This is an optimization exercise on Yosys and OpenROAD, whose aim is small area, not a production implementation. At most, simulation tests tie the RTL to the original design; equivalence was not proved. Not every run is shown, and edits may drop behaviour that the tests do not exercise. Function not checked in runs 10 to 13: the RTL went through the layout flow alone. The flow treats the clock pin as an ideal source, which a real chip does not have. Power is estimated from default activity; no workload was simulated.

run_1/top_view.png
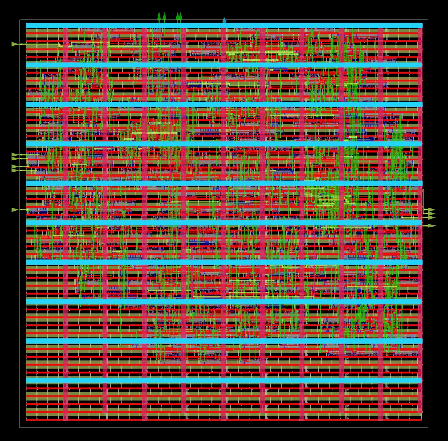
run_1/layers.png
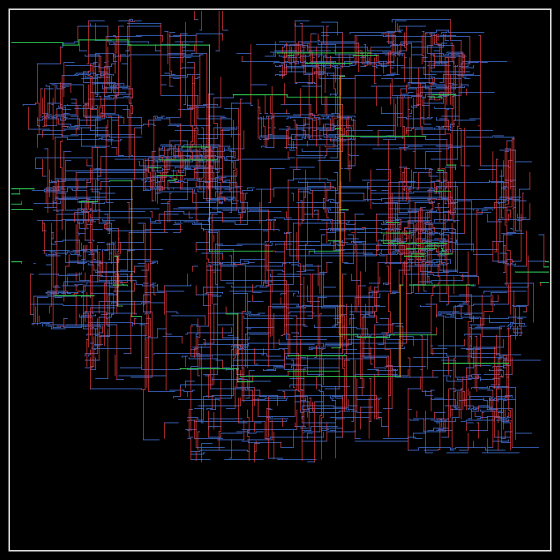
run_1/class_map.png
The bar under the picture is 50 um long.
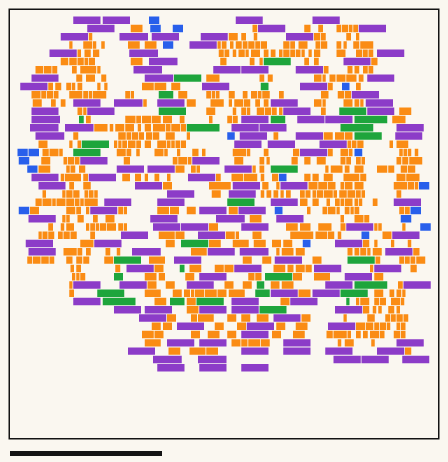
==> design/flow/design.v <==
`timescale 1ns / 1ps
module keypad_scan(
    input clk,
    input rst,
    input [3:0] col,           
    output reg [3:0] row,      
    output reg [3:0] key_code,
    output reg key_valid
);
    reg [9:0] cnt;
    reg [12:0] debounce_cnt;
    reg [3:0] last_col;
    reg [3:0] last_row;
    reg key_pressed;
    localparam SCAN_PERIOD   = 10'd125;         
    localparam DEBOUNCE_TIME = 13'd2500;        
    always @(posedge clk or posedge rst) begin
        if (rst) begin
            row <= 4'b1110;
            cnt <= 0;
            debounce_cnt <= 0;
            last_col <= 4'b1111;
            last_row <= 4'b1110;
            key_pressed <= 0;
            key_code <= 4'h0;
            key_valid <= 1'b0;
        end else begin
            if (!key_pressed)
                key_valid <= 1'b0;
            if (debounce_cnt == 0 && !key_pressed) begin
                if (cnt >= SCAN_PERIOD) begin
                    cnt <= 0;
                    row <= {row[2:0], row[3]};
                end else
                    cnt <= cnt + 1;
            end
            if (col != 4'b1111 && !key_pressed) begin
                if (debounce_cnt == 0) begin
                    last_col <= col;
                    last_row <= row;
                    debounce_cnt <= 1;
                end else if (debounce_cnt < DEBOUNCE_TIME) begin
                    debounce_cnt <= debounce_cnt + 1;
                end else begin
                    key_pressed <= 1'b1;
                    key_valid   <= 1'b1;
                    debounce_cnt <= 0;
                    case ({last_row, last_col})
                        8'b1110_1110: key_code <= 4'h1;
                        8'b1110_1101: key_code <= 4'h2;
                        8'b1110_1011: key_code <= 4'h3;
                        8'b1110_0111: key_code <= 4'hA;
                        8'b1101_1110: key_code <= 4'h4;
                        8'b1101_1101: key_code <= 4'h5;
                        8'b1101_1011: key_code <= 4'h6;
                        8'b1101_0111: key_code <= 4'hB;
                        8'b1011_1110: key_code <= 4'h7;
                        8'b1011_1101: key_code <= 4'h8;
                        8'b1011_1011: key_code <= 4'h9;
                        8'b1011_0111: key_code <= 4'hC;
                        8'b0111_1110: key_code <= 4'hE;  
                        8'b0111_1101: key_code <= 4'h0;
                        8'b0111_1011: key_code <= 4'hF;  
                        8'b0111_0111: key_code <= 4'hD;
                        default: key_code <= 4'h0;
                    endcase
                end
            end
            else if (col == 4'b1111) begin
                debounce_cnt <= 0;
                key_pressed <= 0;
                key_valid <= 0;
            end
        end
    end
endmodule
`timescale 1ns / 1ps
module digilock(
    input clk,
    input rst,
    input key_valid,
    input [3:0] key_code,
    output reg led0,
    output reg [2:0] wrong_leds
);
    localparam LOCKED           = 3'd0,
               UNLOCKED         = 3'd1,
               LOCKED_OUT       = 3'd2,
               CHANGE_PASS_OLD  = 3'd3,
               CHANGE_PASS_NEW  = 3'd4,
               CHANGE_PASS_CONF = 3'd5;
    reg [2:0] state, prev_state;
    reg [15:0] stored_pass, entered_pass, new_pass;
    reg [2:0] digit_cnt, wrong_cnt;
    reg [21:0] lockout_timer;
    reg [16:0] blink_cnt;      
    localparam LOCKOUT_TIME = 22'd375_000;    
    localparam BLINK_HALF   = 17'd62_500;     
    reg key_valid_d;
    wire key_pulse = key_valid & ~key_valid_d;
    always @(posedge clk or posedge rst)
        if (rst) key_valid_d <= 1'b0;
        else     key_valid_d <= key_valid;
    wire is_digit   = (key_code <= 4'd9);
    wire is_clear   = (key_code == 4'hA);  
    wire is_confirm = (key_code == 4'hB);  
    always @(posedge clk or posedge rst) begin
        if (rst)
            blink_cnt <= 0;
        else if (state == LOCKED_OUT ||
                 state == CHANGE_PASS_OLD ||
                 state == CHANGE_PASS_NEW ||
                 state == CHANGE_PASS_CONF)
            blink_cnt <= blink_cnt + 1;
        else
            blink_cnt <= 0;
    end
    wire blink = (blink_cnt < BLINK_HALF);
    always @(posedge clk or posedge rst) begin
        if (rst) begin
            state <= LOCKED;
            prev_state <= LOCKED;
            stored_pass <= 16'h1234;
            entered_pass <= 0;
            new_pass <= 0;
            digit_cnt <= 0;
            wrong_cnt <= 0;
            lockout_timer <= 0;
        end else begin
            if (state != prev_state) begin
                entered_pass <= 0;
                digit_cnt <= 0;
            end
            prev_state <= state;
            case (state)
                LOCKED: if (key_pulse) begin
                    if (is_digit && digit_cnt < 4) begin
                        entered_pass <= {entered_pass[11:0], key_code};
                        digit_cnt <= digit_cnt + 1;
                    end
                    else if (is_clear) begin
                        entered_pass <= 0;
                        digit_cnt <= 0;
                    end
                    else if (is_confirm && digit_cnt == 4) begin
                        if (entered_pass == stored_pass) begin
                            state <= UNLOCKED;
                            wrong_cnt <= 0;
                        end else begin
                            if (wrong_cnt == 2) begin
                                state <= LOCKED_OUT;
                                lockout_timer <= 0;
                                wrong_cnt <= 3;
                            end else
                                wrong_cnt <= wrong_cnt + 1;
                        end
                    end
                end
                UNLOCKED: if (key_pulse) begin
                    if (is_confirm)
                        state <= LOCKED;           
                    else if (is_clear)
                        state <= CHANGE_PASS_OLD;  
                end
                LOCKED_OUT: begin
                    if (lockout_timer >= LOCKOUT_TIME) begin
                        state <= LOCKED;
                        wrong_cnt <= 0;
                        lockout_timer <= 0;
                    end else
                        lockout_timer <= lockout_timer + 1;
                end
                CHANGE_PASS_OLD: if (key_pulse) begin
                    if (is_digit && digit_cnt < 4) begin
                        entered_pass <= {entered_pass[11:0], key_code};
                        digit_cnt <= digit_cnt + 1;
                    end
                    else if (is_confirm)
                        state <= (digit_cnt == 4 && entered_pass == stored_pass)
                                  ? CHANGE_PASS_NEW : LOCKED;
                    else if (is_clear)
                        state <= LOCKED;
                end
                CHANGE_PASS_NEW: if (key_pulse) begin
                    if (is_digit && digit_cnt < 4) begin
                        entered_pass <= {entered_pass[11:0], key_code};
                        digit_cnt <= digit_cnt + 1;
                    end
                    else if (is_confirm && digit_cnt == 4) begin
                        new_pass <= entered_pass;
                        state <= CHANGE_PASS_CONF;
                    end
                    else if (is_clear)
                        state <= LOCKED;
                end
                CHANGE_PASS_CONF: if (key_pulse) begin
                    if (is_digit && digit_cnt < 4) begin
                        entered_pass <= {entered_pass[11:0], key_code};
                        digit_cnt <= digit_cnt + 1;
                    end
                    else if (is_confirm) begin
                        if (digit_cnt == 4 && entered_pass == new_pass) begin
                            stored_pass <= new_pass;    
                            state <= UNLOCKED;
                            wrong_cnt <= 0;
                        end else
                            state <= LOCKED;
                    end
                    else if (is_clear)
                        state <= LOCKED;
                end
            endcase
        end
    end
    always @(*) begin
        case (state)
            UNLOCKED: begin
                led0 = 1'b1;
                wrong_leds = 3'b000;
            end
            LOCKED_OUT: begin
                led0 = 1'b0;
                wrong_leds = blink ? 3'b111 : 3'b000;  
            end
            CHANGE_PASS_OLD,
            CHANGE_PASS_NEW,
            CHANGE_PASS_CONF: begin
                led0 = blink;           
                wrong_leds = 3'b000;
            end
            default: begin
                led0 = 1'b0;
                wrong_leds[0] = (wrong_cnt >= 1);
                wrong_leds[1] = (wrong_cnt >= 2);
                wrong_leds[2] = (wrong_cnt >= 3);
            end
        endcase
    end
endmodule
`timescale 1ns / 1ps
module top(
    input clk,
    input rst,
    input [3:0] col,
    output [3:0] row,
    output led0,
    output [2:0] wrong_leds
);
    wire [3:0] key_code;
    wire key_valid;
    keypad_scan U1 (
        .clk(clk),
        .rst(rst),
        .col(col),
        .row(row),
        .key_code(key_code),
        .key_valid(key_valid)
    );
    digilock U2 (
        .clk(clk),
        .rst(rst),
        .key_valid(key_valid),
        .key_code(key_code),
        .led0(led0),
        .wrong_leds(wrong_leds)
    );
endmodule
==> design/flow/run.sh <==
#!/bin/bash
# synth_recipe.tcl (not shown) runs the flow's synth.tcl, then flattens the netlist and writes it again
# the make line also repeats each setting of config.mk as NAME=value (left out here)
make -C /OpenROAD-flow-scripts/flow DESIGN_CONFIG=/design/flow/config.mk WORK_HOME=/design/flow/orfs CLKGATE_MAP_FILE= SYNTH_SCRIPT=/design/flow/synth_recipe.tcl finish
==> design/flow/config.mk <==
export PLATFORM = sky130hd
export DESIGN_NAME = top
export DESIGN_NICKNAME = top
export VERILOG_FILES = /design/flow/design.v
export SDC_FILE = /design/flow/constraint.sdc
export NUM_CORES = 4
export LEC_CHECK = 0
export CAP_MARGIN = 20
export CORE_MARGIN = 2
export CORE_UTILIZATION = 40
export SLEW_MARGIN = 20
==> design/flow/constraint.sdc <==
create_clock -name core_clock -period 10.0 [get_ports {clk}]
set_input_delay 2.0000 -clock core_clock [delete_from_list [all_inputs] [get_ports {clk}]]
set_output_delay 2.0000 -clock core_clock [all_outputs]
set_load 0.01 [all_outputs]
==> flow_summary.ini, run 1 <==
[global_routing]
use_met2_pct = 26.0
grt_start_max_net_pins = 88
grt_overflow = 0
grt_use_total_pct = 16.3
grtUsageMet3_pct = 3.91
grt_pass1_wl_um = 26200
use_met1_pct = 21.8
grt_pass1_vias = 5407

[power_and_ir_drop]
power-top-group = clock
clk-power_w = 0.000709
worst_ir_drop_vdd_v = 0.000166
power.share.sequential_pct = 42.2
powerComb_w = 0.000202
switching_power_w = 0.000427
leakagePower_nw = 3.64
total_power_w = 0.00158
power_density_mw_per_mm2 = 186

[cells_and_area]
largest_reg_flops = 22
multi_input_area_share_pct = 43.5
flops_and_latches = 141
antenna_cells = 0
buf_share_pct = 2.15
ff_latch_area_sq_mm = 0.00355

[timing]
timing.setup.tns_ns = 0
finalWorstSetupSlack_ns = 5.51
whs_ns = 0.502
drv_slew = 0
hold_viol_final = 0
relSlewSlack_pct = 37.1
max_freq_ghz = 0.223
finalCriticalPeriod_ns = 4.49

[setup_path]
rr_startpoint = U2.digit_cnt[0]
crit_type = reg2out
r2r_cells = 8
worst_path_max_delay_cell = clkdlybuf4s50_1
critPathMaxFanout = 5
crit_family = compound AO/OA/AOI/OAI gates
required_ns = 8.00
path_depth = 7
crit_chain = nor4_1 > nand2_1 > a21o_1 > a31oi_1 > nand3_1 > o21ai_0 > clkdlybuf4s50_1
reg2reg_slack_ns = 7.30

[route]
wl_met3_um = 503
drc = 0
top_layer = met4
wl_met2_um = 7260
first_pass_iters = 5

[synth]
synth_xor_xnor_area_share_pct = 6.79
syn-cell-area_sq_mm = 0.00748
synth_top_family_by_area = simple AND/OR/NAND/NOR gates
yosys.area_share.simple_pct = 17.7
synth_most_common_cell = dfrtp_1
synth-seq-cells = 141
synthDistinctLibCells = 71
syn_area_per_cell_sq_um = 10.1
synth_nets = 760
synth.area.mux_share_pct = 7.13
synth_common_cells = dfrtp_1 (126), o21ai_0 (64), nand2_1 (56)
async_flop_share_pct = 100

[outcome]
status = timing/DRC/antenna clean

[placement]
placedCellCount = 964
detailed_place_hpwl_um = 10200

[die]
dieWidth_um = 141
initial_core_util_pct = 40.4

[clock_tree]
post_cts_buffers = 0
worstSkewPairLatency_ns = 0.43
cts-resized-gates = 0
cts_sinks = 141

[flow_run]
cap_violations = 0

[worst_hold_path]
whs_path_depth = 2
hold_path_class = reg2reg
Back to the opening pictures, top_view.png:
die height: 141 um
total number of placement rows: 50

Back to the opening pictures, layers.png:
M3 -> green  # wire length 503 um
M2 -> red  # wire length 7,260 um
M1 -> blue  # wire length 7,250 um
M4 -> orange  # wire length 214 um
via count: 5,542
Wirelength per Cell: 15.3 um
wirelength, routed: 15,200 um

Back to the opening pictures, class_map.png:
registers -> purple  # cells 141
clock drivers and dummy loads -> green  # cells 32
remaining logic cells -> orange  # cells 569
remaining buffers and delay cells -> blue  # cells 20
fraction of area in registers: 41.8%
Final Cell Area: 0.00848 sq mm
Core ar.: 0.0185 sq mm
Final Core Density: 45.8%

--- run 2 (changed files replaced; the others as in run 1) ---
==> design/flow/design.v <==
`timescale 1ns / 1ps
module keypad_scan(
    input clk,
    input rst,
    input [3:0] col,           
    output [3:0] row,          
    output reg [3:0] key_code,
    output key_pulse
);
    reg [1:0] rowi;
    reg [6:0] cnt;
    reg [11:0] deb;
    localparam SCAN_LAST = 7'd125;
    localparam DEB_LAST  = 12'd2500;
    localparam DEB_PULSE = 12'd2501;
    localparam DEB_HELD  = 12'd2502;
    assign row = ~(4'b0001 << rowi);
    wire idle = (deb == 12'd0);
    wire none = (col == 4'b1111);
    assign key_pulse = (deb == DEB_PULSE);
    reg [1:0] c;
    reg one;
    always @(*) begin
        one = 1'b1;
        case (col)
            4'b1110: c = 2'd0;
            4'b1101: c = 2'd1;
            4'b1011: c = 2'd2;
            4'b0111: c = 2'd3;
            default: begin c = 2'd1; one = 1'b0; end
        endcase
    end
    always @(posedge clk or posedge rst) begin
        if (rst) begin
            rowi <= 2'd0;
            cnt <= 7'd0;
            deb <= 12'd0;
        end else begin
            if (idle) begin
                if (cnt == SCAN_LAST) begin
                    cnt <= 7'd0;
                    rowi <= rowi + 2'd1;
                end else
                    cnt <= cnt + 7'd1;
            end
            if (none)
                deb <= 12'd0;
            else if (deb != DEB_HELD)
                deb <= deb + 12'd1;
        end
    end
    always @(posedge clk)
        if (idle && !none)
            key_code <= {one ? rowi : 2'd3, c};
endmodule
`timescale 1ns / 1ps
module digilock(
    input clk,
    input rst,
    input key_pulse,
    input [3:0] key_code,
    output reg led0,
    output reg [2:0] wrong_leds
);
    localparam L0   = 3'd0,
               L1   = 3'd1,
               L2   = 3'd2,
               OUT  = 3'd3,
               UNL  = 3'd4,
               OLD  = 3'd5,
               NEW  = 3'd6,
               CONF = 3'd7;
    localparam LOCKOUT_TIME = 19'd375_000;
    localparam BLINK_HALF   = 17'd62_500;
    reg [2:0] state;
    reg [2:0] dcnt;           
    reg match;                
    reg [15:0] stored;        
    reg [15:0] newp;          
    reg [18:0] tmr;           
    wire is_clear   = (key_code == 4'd3);
    wire is_confirm = (key_code == 4'd7);
    wire is_digit   = !(key_code == 4'd3 || key_code == 4'd7 || key_code == 4'd11 ||
                        key_code == 4'd12 || key_code == 4'd14 || key_code == 4'd15);
    wire locked = (state == L0 || state == L1 || state == L2);
    wire timing = (state == OUT || state == OLD || state == NEW || state == CONF);
    reg [3:0] sdig;
    always @(*)
        case (dcnt[1:0])
            2'd0: sdig = stored[15:12];
            2'd1: sdig = stored[11:8];
            2'd2: sdig = stored[7:4];
            default: sdig = stored[3:0];
        endcase
    wire [3:0] want = (state == CONF) ? newp[15:12] : sdig;
    wire same = (key_code == want);
    wire take = key_pulse && is_digit && !dcnt[2] && state != UNL && state != OUT;
    wire full = dcnt[2];
    always @(posedge clk)
        if (timing)
            tmr <= tmr + 19'd1;
        else
            tmr <= 19'd0;
    wire blink = (tmr[16:0] < BLINK_HALF);
    wire lockout_end = ((tmr & LOCKOUT_TIME) == LOCKOUT_TIME);
    always @(posedge clk)
        if (take) begin
            match <= (dcnt == 3'd0 || match) && same;
            if (state == NEW || state == CONF)
                newp <= {newp[11:0], (state == NEW) ? key_code : newp[15:12]};
        end
    always @(posedge clk or posedge rst) begin
        if (rst) begin
            state <= L0;
            dcnt <= 3'd0;
            stored <= 16'h0124;
        end else if (take) begin
            dcnt <= dcnt + 3'd1;
        end else if (state == OUT) begin
            if (lockout_end)
                state <= L0;
        end else if (key_pulse) begin
            if (locked) begin
                if (is_clear)
                    dcnt <= 3'd0;
                else if (is_confirm && full) begin
                    if (match) begin
                        state <= UNL;
                        dcnt <= 3'd0;
                    end else if (state == L2) begin
                        state <= OUT;
                        dcnt <= 3'd0;
                    end else
                        state <= state + 3'd1;
                end
            end else if (state == UNL) begin
                if (is_confirm)
                    state <= L0;
                else if (is_clear)
                    state <= OLD;
            end else if (is_clear) begin
                state <= L0;
                dcnt <= 3'd0;
            end else if (is_confirm) begin
                if (state == NEW) begin
                    if (full) begin
                        state <= CONF;
                        dcnt <= 3'd0;
                    end
                end else if (full && match) begin
                    state <= (state == OLD) ? NEW : UNL;
                    dcnt <= 3'd0;
                    if (state == CONF)
                        stored <= newp;
                end else begin
                    state <= L0;
                    dcnt <= 3'd0;
                end
            end
        end
    end
    always @(*) begin
        led0 = 1'b0;
        wrong_leds = 3'b000;
        case (state)
            L1:   wrong_leds = 3'b001;
            L2:   wrong_leds = 3'b011;
            OUT:  wrong_leds = {3{blink}};
            UNL:  led0 = 1'b1;
            OLD, NEW, CONF: led0 = blink;
            default: ;
        endcase
    end
endmodule
`timescale 1ns / 1ps
module top(
    input clk,
    input rst,
    input [3:0] col,
    output [3:0] row,
    output led0,
    output [2:0] wrong_leds
);
    wire [3:0] key_code;
    wire key_pulse;
    keypad_scan U1 (
        .clk(clk),
        .rst(rst),
        .col(col),
        .row(row),
        .key_code(key_code),
        .key_pulse(key_pulse)
    );
    digilock U2 (
        .clk(clk),
        .rst(rst),
        .key_pulse(key_pulse),
        .key_code(key_code),
        .led0(led0),
        .wrong_leds(wrong_leds)
    );
endmodule
==> design/flow/config.mk <==
export PLATFORM = sky130hd
export DESIGN_NAME = top
export DESIGN_NICKNAME = top
export VERILOG_FILES = /design/flow/design.v
export SDC_FILE = /design/flow/constraint.sdc
export NUM_CORES = 4
export LEC_CHECK = 0
export ABC_AREA = 1
export CAP_MARGIN = 20
export CORE_MARGIN = 2
export CORE_UTILIZATION = 40
export SLEW_MARGIN = 20
run_2/placed.png
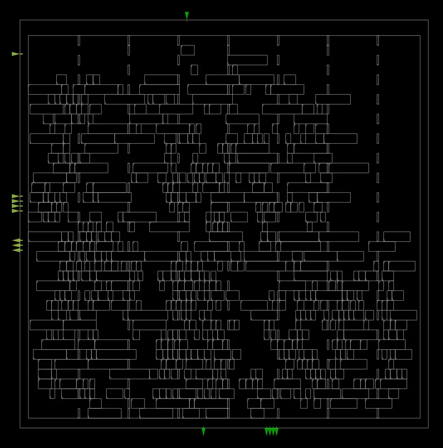
fraction of area in registers: 39.6%
Core ar.: 0.0115 sq mm

run_2/gates.png
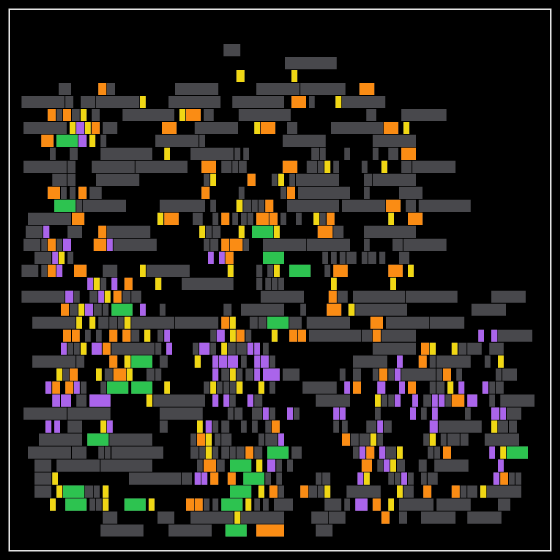
nor cells -> purple  # cells 80
inv cells -> yellow  # cells 85, where all over the die
fa/ha/maj cells -> green  # cells 21
aoi and oai cells -> orange  # cells 87, where all over the die
multi-input combinational area share: 43.4%
Post-Layout Cell Count: 773

==> run 2 against run 1 <==
Effect of this change: utilization increased by 0.10 points; die area decreased by 35%; sequential power decreased by 41%; power decreased by 50%; register-to-register slack got worse by 0.18 ns; largest cell class unchanged; highest routed layer unchanged.
==> flow_summary.ini, run 2 <==
[timing]
finalWorstSetupSlack_ns = 5.96
timing.setup.tns_ns = 0
whs_ns = 0.450
hold_viol_final = 0
max_freq_ghz = 0.247
relSlewSlack_pct = 38.0
finalCriticalPeriod_ns = 4.04
drv_slew = 0
tightest_slew_ns = 0.928

[power_and_ir_drop]
p_seq_w = 0.000393
leakagePower_nw = 2.35
total_power_w = 0.000786
power.share.sequential_pct = 50.0
power-top-group = registers
switching_power_w = 0.000215
p_int_w = 0.000571
powerComb_w = 0.0000877
clkPwrFrac_pct = 38.9
worst_ir_drop_vdd_v = 0.000126
power_density_mw_per_mm2 = 149
clk-power_w = 0.000305

[global_routing]
use_met2_pct = 29.8
grt_pass1_vias = 3784
grt_start_max_net_pins = 44
use_met1_pct = 22.1
grt_overflow = 0
antenna_found_initial = 0
grtUsageMet3_pct = 5.09
grt_pass1_wl_um = 18200
grt_use_total_pct = 18.0

[setup_path]
critPathMaxFanout = 6
crit_family = buffers and inverters
rr_startpoint = U2.state[0]
required_ns = 8.00
r2r_cells = 9
path_depth = 5
worst_path_max_delay_cell = clkdlybuf4s50_1
crit_path_end = wrong_leds[0]
crit_chain = ha_1 > ha_1 > nand3_1 > nand3_1 > clkdlybuf4s50_1
reg2reg_slack_ns = 7.12
crit_type = reg2out
crit_start = U2.state[0]

[clock_tree]
worstSkewPairLatency_ns = 0.34
cts_sinks = 83
cts-resized-gates = 0
post_cts_buffers = 0
clock_path_buffers = 2
htree_levels = 3

[cells_and_area]
post-route-util_pct = 45.9
buf_share_pct = 2.60
flops_and_latches = 83
syn2layout_area_growth_pct = 11.0
stdcell_area_sq_mm = 0.00529
largest-register = U2.tmr
largest_reg_flops = 19
n_all_buffers = 14
antenna_cells = 0
ff_latch_area_sq_mm = 0.00209

[synth]
synth_top_family_by_area = simple AND/OR/NAND/NOR gates
synth_xor_xnor_area_share_pct = 2.21
ys_warn_count = 2
yosys.area_share.simple_pct = 29.1
synth_common_cells = nand2_1 (143), inv_1 (82), nor2_1 (59)
synth.area.mux_share_pct = 0
synthDistinctLibCells = 39
synth_most_common_cell = nand2_1
syn_area_per_cell_sq_um = 7.83
synth_fa_ha_area_share_pct = 5.52
synth-seq-cells = 83
syn-cell-area_sq_mm = 0.00476
async_flop_share_pct = 51.8
synth_nets = 635

[die]
rows = 39
nWellTaps = 143
ioPinCount = 14
dieWidth_um = 113
initial_core_util_pct = 41.4
die-height_um = 113

[placement]
placedCellCount = 757
detailed_place_hpwl_um = 7700

[route]
wirelength_um = 10700
top_layer = met4
via_count = 3957
avgRoutedWirePerCell_um = 13.8
drt_first_iter_violations = 240
wl_met3_um = 438
first_pass_iters = 5
drc = 0
wl_met2_um = 5210

[worst_hold_path]
whs_path_depth = 0
hold_path_class = reg2reg

[outcome]
status = timing/DRC/antenna clean

[flow_run]
cap_violations = 0
run_2/layers.png
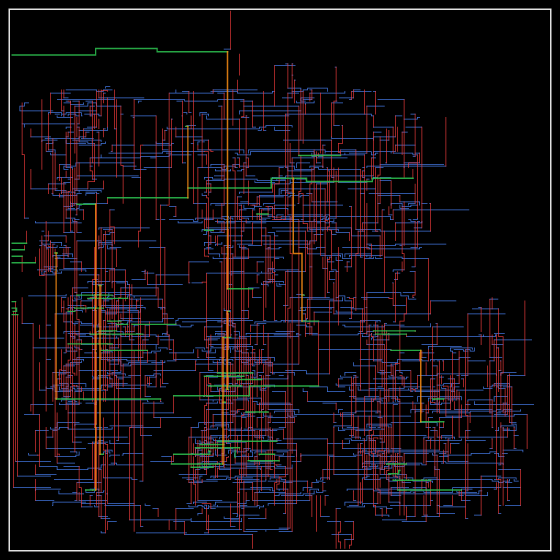

==> run 3: changes to the inputs <==
--- a/design/flow/design.v
+++ b/design/flow/design.v
@@ -10,14 +10,13 @@
     reg [1:0] rowi;
     reg [6:0] cnt;
     reg [11:0] deb;
-    localparam SCAN_LAST = 7'd125;
-    localparam DEB_LAST  = 12'd2500;
-    localparam DEB_PULSE = 12'd2501;
-    localparam DEB_HELD  = 12'd2502;
+    reg held;
+    localparam SCAN_LAST = 7'd32;       
+    localparam DEB_PULSE = 12'd1257;    
     assign row = ~(4'b0001 << rowi);
-    wire idle = (deb == 12'd0);
     wire none = (col == 4'b1111);
-    assign key_pulse = (deb == DEB_PULSE);
+    wire idle = (deb == 12'd0) && !held;
+    assign key_pulse = (deb == DEB_PULSE) && !held;
     reg [1:0] c;
     reg one;
     always @(*) begin
@@ -35,18 +34,23 @@
             rowi <= 2'd0;
             cnt <= 7'd0;
             deb <= 12'd0;
+            held <= 1'b0;
         end else begin
             if (idle) begin
                 if (cnt == SCAN_LAST) begin
                     cnt <= 7'd0;
                     rowi <= rowi + 2'd1;
                 end else
-                    cnt <= cnt + 7'd1;
+                    cnt <= {cnt[5:0], ~(cnt[6] ^ cnt[5])};
             end
-            if (none)
+            if (none) begin
                 deb <= 12'd0;
-            else if (deb != DEB_HELD)
-                deb <= deb + 12'd1;
+                held <= 1'b0;
+            end else begin
+                deb <= {deb[10:0], ~(deb[11] ^ deb[10] ^ deb[9] ^ deb[3])};
+                if (key_pulse)
+                    held <= 1'b1;
+            end
         end
     end
     always @(posedge clk)
@@ -76,6 +80,7 @@
     reg [2:0] dcnt;           
     reg match;                
     reg [15:0] stored;        
+    reg dflt;                 
     reg [15:0] newp;          
     reg [18:0] tmr;           
     wire is_clear   = (key_code == 4'd3);
@@ -84,13 +89,14 @@
                         key_code == 4'd12 || key_code == 4'd14 || key_code == 4'd15);
     wire locked = (state == L0 || state == L1 || state == L2);
     wire timing = (state == OUT || state == OLD || state == NEW || state == CONF);
+    wire [15:0] code = dflt ? 16'h0124 : stored;
     reg [3:0] sdig;
     always @(*)
         case (dcnt[1:0])
-            2'd0: sdig = stored[15:12];
-            2'd1: sdig = stored[11:8];
-            2'd2: sdig = stored[7:4];
-            default: sdig = stored[3:0];
+            2'd0: sdig = code[15:12];
+            2'd1: sdig = code[11:8];
+            2'd2: sdig = code[7:4];
+            default: sdig = code[3:0];
         endcase
     wire [3:0] want = (state == CONF) ? newp[15:12] : sdig;
     wire same = (key_code == want);
@@ -103,6 +109,9 @@
             tmr <= 19'd0;
     wire blink = (tmr[16:0] < BLINK_HALF);
     wire lockout_end = ((tmr & LOCKOUT_TIME) == LOCKOUT_TIME);
+    always @(posedge clk)
+        if (key_pulse && is_confirm && state == CONF && full && match)
+            stored <= newp;
     always @(posedge clk)
         if (take) begin
             match <= (dcnt == 3'd0 || match) && same;
@@ -113,7 +122,7 @@
         if (rst) begin
             state <= L0;
             dcnt <= 3'd0;
-            stored <= 16'h0124;
+            dflt <= 1'b1;
         end else if (take) begin
             dcnt <= dcnt + 3'd1;
         end else if (state == OUT) begin
@@ -151,7 +160,7 @@
                     state <= (state == OLD) ? NEW : UNL;
                     dcnt <= 3'd0;
                     if (state == CONF)
-                        stored <= newp;
+                        dflt <= 1'b0;
                 end else begin
                     state <= L0;
                     dcnt <= 3'd0;
run_3/layers.png
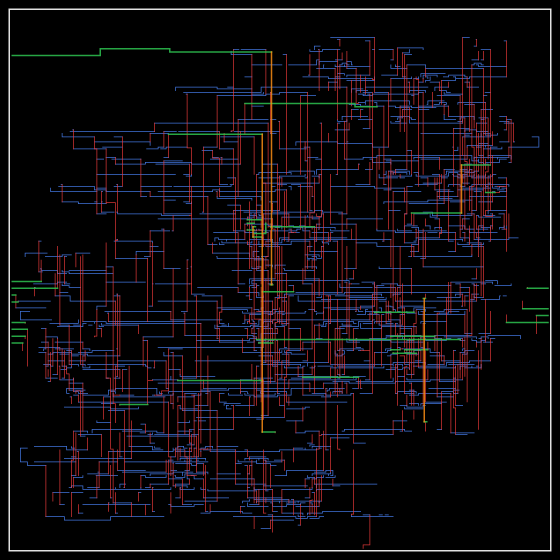
M4 -> orange  # wire length 141 um
M3 -> green  # wire length 297 um
M1 -> blue  # wire length 4,090 um
M2 -> red  # wire length 3,660 um
via count: 3,143
gr usage total: 15.8%
Wirelength per Cell: 12.5 um
wirelength, routed: 8190 um

run_3/placed.png
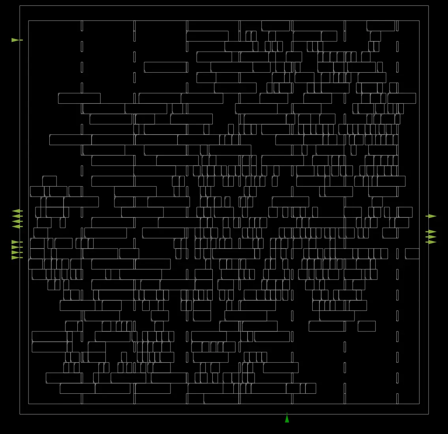
tapcell count: 136
fill count: 1,016
Final Core Density: 46.4%

==> run 3 against run 2 <==
Effect of this change: final area shrank 9.3%; critical endpoint is now led0; synthesized cell count shrank 19%; sequential share of layout area grew 6.7 points; final cell count fell by 15%; hold slack improved by 0.00064 ns; combinational power down 2.9%; largest cell class is now registers; via count decreased by 21%; highest routed layer unchanged.
==> flow_summary.ini, run 3 <==
[power_and_ir_drop]
total_power_w = 0.000748
power.share.sequential_pct = 54.6
power_density_mw_per_mm2 = 156
power-top-group = registers
clkPwrFrac_pct = 34.1
worst_ir_drop_vdd_v = 0.0000825
leakagePower_nw = 1.97
p_seq_w = 0.000408
powerComb_w = 0.0000852

[cells_and_area]
syn2layout_area_growth_pct = 12.3
instances_no_fill = 656
largest_reg_flops = 19
n_all_buffers = 17
multi_input_area_share_pct = 36.7
flops_and_latches = 85
stdcell_area_sq_mm = 0.00479
antenna_cells = 0

[worst_hold_path]
hold_path_class = reg2reg

[setup_path]
rr_startpoint = U2.state[1]
path_depth = 7
r2r_cells = 5
worst_path_max_delay_cell = clkdlybuf4s50_1
crit_path_end = led0
crit_type = reg2out
reg2reg_slack_ns = 7.58
crit_start = U2.state[1]
required_ns = 8.00

[route]
drt_first_iter_violations = 195
wl_met2_um = 3660
drc = 0

[die]
ioPinCount = 14
die-height_um = 107
core_sq_mm = 0.0103
initial_core_util_pct = 41.4
dieWidth_um = 107
rows = 37

[flow_run]
cap_violations = 0

[global_routing]
grt_pass1_wl_um = 14100
grt_start_max_net_pins = 30
grtUsageMet3_pct = 3.51
grt_pass1_vias = 2980
antenna_found_initial = 0
use_met1_pct = 21.3

[synth]
synth_top_family_by_area = simple AND/OR/NAND/NOR gates
synth.area.mux_share_pct = 0
synth_nets = 514
syn-cell-area_sq_mm = 0.00427
synthDistinctLibCells = 39
ys_warn_count = 2
synth_most_common_cell = nand2_1
synth_xor_xnor_area_share_pct = 1.44
async_flop_share_pct = 34.1

[outcome]
status = timing/DRC/antenna clean

[clock_tree]
htree_levels = 3
cts-resized-gates = 0
clock_path_buffers = 2
cts_sinks = 85

[timing]
drv_slew = 0
hold_viol_final = 0
==> run 4: changes to the inputs <==
--- a/design/flow/config.mk
+++ b/design/flow/config.mk
@@ -5,7 +5,6 @@
 export SDC_FILE = /design/flow/constraint.sdc
 export NUM_CORES = 4
 export LEC_CHECK = 0
-export ABC_AREA = 1
 export CAP_MARGIN = 20
 export CORE_MARGIN = 2
 export CORE_UTILIZATION = 40
==> run 4 against run 3 <==
Effect of this change: wire length fell by 13%; flip-flop and latch count did not move; hold slack got worse by 0.0055 ns; clock-buffer cell count fell by 1; still clean; first-iteration DRC count fell by 26%; synthesized area fell by 6.2%; fmax fell by 3.2%; largest cell class unchanged; critical endpoint is now wrong_leds[0]; register-to-register slack got worse by 0.16 ns.
==> flow_summary.ini, run 4 <==
[route]
wirelength_um = 7100
via_count = 2569
wl_met2_um = 3210
wl_met3_um = 227
avgRoutedWirePerCell_um = 13.9
drt_first_iter_violations = 144
top_layer = met4

[synth]
ys_warn_count = 2
async_flop_share_pct = 34.1
synth_most_common_cell = nor2_1
syn_area_per_cell_sq_um = 11.3
synth_xor_xnor_area_share_pct = 6.34
synthDistinctLibCells = 57
synth_fa_ha_area_share_pct = 5.31
syn-cell-area_sq_mm = 0.00401
synth_common_cells = nor2_1 (39), edfxtp_1 (37), dfrtp_1 (28)

[timing]
finalWorstSetupSlack_ns = 5.61
max_freq_ghz = 0.228
relSlewSlack_pct = 50.4
drv_slew = 0
finalCriticalPeriod_ns = 4.39
tightest_slew_ns = 0.744

[power_and_ir_drop]
power-top-group = registers
worst_ir_drop_vdd_v = 0.0000814
switching_power_w = 0.000164
p_int_w = 0.000537
clkPwrFrac_pct = 33.4
leakagePower_nw = 1.58
power_density_mw_per_mm2 = 157
clk-power_w = 0.000234
power.share.sequential_pct = 57.9
total_power_w = 0.000701
powerComb_w = 0.0000608

[global_routing]
grtUsageMet3_pct = 4.07
antenna_found_initial = 0
use_met2_pct = 21.6
grt_pass1_vias = 2554
use_met1_pct = 19.5
grt_use_total_pct = 14.3
grt_overflow = 0
grt_pass1_wl_um = 12300
grt_start_max_net_pins = 30

[clock_tree]
clock_path_buffers = 2
htree_levels = 3
cts-resized-gates = 0
post_cts_buffers = 0
cts_sinks = 85

[setup_path]
crit_family = buffers and inverters
crit_start = U2.state[2]
end_kind = output port
path_depth = 5
crit_chain = inv_1 > ha_1 > and2_1 > o31a_1 > clkdlybuf4s50_1
crit_path_end = wrong_leds[0]
critPathMaxFanout = 14
rr_startpoint = U2.state[1]
r2r_cells = 6
crit_type = reg2out
reg2reg_slack_ns = 7.42

[cells_and_area]
multi_input_area_share_pct = 37.5
antenna_cells = 0
fill_cells = 925
syn2layout_area_growth_pct = 11.7
flops_and_latches = 85
n_all_buffers = 16
buf_share_pct = 3.41
inverters = 20
stdcell_area_sq_mm = 0.00447
largest_reg_flops = 19

[placement]
gp_congestion = 0.835
post-place-ws_ns = 5.99
detailed_place_hpwl_um = 4890

[worst_hold_path]
whs_path_depth = 0

[flow_run]
cap_violations = 0

[outcome]
status = timing/DRC/antenna clean

[die]
initial_core_util_pct = 41.2
run_4/top_view.png
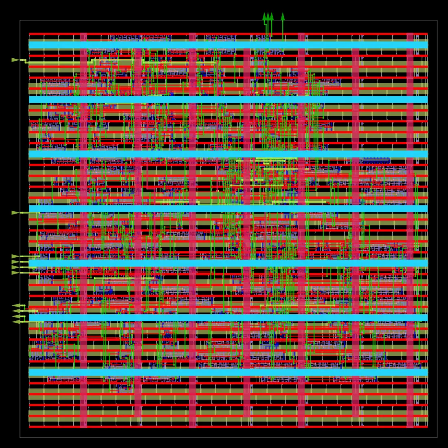
I/O pins: 14
chip width: 104 um
Post-Layout Cell Count: 510

run_4/ff_map.png
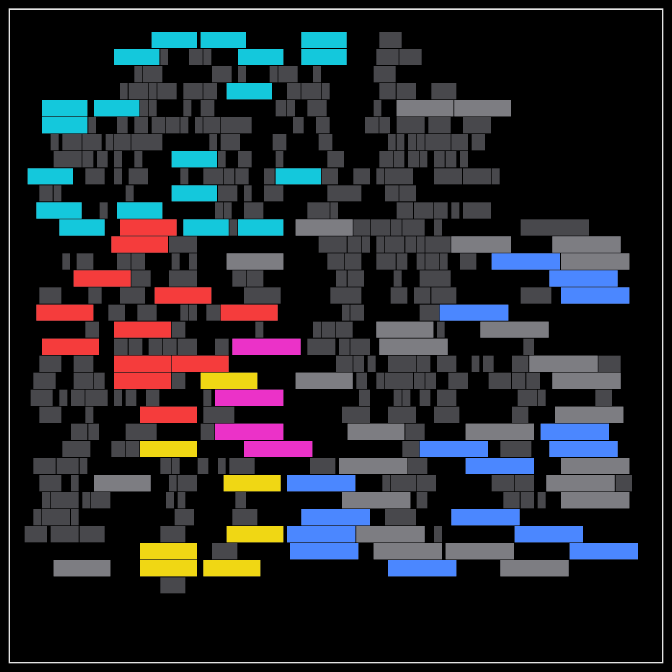
U1.deb -> red  # placed flops 12, where west
U2.newp -> blue  # placed flops 16
U1.key_code -> magenta  # placed flops 4
U2.tmr -> cyan  # placed flops 19
U1.cnt -> yellow  # placed flops 7
not colored = 27
fraction of area in registers: 49.6%
Final Core Density: 46.0%
Sequential Area: 0.00222 sq mm
P_seq: 0.000406 W

==> run 5: changes to the inputs <==
--- a/design/flow/config.mk
+++ b/design/flow/config.mk
@@ -7,5 +7,6 @@
 export LEC_CHECK = 0
 export CAP_MARGIN = 20
 export CORE_MARGIN = 2
-export CORE_UTILIZATION = 40
+export CORE_UTILIZATION = 75
+export PLACE_DENSITY = 0.85
 export SLEW_MARGIN = 20
run_5/layers.png
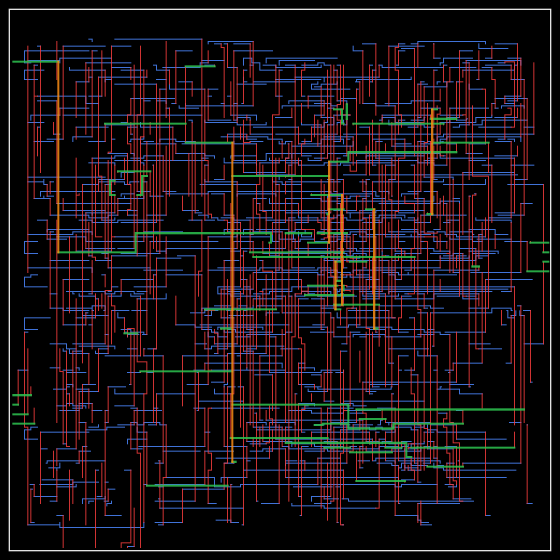
M1 -> blue  # wire length 3,280 um
M4 -> orange  # wire length 139 um
M2 -> red  # wire length 3,990 um
M3 -> green  # wire length 416 um
gr usage total: 28.8%
wirelength, routed: 7830 um
Wirelength per Cell: 17.5 um

run_5/class_map.png
The bar under the picture is 20 um long.
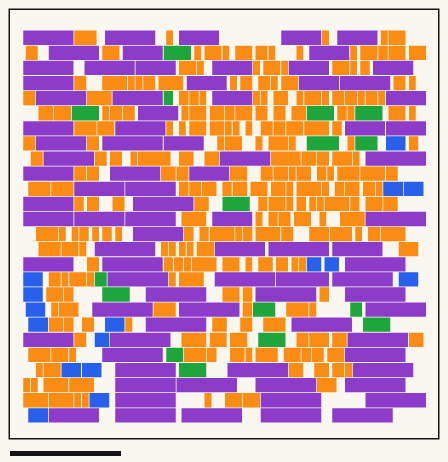
remaining logic cells -> orange  # cells 260
clock drivers and dummy loads -> green  # cells 16
remaining buffers and delay cells -> blue  # cells 16
registers -> purple  # cells 85
Final Cell Area: 0.00440 sq mm
Core ar.: 0.00514 sq mm
total number of placement rows: 26
Final Core Density: 85.6%
fraction of area in registers: 50.4%

==> run 5 against run 4 <==
Effect of this change: still clean on timing, DRC and antenna; global-route usage up 15 points; sequential power hardly changed; first-iteration DRC count rose by 100%; utilization increased by 40 points; critical endpoint unchanged; largest cell class unchanged.
==> flow_summary.ini, run 5 <==
[outcome]
status = timing/DRC/antenna clean

[cells_and_area]
instances_no_fill = 447
inverters = 20
n_all_buffers = 16
syn2layout_area_growth_pct = 9.87
multi_input_area_share_pct = 38.1
flops_and_latches = 85
ff_latch_area_sq_mm = 0.00222
antenna_cells = 0
fill_cells = 276
largest_reg_flops = 19

[die]
nWellTaps = 70
initial_core_util_pct = 77.9
dieWidth_um = 77.1
die-height_um = 77.1

[timing]
whs_ns = 0.460
tightest_slew_ns = 0.763
timing.setup.tns_ns = 0
max_freq_ghz = 0.226
hold_viol_final = 0
clock_skew_ns = 0.0128
finalCriticalPeriod_ns = 4.43
drv_slew = 0
finalWorstSetupSlack_ns = 5.57
relSlewSlack_pct = 48.7

[route]
first_pass_iters = 5
wl_met1_um = 3280
top_layer = met4
drc = 0
wl_met2_um = 3990
drt_first_iter_violations = 292
via_count = 2731
wl_met3_um = 415

[setup_path]
r2r_cells = 6
rr_startpoint = U2.state[1]
crit_type = reg2out
critPathMaxFanout = 14
path_depth = 5
crit_chain = inv_1 > ha_1 > and2_1 > o31a_1 > clkdlybuf4s50_1
reg2reg_slack_ns = 7.38
required_ns = 8.00
crit_family = buffers and inverters
crit_path_end = wrong_leds[0]
end_kind = output port

[placement]
placedCellCount = 431
post-place-ws_ns = 6.01
gp_congestion = 0.946
detailed_place_hpwl_um = 5340

[global_routing]
use_met2_pct = 48.5
antenna_found_initial = 0
grt_overflow = 0
grt_pass1_wl_um = 13000
use_met1_pct = 35.7
grt_start_max_net_pins = 30
grt_pass1_vias = 2778

[synth]
yosys.area_share.simple_pct = 16.8
synth-seq-cells = 85
synth_common_cells = nor2_1 (39), edfxtp_1 (37), dfrtp_1 (28)
syn-cell-area_sq_mm = 0.00401
synth.largest_area_cell = edfxtp_1
synth_most_common_cell = nor2_1
ys_warn_count = 2
synthDistinctLibCells = 57
synth_nets = 376
synth_fa_ha_area_share_pct = 5.31
syn_area_per_cell_sq_um = 11.3
synth.area.mux_share_pct = 4.37
synth_xor_xnor_area_share_pct = 6.34
synth_top_family_by_area = simple AND/OR/NAND/NOR gates

[clock_tree]
cts-resized-gates = 0
cts_tree = built
cts_sinks = 85
htree_levels = 3
worstSkewPairLatency_ns = 0.37
clock_path_buffers = 2

[power_and_ir_drop]
leakagePower_nw = 1.59
power.share.sequential_pct = 57.7
powerComb_w = 0.0000668
clk-power_w = 0.000233
worst_ir_drop_vdd_v = 0.000185
p_seq_w = 0.000409
p_int_w = 0.000518
power-top-group = registers
power_density_mw_per_mm2 = 161
clkPwrFrac_pct = 32.9
total_power_w = 0.000709

[worst_hold_path]
hold_path_class = reg2reg
whs_path_depth = 0

[flow_run]
cap_violations = 0
run_5/top_view.png
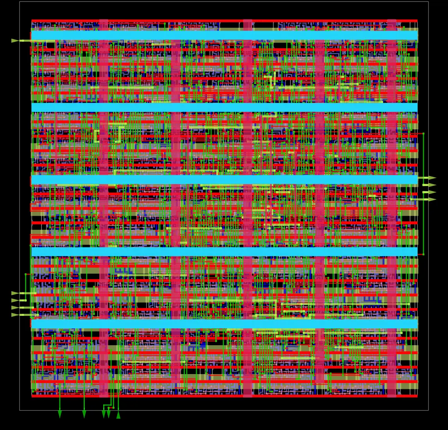

==> run 6: changes to the inputs <==
==> design/flow/flow/run.sh (new file) <==
#!/bin/bash
set -euo pipefail
W=$(cd "$(dirname "$0")/.." && pwd)
F=$W/flow
cd "$W"
R=$W/orfs/results/$FLOW_PLATFORM/top/base
LIB=$FLOW_HOME/platforms/$FLOW_PLATFORM/lib/sky130_fd_sc_hd__tt_025C_1v80.lib
YOSYS=$(command -v yosys || echo "$FLOW_HOME/../tools/install/yosys/bin/yosys")

bash standard.sh synth > "$W/synth_standard.log" 2>&1
cp "$R/1_2_yosys.v" "$W/std_1_2_yosys.v"

# don't-use cells, as the platform lists them
DU=""
for c in $(sed -n '/DONT_USE_CELLS/,/^$/p' "$FLOW_HOME/platforms/$FLOW_PLATFORM/config.mk" | tr -d '\\' | tr ' ' '\n' | grep '^sky130'); do
  DU="$DU -dont_use $c"
done
FLOPS=$(grep -oE "sky130_fd_sc_hd__(df|edf|sdf|dl)[a-z0-9_]+" "$W/std_1_2_yosys.v" | sort -u | tr '\n' ' ')

cat > "$W/resynth.ys" <<EOY
read_liberty -ignore_miss_func $LIB
blackbox $FLOPS
read_verilog $W/std_1_2_yosys.v
hierarchy -top $FLOW_TOP
flatten
opt_clean -purge
opt -purge
abc -liberty $LIB $DU -script $F/area.abc
read_liberty -lib -overwrite $LIB
splitnets
opt_clean -purge
hilomap -singleton -hicell sky130_fd_sc_hd__conb_1 HI -locell sky130_fd_sc_hd__conb_1 LO
opt_clean -purge
check -assert -mapped
stat -liberty $LIB
write_verilog -noattr -nohex -nodec $W/resynth_1_2_yosys.v
EOY
ok=1
"$YOSYS" -s "$W/resynth.ys" > "$W/resynth.log" 2>&1 || ok=0

if [[ $ok == 1 ]]; then
  # equivalence: registers cut into ports, combinational SAT proof
  python3 "$F/cutff.py" "$W/std_1_2_yosys.v" "$W/eq_gold.v" gold > "$W/cutff.log" 2>&1 || ok=0
  python3 "$F/cutff.py" "$W/resynth_1_2_yosys.v" "$W/eq_gate.v" gate >> "$W/cutff.log" 2>&1 || ok=0
fi
if [[ $ok == 1 ]]; then
  "$YOSYS" -p "read_liberty -ignore_miss_func $LIB; read_verilog $W/eq_gold.v $W/eq_gate.v; hierarchy; flatten; opt_clean; miter -equiv -flatten -make_assert -ignore_gold_x gold gate miter; hierarchy -top miter; sat -verify -prove-asserts -set-init-zero" > "$W/equiv.log" 2>&1 || ok=0
fi
if [[ $ok == 1 ]]; then
  cp "$W/resynth_1_2_yosys.v" "$R/1_2_yosys.v"
  rm -f "$R/1_synth.odb" "$R/1_synth.sdc"
  echo "using the re-mapped netlist" > "$W/resynth_used.txt"
else
  echo "re-mapping failed or not proven; keeping the standard netlist" > "$W/resynth_used.txt"
fi

bash standard.sh > "$W/layout_standard.log" 2>&1
==> design/flow/flow/area.abc (new file) <==
strash
&get -n
&deepsyn -T 20
&put
dch -f
amap
==> design/flow/flow/cutff.py (new file) <==
import re,sys
# Replace flop instances by module ports: Q -> input ff_<n>_Q, other pins -> outputs ff_<n>_<pin>
src=open(sys.argv[1]).read()
name=sys.argv[3]
inst_re=re.compile(r'\n\s*(sky130_fd_sc_hd__(?:df|edf|sdf|dl)[a-z0-9_]+)\s+(\\\S+|\S+)\s*\((.*?)\);',re.S)
ins=[];outs=[];assigns=[]
def san(s): return re.sub(r'[^A-Za-z0-9_]','_',s)
def rep(m):
    cell,inst,body=m.group(1),m.group(2),m.group(3)
    key=san(inst)
    for pm in re.finditer(r'\.(\w+)\(([^()]*)\)',body):
        pin,net=pm.group(1),pm.group(2).strip()+' '
        if pin=='CLK': continue
        p=f'ff_{key}_{pin}'
        if pin in ('Q','Q_N'):
            ins.append(p); assigns.append(f'  assign {net} = {p};')
        else:
            outs.append(p); assigns.append(f'  assign {p} = {net};')
    return '\n'
src=inst_re.sub(rep,src)
m=re.search(r'module top\((.*?)\);',src,re.S)
ports=m.group(1).strip()
newports=ports+''.join(', '+p for p in ins+outs)
decl=''.join(f'  input {p};\n' for p in ins)+''.join(f'  output {p};\n' for p in outs)
src=src[:m.start()]+f'module {name}({newports});\n'+decl+src[m.end():]
src=src.replace('endmodule','\n'.join(assigns)+'\nendmodule')
open(sys.argv[2],'w').write(src)
print(len(ins),len(outs),file=sys.stderr)
==> design/flow/standard.sh (new file) <==
#!/bin/bash
# synth_recipe.tcl (not shown) runs the flow's synth.tcl, then flattens the netlist and writes it again
# the make line also repeats each setting of config.mk as NAME=value (left out here)
make -C /OpenROAD-flow-scripts/flow DESIGN_CONFIG=/design/flow/config.mk WORK_HOME=/design/flow/orfs CLKGATE_MAP_FILE= SYNTH_SCRIPT=/design/flow/synth_recipe.tcl "${@:-finish}"
--- a/design/flow/config.mk
+++ b/design/flow/config.mk
@@ -7,6 +7,5 @@
 export LEC_CHECK = 0
 export CAP_MARGIN = 20
 export CORE_MARGIN = 2
-export CORE_UTILIZATION = 75
-export PLACE_DENSITY = 0.85
+export CORE_UTILIZATION = 40
 export SLEW_MARGIN = 20
removed: design/flow/run.sh
run_6/top_view.png
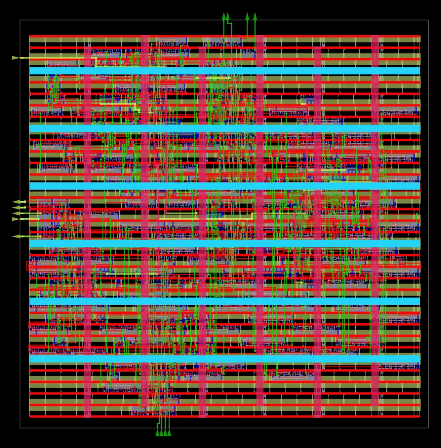
die height: 96.3 um
Final Core Density: 47.3%
wirelength, routed: 6530 um

run_6/class_map.png
The bar under the picture is 20 um long.
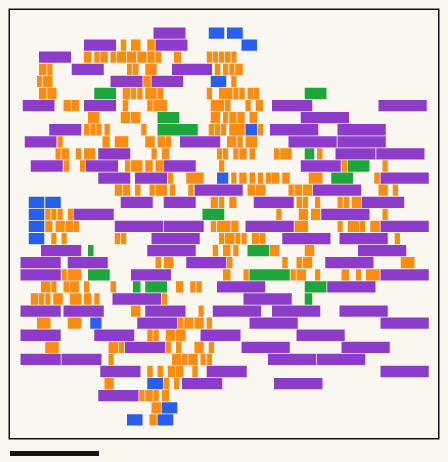
registers -> purple  # cells 85
remaining buffers and delay cells -> blue  # cells 16
clock drivers and dummy loads -> green  # cells 16
remaining logic cells -> orange  # cells 246
Final Cell Area: 0.00391 sq mm
Core ar.: 0.00826 sq mm

==> run 6 against run 5 <==
Effect of this change: still clean; flip-flop and latch count is the same; die area grew 56%; synthesized cell count shrank 6.2%; final cell count grew 4.7%; critical endpoint unchanged.
==> flow_summary.ini, run 6 <==
[outcome]
status = timing/DRC/antenna clean

[clock_tree]
cts-resized-gates = 0
post_cts_buffers = 0
cts_sinks = 85
clock_path_buffers = 2
htree_levels = 3
worstSkewPairLatency_ns = 0.35

[power_and_ir_drop]
p_int_w = 0.000550
clk-power_w = 0.000248
power_density_mw_per_mm2 = 185
switching_power_w = 0.000172
leakagePower_nw = 1.36
power-top-group = registers
power.share.sequential_pct = 57.2
powerComb_w = 0.0000617
worst_ir_drop_vdd_v = 0.000134
p_seq_w = 0.000413

[timing]
finalCriticalPeriod_ns = 4.35
finalWorstSetupSlack_ns = 5.65
whs_ns = 0.434
timing.setup.tns_ns = 0
tightest_slew_ns = 0.581
max_freq_ghz = 0.230
drv_slew = 0

[setup_path]
required_ns = 8.00
crit_type = reg2out
crit_start = U2.state[1]
r2r_cells = 14
crit_family = buffers and inverters
worst_path_max_delay_cell = clkdlybuf4s50_1
end_kind = output port
path_depth = 9

[global_routing]
use_met1_pct = 20.5
grt_use_total_pct = 16.2
antenna_found_initial = 0
grt_pass1_vias = 2437
use_met2_pct = 26.2
grtUsageMet3_pct = 4.46

[die]
nWellTaps = 105
ioPinCount = 14
dieWidth_um = 96.3

[route]
drc = 0
wl_met1_um = 3180
top_layer = met4
first_pass_iters = 4
wl_met3_um = 156
avgRoutedWirePerCell_um = 14.0

[cells_and_area]
n_all_buffers = 16
instances_no_fill = 468
syn2layout_area_growth_pct = 14.6
flops_and_latches = 85
fill_cells = 786
largest-register = U2.tmr
buf_share_pct = 3.91

[synth]
syn_area_per_cell_sq_um = 10.3
synth_nets = 337
ys_warn_count = 2
syn-cell-area_sq_mm = 0.00341

[worst_hold_path]
hold_path_class = reg2reg
whs_path_depth = 1

[placement]
gp_congestion = 0.798
placedCellCount = 452
post-place-ws_ns = 6.03
detailed_place_hpwl_um = 4620
==> run 7: changes to the inputs <==
--- a/design/flow/flow/run.sh
+++ b/design/flow/flow/run.sh
@@ -54,4 +54,6 @@
   echo "re-mapping failed or not proven; keeping the standard netlist" > "$W/resynth_used.txt"
 fi
 
+export BUFFER_PORTS_ARGS="-buffer_cell sky130_fd_sc_hd__buf_1"
+export CTS_ARGS="-sink_clustering_enable -repair_clock_nets -dont_use_dummy_load"
 bash standard.sh > "$W/layout_standard.log" 2>&1
run_7/layers.png
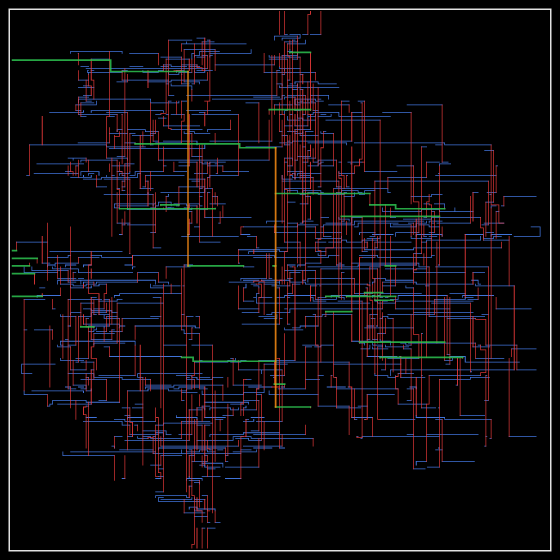
M4 -> orange  # wire length 80.9 um
M2 -> red  # wire length 2,850 um
M3 -> green  # wire length 248 um
M1 -> blue  # wire length 3,100 um
wirelength, routed: 6280 um
gr usage total: 15.4%
via count: 2,381
Wirelength per Cell: 13.6 um

run_7/gates.png
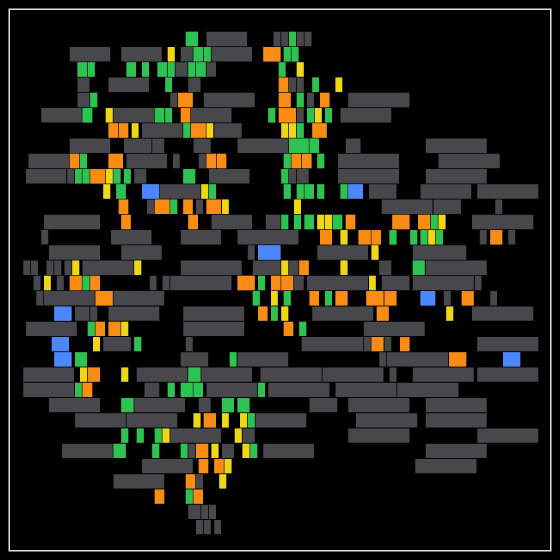
aoi and oai cells -> orange  # cells 60
nor cells -> green  # cells 85
inv cells -> yellow  # cells 42
non-inverting ao/oa cells -> blue  # cells 8
most common cell after layout, fill and taps aside: nor2_1
Post-Layout Cell Count: 462
multi-input combinational area share: 27.5%

==> run 7 against run 6 <==
Effect of this change: still clean; via count decreased by 0.46%; clock power fell by 27%; register-to-register slack better by 0.04 ns; utilization is 1.7 points lower; synthesized cell count unchanged; final area is 3.6% lower; wire length fell by 3.8%; clock skew up 0.016 ns; flip-flop and latch count did not move; global-route usage decreased by 0.81 points.
==> flow_summary.ini, run 7 <==
[setup_path]
required_ns = 8.00
crit_path_end = wrong_leds[1]
crit_chain = clkinv_1 > nor2_1 > clkinv_1 > nor2_1 > clkinv_1 > nor2_1 > nor2_1 > nor2_1 > buf_1
crit_family = simple AND/OR/NAND/NOR gates
worst_path_max_delay_cell = dfrtp_1
rr_startpoint = U2.tmr[2]
reg2reg_slack_ns = 7.42

[worst_hold_path]
whs_path_depth = 0

[timing]
timing.setup.tns_ns = 0
finalCriticalPeriod_ns = 3.95
max_freq_ghz = 0.253
whs_ns = 0.425

[cells_and_area]
n_all_buffers = 17
syn2layout_area_growth_pct = 10.5
buf_share_pct = 2.62
ff_latch_area_sq_mm = 0.00222
antenna_cells = 0

[global_routing]
use_met2_pct = 23.6
grt_pass1_wl_um = 10700
grtUsageMet3_pct = 4.54
antenna_found_initial = 0
grt_overflow = 0
grt_start_max_net_pins = 21
grt_pass1_vias = 2245

[power_and_ir_drop]
leakagePower_nw = 1.29
p_seq_w = 0.000413
power_density_mw_per_mm2 = 174
p_int_w = 0.000501

[synth]
synth_nets = 337
syn-cell-area_sq_mm = 0.00341
syn_area_per_cell_sq_um = 10.3

[route]
drt_first_iter_violations = 101
top_layer = met4
drc = 0
wl_met2_um = 2850
wl_met1_um = 3100

[clock_tree]
clock_path_buffers = 2
worstSkewPairLatency_ns = 0.35

[die]
initial_core_util_pct = 41.3
ioPinCount = 14

[outcome]
status = timing/DRC/antenna clean

[placement]
post-place-ws_ns = 6.42
run_7/ff_map.png
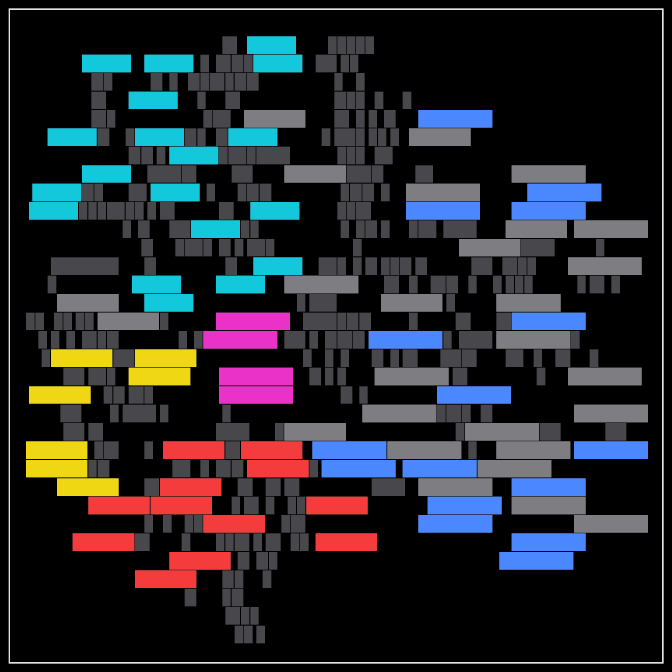

==> run 8: changes to the inputs <==
--- a/design/flow/flow/run.sh
+++ b/design/flow/flow/run.sh
@@ -55,5 +55,5 @@
 fi
 
 export BUFFER_PORTS_ARGS="-buffer_cell sky130_fd_sc_hd__buf_1"
-export CTS_ARGS="-sink_clustering_enable -repair_clock_nets -dont_use_dummy_load"
+export CTS_ARGS="-sink_clustering_enable -repair_clock_nets -dont_use_dummy_load -buf_list sky130_fd_sc_hd__clkbuf_16 -sink_clustering_size 100 -sink_clustering_max_diameter 500"
 bash standard.sh > "$W/layout_standard.log" 2>&1
run_8/ff_map.png
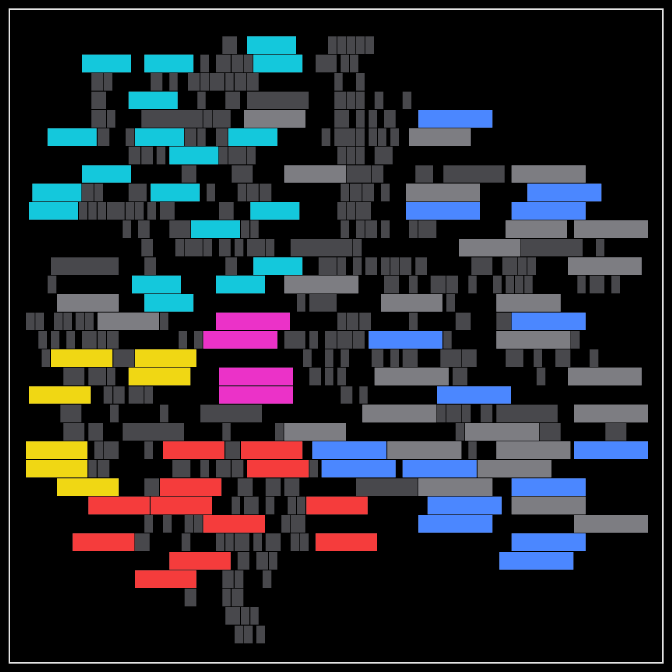
U1.key_code -> magenta  # placed flops 4
U2.newp -> blue  # placed flops 16
U1.cnt -> yellow  # placed flops 7, where west
U1.deb -> red  # placed flops 12
U2.tmr -> cyan  # placed flops 19
not colored = 27
fraction of area in registers: 57.3%
P_seq: 0.000413 W

==> run 8 against run 7 <==
Effect of this change: still clean; register-to-register slack gained 0.02 ns; synthesized area is the same; combinational power is essentially flat; non-clock buffer count is the same; critical endpoint unchanged; largest cell class unchanged.
==> flow_summary.ini, run 8 <==
[power_and_ir_drop]
powerComb_w = 0.0000626
total_power_w = 0.000745
switching_power_w = 0.000166

[placement]
placedCellCount = 453
gp_congestion = 0.822
detailed_place_hpwl_um = 4540

[outcome]
status = timing/DRC/antenna clean

[route]
wirelength_um = 6270
drt_first_iter_violations = 106
wl_met2_um = 2860
top_layer = met4

[die]
nWellTaps = 105
dieWidth_um = 96.3

[setup_path]
crit_chain = clkinv_1 > nor2_1 > clkinv_1 > nor2_1 > clkinv_1 > nor2_1 > nor2_1 > nor2_1 > buf_1
crit_start = U2.state[1]
reg2reg_slack_ns = 7.44
crit_path_end = wrong_leds[1]
path_depth = 9
end_kind = output port

[timing]
timing.setup.tns_ns = 0
clock_skew_ns = 0.0177
relSlewSlack_pct = 62.9
hold_viol_final = 0

[global_routing]
use_met2_pct = 23.5
grt_use_total_pct = 15.6
grt_overflow = 0

[synth]
synth_nets = 337
syn-cell-area_sq_mm = 0.00341

[cells_and_area]
syn2layout_area_growth_pct = 13.5
instances_no_fill = 462
flops_and_latches = 85
final_common_cell = nor2_1
stdcell_area_sq_mm = 0.00387
ff_latch_area_sq_mm = 0.00222
n_all_buffers = 17

[clock_tree]
worstSkewPairLatency_ns = 0.34
cts_tree = built
post_cts_buffers = 0
htree_levels = 3

[flow_run]
cap_violations = 0
run_8/gates.png
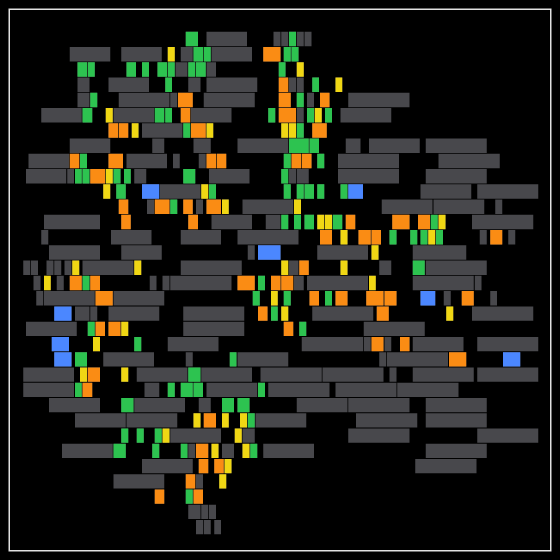
inv cells -> yellow  # cells 42
aoi and oai cells -> orange  # cells 60
non-inverting ao/oa cells -> blue  # cells 8
nor cells -> green  # cells 85
multi-input combinational area share: 26.8%

run_8/top_view.png
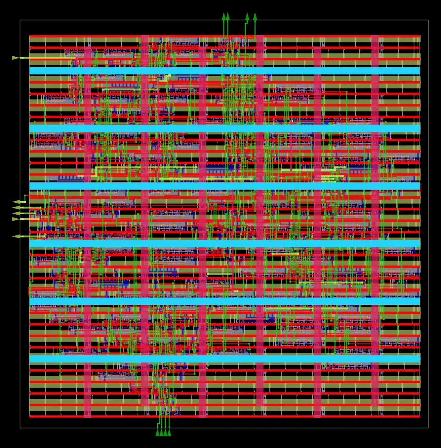

==> run 9: changes to the inputs <==
--- a/design/flow/design.v
+++ b/design/flow/design.v
@@ -11,7 +11,7 @@
     reg [6:0] cnt;
     reg [11:0] deb;
     reg held;
-    localparam SCAN_LAST = 7'd32;       
+    localparam SCAN_LAST = 7'd96;       
     localparam DEB_PULSE = 12'd1257;    
     assign row = ~(4'b0001 << rowi);
     wire none = (col == 4'b1111);
@@ -37,11 +37,9 @@
             held <= 1'b0;
         end else begin
             if (idle) begin
-                if (cnt == SCAN_LAST) begin
-                    cnt <= 7'd0;
+                cnt <= {~cnt[6], cnt[4:0], ~(cnt[5] ^ cnt[4])};
+                if (cnt == SCAN_LAST)
                     rowi <= rowi + 2'd1;
-                end else
-                    cnt <= {cnt[5:0], ~(cnt[6] ^ cnt[5])};
             end
             if (none) begin
                 deb <= 12'd0;
@@ -74,15 +72,17 @@
                OLD  = 3'd5,
                NEW  = 3'd6,
                CONF = 3'd7;
-    localparam LOCKOUT_TIME = 19'd375_000;
-    localparam BLINK_HALF   = 17'd62_500;
+    localparam [16:0] T_BLINK_OFF = 17'd76063;
+    localparam [16:0] T_LOCK_END  = 17'd64822;
     reg [2:0] state;
     reg [2:0] dcnt;           
     reg match;                
     reg [15:0] stored;        
     reg dflt;                 
     reg [15:0] newp;          
-    reg [18:0] tmr;           
+    reg [16:0] tlo;
+    reg [1:0] thi;
+    reg blink;
     wire is_clear   = (key_code == 4'd3);
     wire is_confirm = (key_code == 4'd7);
     wire is_digit   = !(key_code == 4'd3 || key_code == 4'd7 || key_code == 4'd11 ||
@@ -102,13 +102,15 @@
     wire same = (key_code == want);
     wire take = key_pulse && is_digit && !dcnt[2] && state != UNL && state != OUT;
     wire full = dcnt[2];
-    always @(posedge clk)
-        if (timing)
-            tmr <= tmr + 19'd1;
-        else
-            tmr <= 19'd0;
-    wire blink = (tmr[16:0] < BLINK_HALF);
-    wire lockout_end = ((tmr & LOCKOUT_TIME) == LOCKOUT_TIME);
+    wire tlo_low0 = (tlo[15:0] == 16'd0);
+    wire tlo_wrap = tlo[16] && tlo_low0;      
+    wire lockout_end = thi[1] && (tlo == T_LOCK_END);
+    always @(posedge clk) begin
+        tlo <= {tlo[15:0], timing && (tlo[16] ^ tlo[13] ^ tlo_low0)};
+        thi[0] <= timing && (thi[0] || tlo_wrap);
+        thi[1] <= timing && (thi[1] || (thi[0] && tlo_wrap));
+        blink <= !timing || tlo_wrap || (blink && tlo != T_BLINK_OFF);
+    end
     always @(posedge clk)
         if (key_pulse && is_confirm && state == CONF && full && match)
             stored <= newp;
--- a/design/flow/flow/run.sh
+++ b/design/flow/flow/run.sh
@@ -55,5 +55,5 @@
 fi
 
 export BUFFER_PORTS_ARGS="-buffer_cell sky130_fd_sc_hd__buf_1"
-export CTS_ARGS="-sink_clustering_enable -repair_clock_nets -dont_use_dummy_load -buf_list sky130_fd_sc_hd__clkbuf_16 -sink_clustering_size 100 -sink_clustering_max_diameter 500"
+export CTS_ARGS="-sink_clustering_enable -repair_clock_nets -dont_use_dummy_load"
 bash standard.sh > "$W/layout_standard.log" 2>&1
run_9/top_view.png
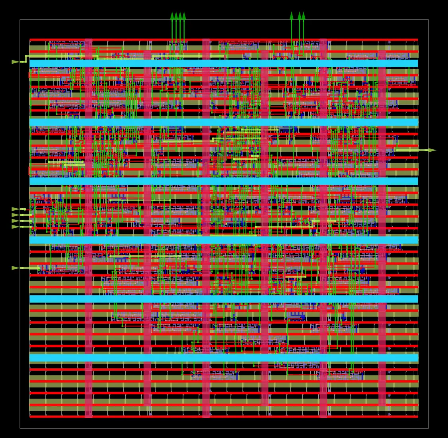
total number of placement rows: 32
Post-Layout Cell Count: 430
Final Cell Area: 0.00360 sq mm

run_9/layers.png
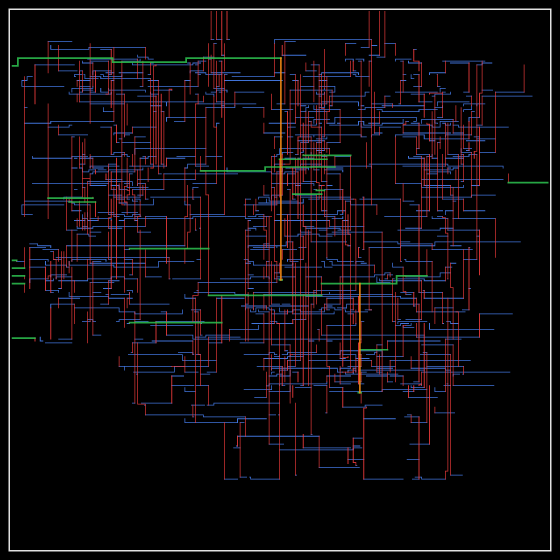
M1 -> blue  # wire length 2,780 um
M2 -> red  # wire length 2,780 um
M4 -> orange  # wire length 57.8 um
M3 -> green  # wire length 202 um
Wirelength per Cell: 13.5 um
wirelength, routed: 5820 um

==> run 9 against run 8 <==
Effect of this change: global-route usage decreased by 0.52 points; final area fell by 7.0%; clock-buffer cell count is the same; flip-flop and latch count grew 1; sequential power down 1%; fmax is 7.9% higher; sequential share of layout area rose by 4.8 points; non-clock buffer count decreased by 1; critical path type unchanged; largest cell class unchanged.
==> flow_summary.ini, run 9 <==
[setup_path]
crit_path_end = wrong_leds[1]
path_depth = 7
crit_type = reg2out
rr_startpoint = U1.held
required_ns = 8.00
r2r_cells = 9
crit_chain = clkinv_1 > nor2_1 > nand2_1 > nor2_1 > nor2_1 > nor2_1 > buf_1
crit_family = simple AND/OR/NAND/NOR gates
crit_start = U2.state[1]
critPathMaxFanout = 5

[global_routing]
grt_pass1_vias = 2191
use_met1_pct = 19.1
grtUsageMet3_pct = 5.03
grt_overflow = 0
grt_start_max_net_pins = 30
use_met2_pct = 24.3
antenna_found_initial = 0
grt_pass1_wl_um = 10200

[power_and_ir_drop]
leakagePower_nw = 1.28
p_seq_w = 0.000409
worst_ir_drop_vdd_v = 0.000121
power-top-group = registers
p_int_w = 0.000497
powerComb_w = 0.0000570
power_density_mw_per_mm2 = 180
power.share.sequential_pct = 63.0
clk-power_w = 0.000183

[cells_and_area]
syn2layout_area_growth_pct = 10.0
buf_share_pct = 1.98
flops_and_latches = 86
inverters = 44
antenna_cells = 0
largest-register = U2.tlo
fill_cells = 736
largest_reg_flops = 17
ff_latch_area_sq_mm = 0.00224

[worst_hold_path]
whs_path_depth = 0

[route]
drc = 0
top_layer = met4
via_count = 2195
wl_met3_um = 201
drt_first_iter_violations = 92

[clock_tree]
clock_path_buffers = 2
cts_tree = built
cts-resized-gates = 0
htree_levels = 3
cts_sinks = 86
worstSkewPairLatency_ns = 0.35
post_cts_buffers = 0

[die]
initial_core_util_pct = 41.9
ioPinCount = 14
nWellTaps = 102
dieWidth_um = 94.4
die-height_um = 94.4

[placement]
gp_congestion = 0.805
placedCellCount = 421
detailed_place_hpwl_um = 4160

[timing]
tightest_slew_ns = 0.809
whs_ns = 0.332
relSlewSlack_pct = 45.8
timing.setup.tns_ns = 0
finalWorstSetupSlack_ns = 6.35
clock_skew_ns = 0.0242
drv_slew = 0

[outcome]
status = timing/DRC/antenna clean

[flow_run]
cap_violations = 0

[synth]
ys_warn_count = 2
==> run 10: changes to the inputs <==
--- a/design/flow/design.v
+++ b/design/flow/design.v
@@ -7,6 +7,7 @@
     output reg [3:0] key_code,
     output key_pulse
 );
+    reg idle;
     reg [1:0] rowi;
     reg [6:0] cnt;
     reg [11:0] deb;
@@ -15,8 +16,7 @@
     localparam DEB_PULSE = 12'd1257;    
     assign row = ~(4'b0001 << rowi);
     wire none = (col == 4'b1111);
-    wire idle = (deb == 12'd0) && !held;
-    assign key_pulse = (deb == DEB_PULSE) && !held;
+    assign key_pulse = (deb == DEB_PULSE) && !held && !idle;
     reg [1:0] c;
     reg one;
     always @(*) begin
@@ -31,25 +31,24 @@
     end
     always @(posedge clk or posedge rst) begin
         if (rst) begin
+            idle <= 1'b1;
             rowi <= 2'd0;
             cnt <= 7'd0;
-            deb <= 12'd0;
-            held <= 1'b0;
         end else begin
+            idle <= none;
             if (idle) begin
                 cnt <= {~cnt[6], cnt[4:0], ~(cnt[5] ^ cnt[4])};
                 if (cnt == SCAN_LAST)
                     rowi <= rowi + 2'd1;
             end
-            if (none) begin
-                deb <= 12'd0;
-                held <= 1'b0;
-            end else begin
-                deb <= {deb[10:0], ~(deb[11] ^ deb[10] ^ deb[9] ^ deb[3])};
-                if (key_pulse)
-                    held <= 1'b1;
-            end
         end
+    end
+    always @(posedge clk) begin
+        if (idle)
+            deb <= 12'd1;
+        else
+            deb <= {deb[10:0], ~(deb[11] ^ deb[10] ^ deb[9] ^ deb[3])};
+        held <= !none && !idle && (held || key_pulse);
     end
     always @(posedge clk)
         if (idle && !none)
==> design/flow/config.mk (replaced) <==
export PLATFORM = sky130hd
export DESIGN_NAME = top
export DESIGN_NICKNAME = top
export VERILOG_FILES = /design/flow/design.v
export SDC_FILE = /design/flow/constraint.sdc
export NUM_CORES = 4
export LEC_CHECK = 0
export CAP_MARGIN = 0
export CORE_MARGIN = 2
export CORE_UTILIZATION = 40
export GPL_TIMING_DRIVEN = 0
export SLEW_MARGIN = 0
==> run 10 against run 9 <==
Effect of this change: clock skew decreased by 0.0075 ns; highest routed layer unchanged; sequential power rose by 1%; clock-buffer cell count did not move; final cell count grew 0.70%; hold slack gained 0.013 ns; non-clock buffer count down 1.
==> flow_summary.ini, run 10 <==
[placement]
post-place-ws_ns = 6.65
detailed_place_hpwl_um = 4070
port_buffers = 13
gp_congestion = 0.843
placedCellCount = 424

[route]
wl_met2_um = 2510
wl_met3_um = 281
top_layer = met4
first_pass_iters = 5
drc = 0
wirelength_um = 5790
drt_first_iter_violations = 116
wl_met1_um = 2870

[die]
die-height_um = 94.1
ioPinCount = 14
nWellTaps = 102
dieArea_sq_mm = 0.00886
initial_core_util_pct = 41.6
dieWidth_um = 94.1
core_sq_mm = 0.00781
rows = 32

[cells_and_area]
largest-register = U2.tlo
antenna_cells = 0
flops_and_latches = 87
largest_class = registers
post-route-util_pct = 45.8
finalNetCount = 339
syn2layout_area_growth_pct = 9.97
seq_share_pct = 61.5
n_all_buffers = 15
ff_latch_area_sq_mm = 0.00220
inverters = 41
fill_cells = 743
stdcell_area_sq_mm = 0.00357
buf_share_pct = 1.89
largest_reg_flops = 17
final_common_cell = nor2_1

[synth]
ys_warn_count = 2
syn-cell-area_sq_mm = 0.00325
syn_area_per_cell_sq_um = 10.6
synth_nets = 313

[clock_tree]
post_cts_buffers = 0
htree_levels = 3
cts_sinks = 87
cts_tree = built
worstSkewPairLatency_ns = 0.35
cts-resized-gates = 0
clock_path_buffers = 2

[power_and_ir_drop]
leakagePower_nw = 1.24
switching_power_w = 0.000155
p_int_w = 0.000503
power-top-group = registers
p_seq_w = 0.000415
clkPwrFrac_pct = 27.9
powerComb_w = 0.0000591
worst_ir_drop_vdd_v = 0.0000849
power.share.sequential_pct = 63.1
clk-power_w = 0.000184
total_power_w = 0.000657
power_density_mw_per_mm2 = 184

[timing]
finalCriticalPeriod_ns = 3.74
finalWorstSetupSlack_ns = 6.26
drv_slew = 0
rsz0062_at_grt = no
clock_skew_ns = 0.0167
relSlewSlack_pct = 54.2
timing.setup.tns_ns = 0
tightest_slew_ns = 0.682
max_freq_ghz = 0.267
hold_viol_final = 0
whs_ns = 0.345

[global_routing]
grtUsageMet3_pct = 4.33
grt_overflow = 0
grt_pass1_vias = 2060
busiest_layer = met2
antenna_found_initial = 0
grt_pass1_wl_um = 9960
grt_start_max_net_pins = 23
use_met2_pct = 21.4
use_met1_pct = 20.8

[outcome]
status = timing/DRC/antenna clean

[setup_path]
path_depth = 7
end_kind = output port
crit_chain = clkinv_1 > nor2b_1 > nand2_1 > nor2_1 > nor2_1 > nor2_1 > buf_1
crit_path_end = wrong_leds[0]
crit_family = simple AND/OR/NAND/NOR gates
crit_start = U2.state[1]
worst_path_max_delay_cell = dfrtp_1
crit_type = reg2out
path_buf_inv = 2
required_ns = 8.00
reg2reg_slack_ns = 7.31
r2r_cells = 9
rr_startpoint = U1.deb[7]
slowest_delay_ns = 0.43
critPathMaxFanout = 5

[flow_run]
cap_violations = 0

[worst_hold_path]
hold_path_class = reg2reg
whs_path_depth = 0
run_10/gates.png
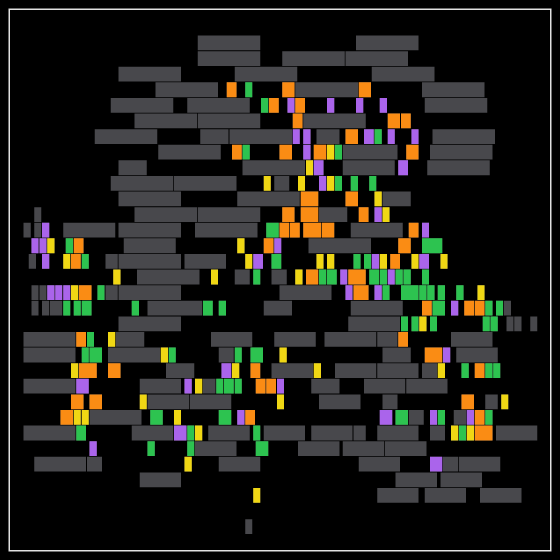
nand cells -> purple  # cells 43
inv cells -> yellow  # cells 41
nor cells -> green  # cells 68
aoi and oai cells -> orange  # cells 51
Post-Layout Cell Count: 433
multi-input combinational area share: 25.2%

run_10/layers.png
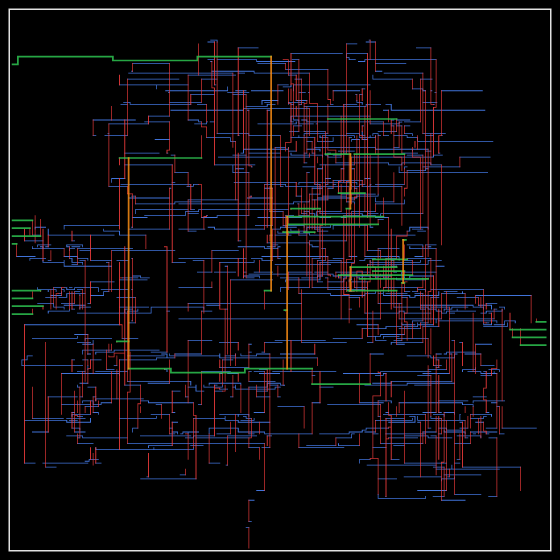
M1 -> blue  # wire length 2,870 um
M2 -> red  # wire length 2,510 um
M4 -> orange  # wire length 125 um
M3 -> green  # wire length 282 um
via count: 2,207
gr usage total: 14.8%
Wirelength per Cell: 13.4 um

==> run 11: changes to the inputs <==
--- a/design/flow/config.mk
+++ b/design/flow/config.mk
@@ -8,5 +8,4 @@
 export CAP_MARGIN = 0
 export CORE_MARGIN = 2
 export CORE_UTILIZATION = 40
-export GPL_TIMING_DRIVEN = 0
 export SLEW_MARGIN = 0
run_11/placed.png
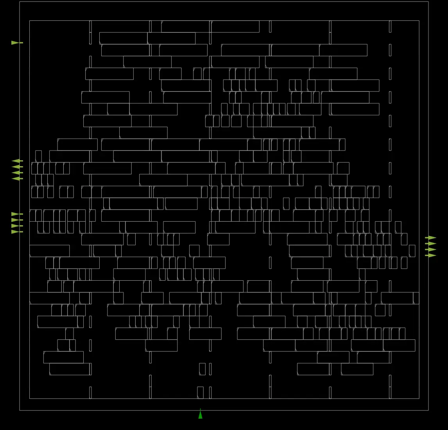
Core ar.: 0.00781 sq mm
tapcell count: 102
fraction of area in registers: 61.6%

==> run 11 against run 10 <==
Effect of this change: wire length shrank 2.7%; fmax up 0.42%; flip-flop and latch count did not move; synthesized cell count stayed put; hold slack worse by 0.0056 ns; largest power group unchanged; non-clock buffer count unchanged; critical path depth stayed put; highest routed layer unchanged; final cell count unchanged; global-route usage decreased by 0.35 points.
==> flow_summary.ini, run 11 <==
[synth]
syn-cell-area_sq_mm = 0.00325
synth_nets = 313
ys_warn_count = 2
syn_area_per_cell_sq_um = 10.6

[setup_path]
slowest_delay_ns = 0.42
required_ns = 8.00
reg2reg_slack_ns = 7.29
worst_path_max_delay_cell = dfrtp_1
rr_endpoint = U2.state[1]
crit_type = reg2out
crit_start = U2.state[1]
r2r_cells = 9
crit_family = simple AND/OR/NAND/NOR gates
rr_startpoint = U1.deb[7]
crit_chain = clkinv_1 > nor2b_1 > nand2_1 > nor2_1 > nor2_1 > nor2_1 > buf_1
critPathMaxFanout = 5
path_buf_inv = 2
crit_path_end = wrong_leds[0]
end_kind = output port
path_depth = 7

[cells_and_area]
largest-register = U2.tlo
inverters = 41
multi_input_area_share_pct = 25.3
final_common_cell = nor2_1
buf_share_pct = 1.79
fill_cells = 752
top_regs = U2.tlo (17), U2.newp (16), U2.stored (16)
largest_reg_flops = 17
syn2layout_area_growth_pct = 9.85
post-route-util_pct = 45.7
largest_class = registers
ff_latch_area_sq_mm = 0.00220
finalNetCount = 339
n_all_buffers = 15
stdcell_area_sq_mm = 0.00357
flops_and_latches = 87
instances_no_fill = 433
antenna_cells = 0
clk_share_pct = 3.47

[global_routing]
use_met2_pct = 20.7
busiest_layer = met2
grtUsageMet3_pct = 4.82
grt_start_max_net_pins = 23
use_met1_pct = 19.7
grt_pass1_wl_um = 9500
antenna_found_initial = 0
grt_pass1_vias = 1999
grt_overflow = 0

[clock_tree]
clock_path_buffers = 2
cts_tree = built
worstSkewPairLatency_ns = 0.36
ctsRootBufferMaster = clkbuf_8
cts-resized-gates = 0
cts.clk_slew.worst_paths_ns = 0.09
post_cts_buffers = 0
cts_sinks = 87
htree_levels = 3

[timing]
clock_skew_ns = 0.0211
timing.setup.tns_ns = 0
tightest_slew_ns = 0.657
rsz0062_at_grt = no
fin_crit_sh_pct = 37.3
drv_slew = 0
setup_viol = 0
relSlewSlack_pct = 55.9
finalCriticalPeriod_ns = 3.73
finalWorstSetupSlack_ns = 6.27
whs_ns = 0.340
max_freq_ghz = 0.268
hold_viol_final = 0

[route]
wl_met3_um = 230
first_pass_iters = 4
top_layer = met4
drt_first_iter_violations = 157
avgRoutedWirePerCell_um = 13.0
wl_met1_um = 2870
drc = 0
wl_met2_um = 2400

[placement]
port_buffers = 13
placedCellCount = 424
detailed_place_hpwl_um = 4010
post-place-ws_ns = 6.66
gp_congestion = 0.851

[power_and_ir_drop]
total_power_w = 0.000658
p_int_w = 0.000503
worst_ir_drop_vdd_v = 0.000103
power_density_mw_per_mm2 = 184
clk-power_w = 0.000184
powerComb_w = 0.0000590
clkPwrFrac_pct = 28.0
switching_share_pct = 23.6
p_seq_w = 0.000415
leakagePower_nw = 1.24
power-top-group = registers
switching_power_w = 0.000156
power.share.sequential_pct = 63.0

[worst_hold_path]
hp-start = U2.tlo[11]
whs_path_depth = 0
hold_path_class = reg2reg
holdPathEnd = U2.tlo[12]

[die]
ioPinCount = 14
rows = 32
dieWidth_um = 94.1
dieArea_sq_mm = 0.00886
initial_core_util_pct = 41.6
die-height_um = 94.1

[outcome]
status = timing/DRC/antenna clean

[flow_run]
cap_violations = 0
run_11/layers.png
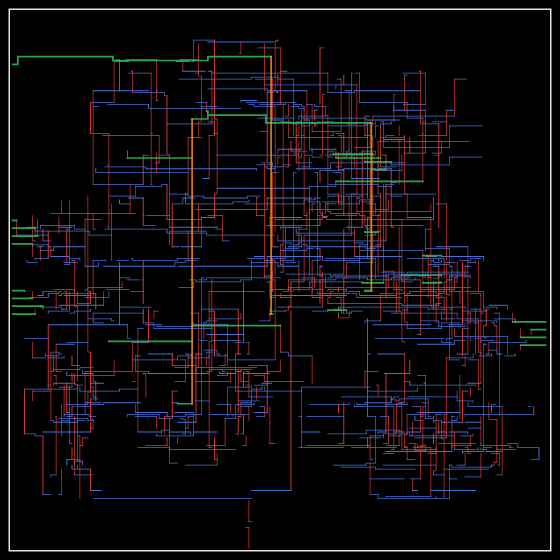
M1 -> blue  # wire length 2,870 um
M2 -> red  # wire length 2,400 um
M3 -> green  # wire length 231 um
M4 -> orange  # wire length 124 um
gr usage total: 14.5%
wirelength, routed: 5630 um
via count: 2,139

run_11/gates.png
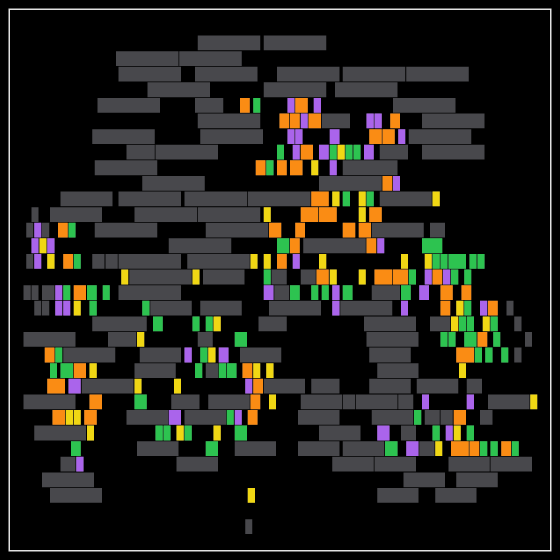

==> run 12: changes to the inputs <==
--- a/design/flow/flow/run.sh
+++ b/design/flow/flow/run.sh
@@ -55,5 +55,7 @@
 fi
 
 export BUFFER_PORTS_ARGS="-buffer_cell sky130_fd_sc_hd__buf_1"
+export TREE_ROOT_CELL=sky130_fd_sc_hd__clkbuf_4 TREE_LEAF_CELL=sky130_fd_sc_hd__clkbuf_8 TREE_GROUPS=6
+export PRE_CTS_TCL="$F/tree.tcl"
 export CTS_ARGS="-sink_clustering_enable -repair_clock_nets -dont_use_dummy_load"
 bash standard.sh > "$W/layout_standard.log" 2>&1
==> design/flow/flow/tree.tcl (new file) <==
# Clock tree by hand: one root buffer at the registers' centroid driving
# one leaf buffer per group of registers (groups split by position).
set root_cell sky130_fd_sc_hd__clkbuf_8
set leaf_cell sky130_fd_sc_hd__clkbuf_8
if {[info exists ::env(TREE_ROOT_CELL)]} { set root_cell $::env(TREE_ROOT_CELL) }
if {[info exists ::env(TREE_LEAF_CELL)]} { set leaf_cell $::env(TREE_LEAF_CELL) }
set ngroups 4
if {[info exists ::env(TREE_GROUPS)]} { set ngroups $::env(TREE_GROUPS) }
set block [ord::get_db_block]
set dbu [$block getDbUnitsPerMicron]
set regs {}
foreach inst [$block getInsts] {
  if {[[$inst getMaster] isSequential]} {
    set bb [$inst getBBox]
    lappend regs [list $inst [expr {([$bb xMin] + [$bb xMax]) / 2.0 / $dbu}] [expr {([$bb yMin] + [$bb yMax]) / 2.0 / $dbu}]]
  }
}
proc centroid {l} {
  set sx 0; set sy 0
  foreach r $l { set sx [expr {$sx + [lindex $r 1]}]; set sy [expr {$sy + [lindex $r 2]}] }
  return [list [expr {$sx / [llength $l]}] [expr {$sy / [llength $l]}]]
}
# split recursively, alternating x and y, into ngroups groups
proc split_groups {l n axis} {
  if {$n <= 1} { return [list $l] }
  set s [lsort -real -index $axis $l]
  set h [expr {[llength $s] / 2}]
  set a [lrange $s 0 [expr {$h - 1}]]
  set b [lrange $s $h end]
  set na [expr {$n / 2}]
  set nb [expr {$n - $na}]
  set next [expr {$axis == 1 ? 2 : 1}]
  return [concat [split_groups $a $na $next] [split_groups $b $nb $next]]
}
set c [centroid $regs]
puts "tree: [llength $regs] registers, root $root_cell at $c"
insert_buffer -buffer_cell $root_cell -net clk -location $c -buffer_name clktree_root -net_name clktree_root_net
set i 0
foreach g [split_groups $regs $ngroups 1] {
  set pins {}
  foreach r $g {
    set inst [lindex $r 0]
    lappend pins [sta::find_pin "[$inst getName]/CLK"]
  }
  set gc [centroid $g]
  puts "tree: leaf $i, [llength $g] registers at $gc"
  insert_buffer -buffer_cell $leaf_cell -net clktree_root_net -load_pins $pins -location $gc -buffer_name clktree_leaf_$i -net_name clktree_leaf_net_$i
  incr i
}
run_12/gates.png
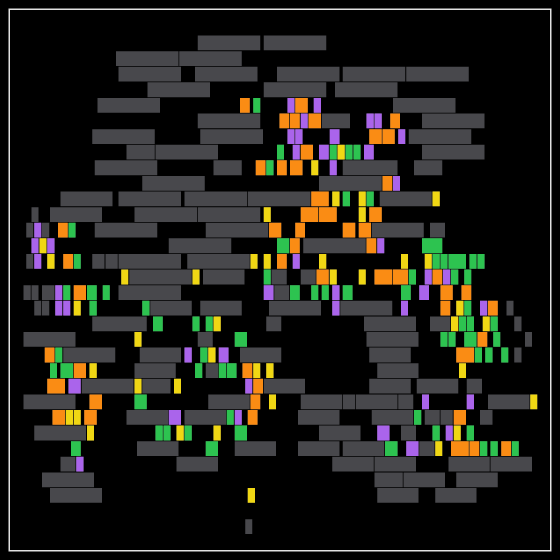
aoi and oai cells -> orange  # cells 51
inv cells -> yellow  # cells 41
nor cells -> green  # cells 68
nand cells -> purple  # cells 43
Post-Layout Cell Count: 431
multi-input combinational area share: 25.5%

==> run 12 against run 11 <==
Effect of this change: flip-flop and latch count is the same; synthesized cell count is the same; via count shrank 0.89%; wire length shrank 1.3%; largest power group unchanged; die area is the same; still clean; sequential share of layout area grew 0.59 points; critical path type unchanged; largest cell class unchanged.
==> flow_summary.ini, run 12 <==
[outcome]
status = timing/DRC/antenna clean

[route]
drt_first_iter_violations = 120
first_pass_iters = 4
wl_met1_um = 2830
wl_met2_um = 2340
drc = 0

[placement]
port_buffers = 13
post-place-ws_ns = 6.66

[global_routing]
use_met2_pct = 20.3
grtUsageMet3_pct = 1.61
busiest_layer = met2
antenna_found_initial = 0
grt_start_max_net_pins = 23

[cells_and_area]
ff_latch_area_sq_mm = 0.00220
fill_cells = 757
antenna_cells = 0
largest_reg_flops = 17
largest-register = U2.tlo
final_common_cell = nor2_1
stdcell_area_sq_mm = 0.00354
finalNetCount = 337
flops_and_latches = 87

[clock_tree]
worstSkewPairLatency_ns = 0.43
cts-resized-gates = 0

[power_and_ir_drop]
power.share.sequential_pct = 65.7
p_seq_w = 0.000415
p_int_w = 0.000480
clk-power_w = 0.000158
total_power_w = 0.000632
clkPwrFrac_pct = 25.0
powerComb_w = 0.0000590
switching_power_w = 0.000151
power-top-group = registers
switching_share_pct = 23.9

[timing]
finalWorstSetupSlack_ns = 6.24
tightest_slew_ns = 0.653
max_freq_ghz = 0.266
fin_crit_sh_pct = 37.6
hold_viol_final = 0
clock_skew_ns = 0.0432
relSlewSlack_pct = 56.2

[setup_path]
crit_path_end = wrong_leds[0]
rr_startpoint = U1.deb[7]
reg2reg_slack_ns = 7.20
crit_family = simple AND/OR/NAND/NOR gates
slowest_delay_ns = 0.41
end_kind = output port
worst_path_max_delay_cell = dfrtp_1

[worst_hold_path]
hp-start = U2.tlo[10]
holdPathEnd = U2.tlo[11]
whs_path_depth = 0

[die]
ioPinCount = 14
initial_core_util_pct = 41.6
dieArea_sq_mm = 0.00886
die-height_um = 94.1
rows = 32

[synth]
ys_warn_count = 2
run_12/layers.png
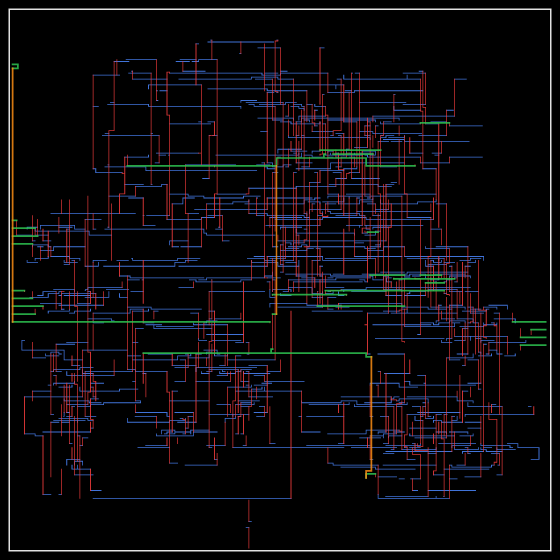
M4 -> orange  # wire length 92.0 um
M2 -> red  # wire length 2,340 um
M3 -> green  # wire length 286 um
M1 -> blue  # wire length 2,830 um
via count: 2,120
wirelength, routed: 5560 um
Wirelength per Cell: 12.9 um

==> run 13: changes to the inputs <==
--- a/design/flow/flow/run.sh
+++ b/design/flow/flow/run.sh
@@ -55,7 +55,7 @@
 fi
 
 export BUFFER_PORTS_ARGS="-buffer_cell sky130_fd_sc_hd__buf_1"
-export TREE_ROOT_CELL=sky130_fd_sc_hd__clkbuf_4 TREE_LEAF_CELL=sky130_fd_sc_hd__clkbuf_8 TREE_GROUPS=6
+export TREE_ROOT_CELL=sky130_fd_sc_hd__clkbuf_4 TREE_LEAF_CELL=sky130_fd_sc_hd__clkbuf_8 TREE_GROUPS=5
 export PRE_CTS_TCL="$F/tree.tcl"
 export CTS_ARGS="-sink_clustering_enable -repair_clock_nets -dont_use_dummy_load"
 bash standard.sh > "$W/layout_standard.log" 2>&1
run_13/top_view.png
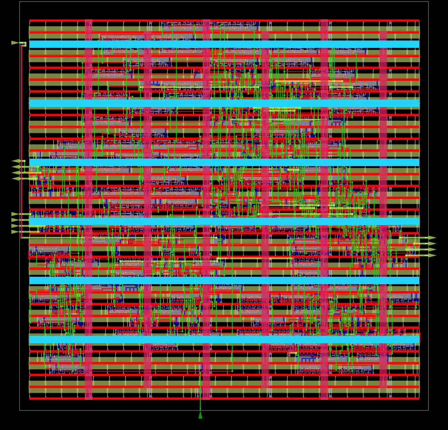
die height: 94.1 um
die area: 0.00886 sq mm
Post-Layout Cell Count: 430

==> run 13 against run 12 <==
Effect of this change: fmax grew 0.38%; synthesized area unchanged; synthesized cell count is the same; flip-flop and latch count did not move; worst setup slack better by 0.014 ns; power decreased by 1.5%.
==> flow_summary.ini, run 13 <==
[placement]
port_buffers = 13
post-place-ws_ns = 6.66
detailed_place_hpwl_um = 4010
placedCellCount = 424
gp_congestion = 0.851

[route]
wl_met3_um = 272
drc = 0
top_layer = met4
via_count = 2119
first_pass_iters = 5
avgRoutedWirePerCell_um = 13.0
drt_first_iter_violations = 134

[worst_hold_path]
hold_path_class = reg2reg
holdPathEnd = U2.tlo[11]
hp-start = U2.tlo[10]

[die]
initial_core_util_pct = 41.6
core_sq_mm = 0.00781

[timing]
relSlewSlack_pct = 56.2
drv_slew = 0
finalWorstSetupSlack_ns = 6.25
hold_viol_final = 0
max_freq_ghz = 0.267

[setup_path]
crit_family = simple AND/OR/NAND/NOR gates
worst_path_max_delay_cell = dfrtp_1
required_ns = 8.00
r2r_cells = 9
crit_start = U2.state[1]
reg2reg_slack_ns = 7.20
end_kind = output port
crit_chain = clkinv_1 > nor2b_1 > nand2_1 > nor2_1 > nor2_1 > nor2_1 > buf_1
path_buf_inv = 2
rr_endpoint = U2.state[1]
critPathMaxFanout = 5

[global_routing]
grt_pass1_wl_um = 9350
grt_use_total_pct = 12.9
use_met1_pct = 19.9
grt_overflow = 0
grtUsageMet3_pct = 1.44
use_met2_pct = 20.1
busiest_layer = met2

[power_and_ir_drop]
powerComb_w = 0.0000590
p_seq_w = 0.000415
clk-power_w = 0.000149
worst_ir_drop_vdd_v = 0.0000917
leakagePower_nw = 1.21
clkPwrFrac_pct = 23.9

[flow_run]
cap_violations = 0

[cells_and_area]
syn2layout_area_growth_pct = 8.39
largest_reg_flops = 17
ff_latch_area_sq_mm = 0.00220
multi_input_area_share_pct = 25.6
inverters = 41
fill_cells = 757
largest_class = registers
flops_and_latches = 87
largest-register = U2.tlo
finalNetCount = 336

[outcome]
status = timing/DRC/antenna clean

[synth]
synth_nets = 313
syn_area_per_cell_sq_um = 10.6
ys_warn_count = 2

[clock_tree]
cts-resized-gates = 0
worstSkewPairLatency_ns = 0.42
run_13/class_map.png
The bar under the picture is 20 um long.
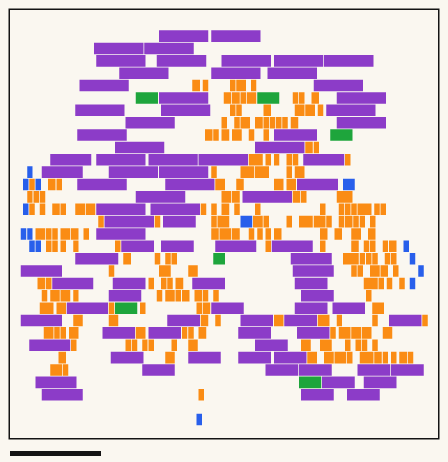
registers -> purple  # cells 87
remaining buffers and delay cells -> blue  # cells 15
remaining logic cells -> orange  # cells 220
clock-net drivers -> green  # cells 6
Final Core Density: 45.1%
fraction of area in registers: 62.4%
Final Cell Area: 0.00352 sq mm

==> run 14: changes to the inputs <==
--- a/design/flow/design.v
+++ b/design/flow/design.v
@@ -88,15 +88,16 @@
                         key_code == 4'd12 || key_code == 4'd14 || key_code == 4'd15);
     wire locked = (state == L0 || state == L1 || state == L2);
     wire timing = (state == OUT || state == OLD || state == NEW || state == CONF);
-    wire [15:0] code = dflt ? 16'h0124 : stored;
-    reg [3:0] sdig;
+    reg [3:0] rdig;
     always @(*)
         case (dcnt[1:0])
-            2'd0: sdig = code[15:12];
-            2'd1: sdig = code[11:8];
-            2'd2: sdig = code[7:4];
-            default: sdig = code[3:0];
+            2'd0: rdig = stored[15:12];
+            2'd1: rdig = stored[11:8];
+            2'd2: rdig = stored[7:4];
+            default: rdig = stored[3:0];
         endcase
+    wire [3:0] ddig = {1'b0, dcnt[1:0] == 2'd3, dcnt[1:0] == 2'd2, dcnt[1:0] == 2'd1};
+    wire [3:0] sdig = dflt ? ddig : rdig;
     wire [3:0] want = (state == CONF) ? newp[15:12] : sdig;
     wire same = (key_code == want);
     wire take = key_pulse && is_digit && !dcnt[2] && state != UNL && state != OUT;
run_14/top_view.png
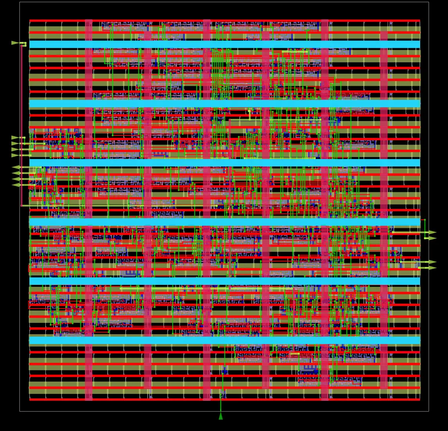
die area: 0.00884 sq mm
chip width: 94.0 um

==> run 14 against run 13 <==
Effect of this change: via count is 0.28% higher; final cell count is 1.6% lower; sequential share of layout area is 0.22 points higher; synthesized area is 0.23% lower; clock power hardly changed; critical path type unchanged; synthesized cell count is 2.3% lower; power is 1.7% lower; combinational power is 16% lower; critical endpoint is now led0; first-iteration DRC count is 10% lower; sequential power hardly changed; fmax is 4.0% lower; clock skew is 0.0018 ns lower.
==> flow_summary.ini, run 14 <==
[setup_path]
crit_family = buffers and inverters
path_buf_inv = 3
crit_start = U2.state[2]
rr_endpoint = U2.stored[10]
required_ns = 8.00
path_depth = 6
reg2reg_slack_ns = 7.26
worst_path_max_delay_cell = dfrtp_1
r2r_cells = 8
slowest_delay_ns = 0.41
rr_startpoint = U1.held
crit_type = reg2out
critPathMaxFanout = 11

[flow_run]
cap_violations = 0

[timing]
whs_ns = 0.354
rsz0062_at_grt = no
max_freq_ghz = 0.256
fin_crit_sh_pct = 39.0
relSlewSlack_pct = 54.1
finalWorstSetupSlack_ns = 6.10
setup_viol = 0
clock_skew_ns = 0.0364
finalCriticalPeriod_ns = 3.90
hold_viol_final = 0
drv_slew = 0
tightest_slew_ns = 0.684

[placement]
post-place-ws_ns = 6.49
detailed_place_hpwl_um = 4100
placedCellCount = 417

[synth]
ys_warn_count = 2
synth_nets = 306
syn_area_per_cell_sq_um = 10.8
syn-cell-area_sq_mm = 0.00324

[cells_and_area]
largest-register = U2.tlo
finalNetCount = 329
inverters = 46
stdcell_area_sq_mm = 0.00351
syn2layout_area_growth_pct = 8.26
final_common_cell = clkinv_1
instances_no_fill = 423
fill_cells = 740
multi_input_area_share_pct = 24.8
top_regs = U2.tlo (17), U2.newp (16), U2.stored (16)
ff_latch_area_sq_mm = 0.00220
post-route-util_pct = 45.0
antenna_cells = 0
largest_reg_flops = 17
seq_share_pct = 62.7

[worst_hold_path]
whs_path_depth = 0
hp-start = U2.tlo[7]
hold_path_class = reg2reg
holdPathEnd = U2.tlo[8]

[power_and_ir_drop]
clk-power_w = 0.000149
power-top-group = registers
p_seq_w = 0.000413
power_density_mw_per_mm2 = 174
power.share.sequential_pct = 67.6
leakagePower_nw = 1.24
p_comb_share_pct = 8.1
powerComb_w = 0.0000494
switching_share_pct = 23.4
switching_power_w = 0.000143

[route]
top_layer = met4
first_pass_iters = 5
drc = 0
wl_met1_um = 2920
wl_met3_um = 196
wl_met2_um = 2400

[die]
initial_core_util_pct = 41.5
rows = 32
ioPinCount = 14
core_sq_mm = 0.00781

[global_routing]
grt_overflow = 0
grt_pass1_wl_um = 9680
use_met1_pct = 20.3
grtUsageMet3_pct = 1.44
use_met2_pct = 21.2
antenna_found_initial = 0
grt_start_max_net_pins = 23
grt_pass1_vias = 2043
busiest_layer = met2

[clock_tree]
post_cts_buffers = 0
cts.clk_slew.worst_paths_ns = 0.12
cts-resized-gates = 0
worstSkewPairLatency_ns = 0.41

[outcome]
status = timing/DRC/antenna clean
run_14/layers.png
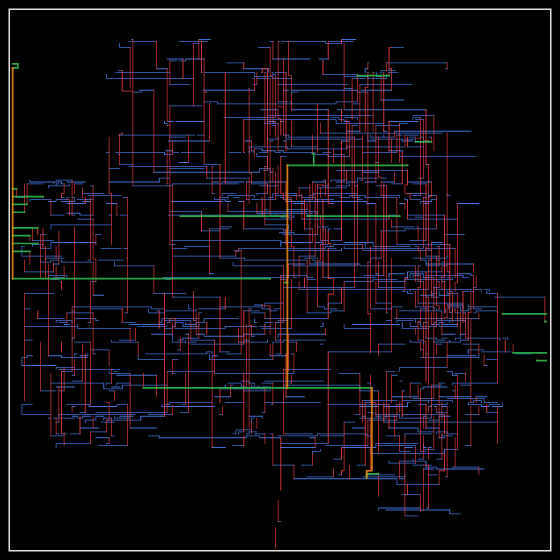
M2 -> red  # wire length 2,400 um
M4 -> orange  # wire length 92.0 um
M1 -> blue  # wire length 2,920 um
M3 -> green  # wire length 197 um
wirelength, routed: 5610 um
gr usage total: 13.4%
via count: 2,125
Wirelength per Cell: 13.3 um

==> run 15: changes to the inputs <==
==> design/flow/flow/run.sh (replaced) <==
#!/bin/bash
set -euo pipefail
W=$(cd "$(dirname "$0")/.." && pwd)
F=$W/flow
cd "$W"
R=$W/orfs/results/$FLOW_PLATFORM/top/base
LIB=$FLOW_HOME/platforms/$FLOW_PLATFORM/lib/sky130_fd_sc_hd__tt_025C_1v80.lib
YOSYS=$(command -v yosys || echo "$FLOW_HOME/../tools/install/yosys/bin/yosys")

bash standard.sh synth > "$W/synth_standard.log" 2>&1
cp "$R/1_2_yosys.v" "$W/std_1_2_yosys.v"

# don't-use cells, as the platform lists them
DU=""
for c in $(sed -n '/DONT_USE_CELLS/,/^$/p' "$FLOW_HOME/platforms/$FLOW_PLATFORM/config.mk" | tr -d '\\' | tr ' ' '\n' | grep '^sky130'); do
  DU="$DU -dont_use $c"
done
FLOPS=$(grep -oE "sky130_fd_sc_hd__(df|edf|sdf|dl)[a-z0-9_]+" "$W/std_1_2_yosys.v" | sort -u | tr '\n' ' ')

resynth() {  # $1 = candidate name, $2 = mapping commands
  local n=$1
  printf 'strash\n&get -n\n&deepsyn -T 20 -S %s\n&put\n%s\n' "${n#*_s}" "$2" > "$W/rs_$n.abc"
  cat > "$W/rs_$n.ys" <<EOY
read_liberty -ignore_miss_func $LIB
blackbox $FLOPS
read_verilog $W/std_1_2_yosys.v
hierarchy -top $FLOW_TOP
flatten
opt_clean -purge
opt -purge
abc -liberty $LIB $DU -script $W/rs_$n.abc
read_liberty -lib -overwrite $LIB
splitnets
opt_clean -purge
hilomap -singleton -hicell sky130_fd_sc_hd__conb_1 HI -locell sky130_fd_sc_hd__conb_1 LO
opt_clean -purge
check -assert -mapped
tee -o $W/rs_$n.stat stat -liberty $LIB
write_verilog -noattr -nohex -nodec $W/rs_$n.v
EOY
  "$YOSYS" -s "$W/rs_$n.ys" > "$W/rs_$n.log" 2>&1 || rm -f "$W/rs_$n.v"
}

AMAP=$'dch -f\namap'
NF=$'&get -n\n&dch -f\n&nf -R 1000\n&put'
for s in 1 2 3 4; do resynth "amap_s$s" "$AMAP" & resynth "nf_s$s" "$NF" & done
wait

# candidates by area, smallest first
: > "$W/rs_areas.txt"
for v in "$W"/rs_*.v; do
  [[ -f $v ]] || continue
  n=$(basename "$v" .v); n=${n#rs_}
  a=$(grep -m1 "Chip area" "$W/rs_$n.stat" | awk '{print $NF}')
  echo "$a $n" >> "$W/rs_areas.txt"
done
sort -n -o "$W/rs_areas.txt" "$W/rs_areas.txt"

python3 "$F/cutff.py" "$W/std_1_2_yosys.v" "$W/eq_gold.v" gold > "$W/cutff_gold.log" 2>&1
used=""
while read -r a n; do
  if python3 "$F/cutff.py" "$W/rs_$n.v" "$W/eq_gate_$n.v" gate > "$W/cutff_$n.log" 2>&1 &&
     "$YOSYS" -p "read_liberty -ignore_miss_func $LIB; read_verilog $W/eq_gold.v $W/eq_gate_$n.v; hierarchy; flatten; opt_clean; miter -equiv -flatten -make_assert -ignore_gold_x gold gate miter; hierarchy -top miter; sat -verify -prove-asserts -set-init-zero" > "$W/equiv_$n.log" 2>&1; then
    used=$n
    break
  fi
done < "$W/rs_areas.txt"

if [[ -n $used ]]; then
  cp "$W/rs_$used.v" "$R/1_2_yosys.v"
  rm -f "$R/1_synth.odb" "$R/1_synth.sdc"
  echo "using the re-mapped netlist $used" > "$W/resynth_used.txt"
else
  echo "no re-mapped netlist was proven; keeping the standard netlist" > "$W/resynth_used.txt"
fi

export BUFFER_PORTS_ARGS="-buffer_cell sky130_fd_sc_hd__buf_1"
export TREE_ROOT_CELL=sky130_fd_sc_hd__clkbuf_4 TREE_LEAF_CELL=sky130_fd_sc_hd__clkbuf_8 TREE_GROUPS=5
export PRE_CTS_TCL="$F/tree.tcl"
export CTS_ARGS="-sink_clustering_enable -repair_clock_nets -dont_use_dummy_load"
bash standard.sh > "$W/layout_standard.log" 2>&1
removed: design/flow/flow/area.abc
run_15/class_map.png
The bar under the picture is 20 um long.
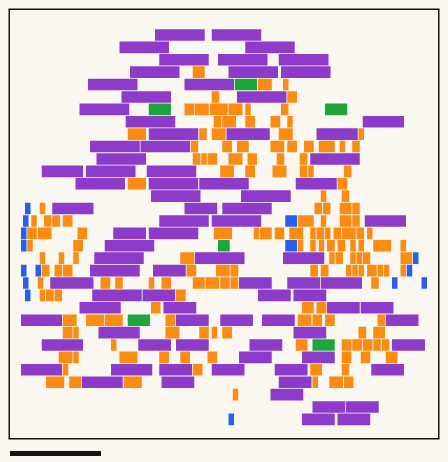
clock-net drivers -> green  # cells 6
remaining buffers and delay cells -> blue  # cells 15
remaining logic cells -> orange  # cells 171
registers -> purple  # cells 87
Final Core Density: 45.1%
fraction of area in registers: 62.8%
Final Cell Area: 0.00350 sq mm
Core ar.: 0.00777 sq mm

run_15/placed.png
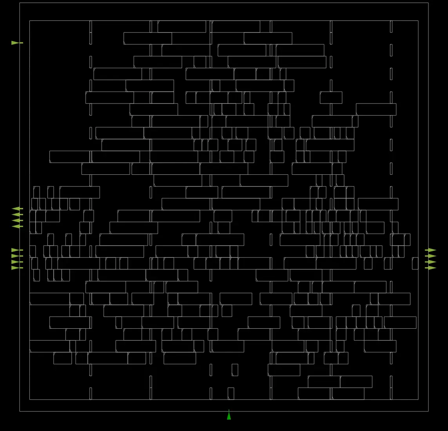
Post-Layout Cell Count: 381
fill count: 733
sequential cell count: 87

==> run 15 against run 14 <==
Effect of this change: final cell count fell by 9.9%; highest routed layer unchanged; final area fell by 0.21%; combinational power fell by 11%; global-route usage fell by 0.17 points; sequential share of layout area rose by 0.13 points; critical path type unchanged; critical path depth did not move; clock power barely moved; synthesized area fell by 0.39%.
==> flow_summary.ini, run 15 <==
[cells_and_area]
top_regs = U2.tlo (17), U2.newp (16), U2.stored (16)
ff_latch_area_sq_mm = 0.00220
largest-register = U2.tlo
syn2layout_area_growth_pct = 8.44
largest_class = registers
inverters = 6
antenna_cells = 0

[setup_path]
slowest_delay_ns = 0.52
critPathMaxFanout = 10
r2r_cells = 9
worst_path_max_delay_cell = dfrtp_1
required_ns = 8.00
crit_path_end = wrong_leds[1]
crit_family = simple AND/OR/NAND/NOR gates
crit_start = U2.state[0]
path_buf_inv = 1
rr_startpoint = U1.idle
crit_chain = nand2_1 > nor2_1 > and2_0 > nor2_1 > nor2_1 > buf_1

[global_routing]
grt_pass1_vias = 1929
busiest_layer = met2
grt_pass1_wl_um = 9570
grt_use_total_pct = 13.2
use_met1_pct = 19.4

[placement]
port_buffers = 13
gp_congestion = 0.790

[die]
dieWidth_um = 93.9
dieArea_sq_mm = 0.00881

[route]
drt_first_iter_violations = 69
wl_met2_um = 2410
via_count = 1943
wl_met3_um = 201
wirelength_um = 5570
wl_met1_um = 2870
first_pass_iters = 4

[clock_tree]
cts.clk_slew.worst_paths_ns = 0.12
post_cts_buffers = 0
cts-resized-gates = 0

[timing]
tightest_slew_ns = 0.721
max_freq_ghz = 0.274
whs_ns = 0.331
drv_slew = 0
relSlewSlack_pct = 51.6
finalWorstSetupSlack_ns = 6.36
setup_viol = 0
fin_crit_sh_pct = 36.4
rsz0062_at_grt = no

[outcome]
status = timing/DRC/antenna clean

[power_and_ir_drop]
switching_share_pct = 22.1
total_power_w = 0.000612
leakagePower_nw = 1.12
power-top-group = registers
p_int_w = 0.000476
clk-power_w = 0.000147
switching_power_w = 0.000136
p_comb_share_pct = 7.2

[worst_hold_path]
holdPathEnd = U2.tlo[11]
hp-start = U2.tlo[10]
hold_path_class = reg2reg

[synth]
ys_warn_count = 2

[flow_run]
cap_violations = 0
==> run 16: changes to the inputs <==
--- a/design/flow/design.v
+++ b/design/flow/design.v
@@ -66,8 +66,8 @@
     localparam L0   = 3'd0,
                L1   = 3'd1,
                L2   = 3'd2,
-               OUT  = 3'd3,
-               UNL  = 3'd4,
+               UNL  = 3'd3,
+               OUT  = 3'd4,
                OLD  = 3'd5,
                NEW  = 3'd6,
                CONF = 3'd7;
@@ -87,7 +87,7 @@
     wire is_digit   = !(key_code == 4'd3 || key_code == 4'd7 || key_code == 4'd11 ||
                         key_code == 4'd12 || key_code == 4'd14 || key_code == 4'd15);
     wire locked = (state == L0 || state == L1 || state == L2);
-    wire timing = (state == OUT || state == OLD || state == NEW || state == CONF);
+    wire timing = state[2];
     reg [3:0] rdig;
     always @(*)
         case (dcnt[1:0])
--- a/design/flow/flow/run.sh
+++ b/design/flow/flow/run.sh
@@ -43,7 +43,7 @@
 
 AMAP=$'dch -f\namap'
 NF=$'&get -n\n&dch -f\n&nf -R 1000\n&put'
-for s in 1 2 3 4; do resynth "amap_s$s" "$AMAP" & resynth "nf_s$s" "$NF" & done
+for s in 1 2 3 4 5 6 7 8; do resynth "amap_s$s" "$AMAP" & resynth "nf_s$s" "$NF" & done
 wait
 
 # candidates by area, smallest first
--- a/design/flow/flow/tree.tcl
+++ b/design/flow/flow/tree.tcl
@@ -24,11 +24,12 @@
 proc split_groups {l n axis} {
   if {$n <= 1} { return [list $l] }
   set s [lsort -real -index $axis $l]
-  set h [expr {[llength $s] / 2}]
+  set na [expr {$n / 2}]
+  set nb [expr {$n - $na}]
+  # split in proportion to the number of groups on each side
+  set h [expr {([llength $s] * $na + $n / 2) / $n}]
   set a [lrange $s 0 [expr {$h - 1}]]
   set b [lrange $s $h end]
-  set na [expr {$n / 2}]
-  set nb [expr {$n - $na}]
   set next [expr {$axis == 1 ? 2 : 1}]
   return [concat [split_groups $a $na $next] [split_groups $b $nb $next]]
 }
==> run 16 against run 15 <==
Effect of this change: critical path depth unchanged; utilization is 0.21 points lower; hold slack improved by 0.023 ns; clock power is essentially flat; still clean; final area down 0.46%; first-iteration DRC count grew to 2.6 times the previous value; flip-flop and latch count stayed put; fmax decreased by 6.9%; sequential power fell by 2%; largest power group unchanged; wire length increased by 1.3%.
==> flow_summary.ini, run 16 <==
[placement]
port_buffers = 13
post-place-ws_ns = 6.51
gp_congestion = 0.898
placedCellCount = 404
detailed_place_hpwl_um = 3910

[setup_path]
slowest_delay_ns = 0.42
critPathMaxFanout = 13
crit_chain = clkinv_1 > nor2_1 > nand2_1 > o21ai_0 > nor2b_1 > buf_1
rr_endpoint = U2.dcnt[1]
path_buf_inv = 2
required_ns = 8.00
reg2reg_slack_ns = 7.59
crit_path_end = wrong_leds[1]

[global_routing]
grt_pass1_wl_um = 9510
busiest_layer = met2
grtUsageMet3_pct = 1.85
use_met1_pct = 19.0
grt_pass1_vias = 2043
use_met2_pct = 21.0

[power_and_ir_drop]
leakagePower_nw = 1.27
clkPwrFrac_pct = 23.9
switching_share_pct = 23.2
switching_power_w = 0.000142
powerComb_w = 0.0000519
p_seq_w = 0.000414

[worst_hold_path]
holdPathEnd = U2.tlo[8]
whs_path_depth = 0

[die]
rows = 32
nWellTaps = 102
dieArea_sq_mm = 0.00875

[cells_and_area]
finalNetCount = 316
flops_and_latches = 87
top_regs = U2.tlo (17), U2.newp (16), U2.stored (16)
final_common_cell = clkinv_1

[timing]
hold_viol_final = 0
rsz0062_at_grt = no
relSlewSlack_pct = 58.6

[route]
via_count = 2146
avgRoutedWirePerCell_um = 13.8
drt_first_iter_violations = 176
wl_met1_um = 2810

[outcome]
status = timing/DRC/antenna clean

[synth]
syn-cell-area_sq_mm = 0.00321
run_16/layers.png
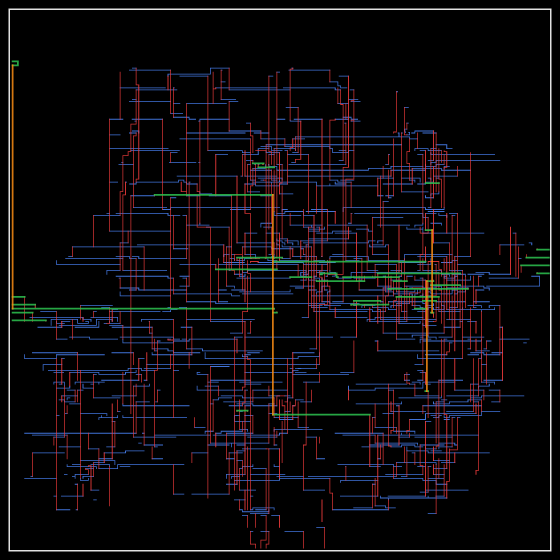
M4 -> orange  # wire length 114 um
M1 -> blue  # wire length 2,810 um
M2 -> red  # wire length 2,470 um
M3 -> green  # wire length 254 um
wirelength, routed: 5650 um
gr usage total: 13.1%

run_16/placed.png
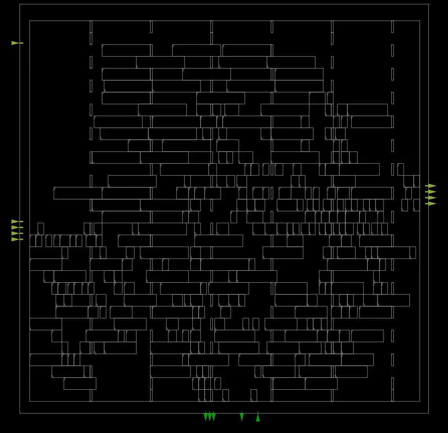
Final Core Density: 44.9%
Post-Layout Cell Count: 410

run_16/gates.png
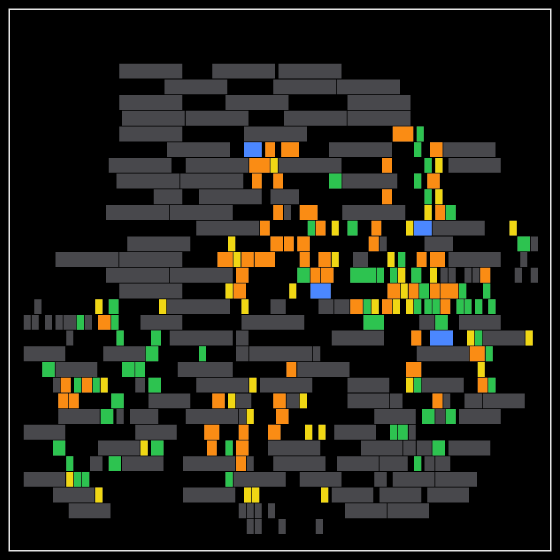

==> run 17: changes to the inputs <==
--- a/design/flow/flow/run.sh
+++ b/design/flow/flow/run.sh
@@ -75,7 +75,7 @@
 fi
 
 export BUFFER_PORTS_ARGS="-buffer_cell sky130_fd_sc_hd__buf_1"
-export TREE_ROOT_CELL=sky130_fd_sc_hd__clkbuf_4 TREE_LEAF_CELL=sky130_fd_sc_hd__clkbuf_8 TREE_GROUPS=5
+export TREE_ROOT_CELL=sky130_fd_sc_hd__clkbuf_4 TREE_LEAF_CELL=sky130_fd_sc_hd__clkbuf_8 TREE_GROUPS=6
 export PRE_CTS_TCL="$F/tree.tcl"
 export CTS_ARGS="-sink_clustering_enable -repair_clock_nets -dont_use_dummy_load"
 bash standard.sh > "$W/layout_standard.log" 2>&1
run_17/gates.png
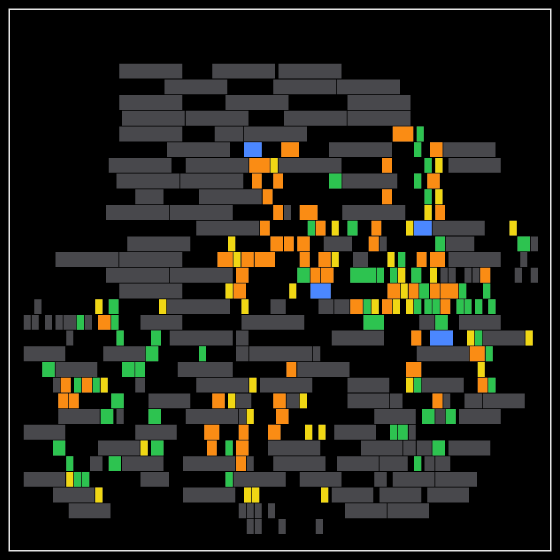
nor cells -> green  # cells 62
non-inverting ao/oa cells -> blue  # cells 4
inv cells -> yellow  # cells 39
aoi and oai cells -> orange  # cells 59
most common cell after layout, fill and taps aside: clkinv_1
multi-input combinational area share: 24.9%
Post-Layout Cell Count: 411

==> run 17 against run 16 <==
Effect of this change: hold slack got worse by 0.0024 ns; flip-flop and latch count unchanged; highest routed layer unchanged; critical endpoint unchanged; via count decreased by 1.4%; utilization increased by 0.18 points.
==> flow_summary.ini, run 17 <==
[outcome]
status = timing/DRC/antenna clean

[setup_path]
crit_family = simple AND/OR/NAND/NOR gates
crit_start = U2.state[2]
crit_type = reg2out
slowest_delay_ns = 0.42
rr_endpoint = U2.dcnt[1]
end_kind = output port
rr_startpoint = U1.key_code[2]
required_ns = 8.00

[power_and_ir_drop]
leakagePower_nw = 1.28
power.share.sequential_pct = 66.4
clkPwrFrac_pct = 25.2
worst_ir_drop_vdd_v = 0.000121
p_comb_share_pct = 8.3
power_density_mw_per_mm2 = 178
total_power_w = 0.000624
switching_share_pct = 23.2

[placement]
placedCellCount = 404
detailed_place_hpwl_um = 3910

[route]
top_layer = met4
wl_met1_um = 2760
first_pass_iters = 4
drc = 0
avgRoutedWirePerCell_um = 13.6
wl_met2_um = 2460
via_count = 2116

[cells_and_area]
syn2layout_area_growth_pct = 9.13
inverters = 39
seq_share_pct = 62.8
finalNetCount = 317
fill_cells = 741
largest_class = registers

[timing]
finalWorstSetupSlack_ns = 6.09
drv_slew = 0
hold_viol_final = 0
finalCriticalPeriod_ns = 3.91
setup_viol = 0
timing.setup.tns_ns = 0
fin_crit_sh_pct = 39.1
max_freq_ghz = 0.256

[die]
dieArea_sq_mm = 0.00875
ioPinCount = 14
core_sq_mm = 0.00777

[worst_hold_path]
hold_path_class = reg2reg
holdPathEnd = U2.tlo[10]
whs_path_depth = 0

[synth]
syn_area_per_cell_sq_um = 11.2
synth_nets = 293
ys_warn_count = 2

[clock_tree]
cts-resized-gates = 0
cts.clk_slew.worst_paths_ns = 0.09
worstSkewPairLatency_ns = 0.41

[global_routing]
grtUsageMet3_pct = 1.85
grt_overflow = 0
grt_pass1_wl_um = 9580
grt_pass1_vias = 2039
use_met2_pct = 21.2
grt_use_total_pct = 13.2
antenna_found_initial = 0
grt_start_max_net_pins = 22
use_met1_pct = 19.0
busiest_layer = met2
run_17/top_view.png
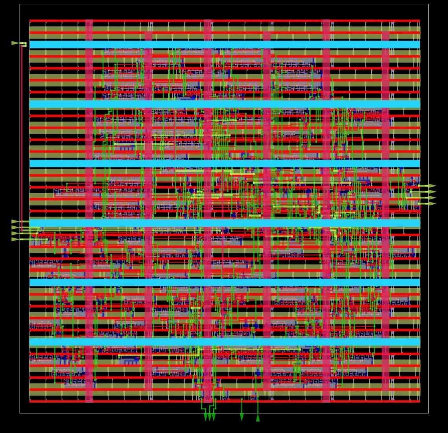
Final Cell Area: 0.00350 sq mm
Final Core Density: 45.1%
wirelength, routed: 5610 um
chip width: 93.6 um

[afterwards: timing with drivers on the ports]
How much do the figures lean on ideal ports? The routed layouts below were timed once more, with nothing changed but the port constraints. Step 1 sets driving cells, clkbuf_16 on the clock port and buf_2 on the other inputs (assumed; they add their load-dependent delay and slew). Step 2 times the ports against the registers' clock, not the clock port: input delays grow and output delays shrink by t, the midpoint of the rising clock arrivals with the driver on. a / b / c = no drivers / after step 1 / after step 2; a / b = the first two.
run	t (ns)	setup WS [ns]	worst hold slack (ns)
run 1	0.466	5.506 / 5.463 / 5.929	0.502 / 0.502 / 0.502
run 2	0.378	5.958 / 5.919 / 6.249	0.450 / 0.450 / 0.450
run 3	0.383	5.754 / 5.721 / 6.104	0.451 / 0.451 / 0.451
run 4	0.385	5.612 / 5.580 / 5.965	0.445 / 0.445 / 0.445
run 5	0.398	5.569 / 5.539 / 5.937	0.460 / 0.460 / 0.460
run 6	0.381	5.651 / 5.620 / 6.000	0.434 / 0.434 / 0.434
run 7	0.367	6.054 / 6.024 / 6.391	0.425 / 0.425 / 0.425
run 8	0.361	6.061 / 6.028 / 6.389	0.430 / 0.430 / 0.430
run 9	0.373	6.349 / 6.315 / 6.614	0.332 / 0.332 / 0.332
run 10	0.371	6.256 / 6.224 / 6.595	0.345 / 0.345 / 0.345
run 11	0.384	6.272 / 6.237 / 6.621	0.340 / 0.340 / 0.340
run 12	0.436	6.238 / 6.211 / 6.647	0.327 / 0.327 / 0.327
run 13	0.424	6.253 / 6.226 / 6.650	0.326 / 0.326 / 0.326
run 14	0.419	6.097 / 6.072 / 6.491	0.354 / 0.354 / 0.354
run 15	0.416	6.356 / 6.329 / 6.745	0.331 / 0.331 / 0.331
run 16	0.423	6.085 / 6.057 / 6.480	0.354 / 0.354 / 0.354
run 17	0.427	6.089 / 6.061 / 6.489	0.352 / 0.352 / 0.352
After both steps setup and hold are still met in every run listed.
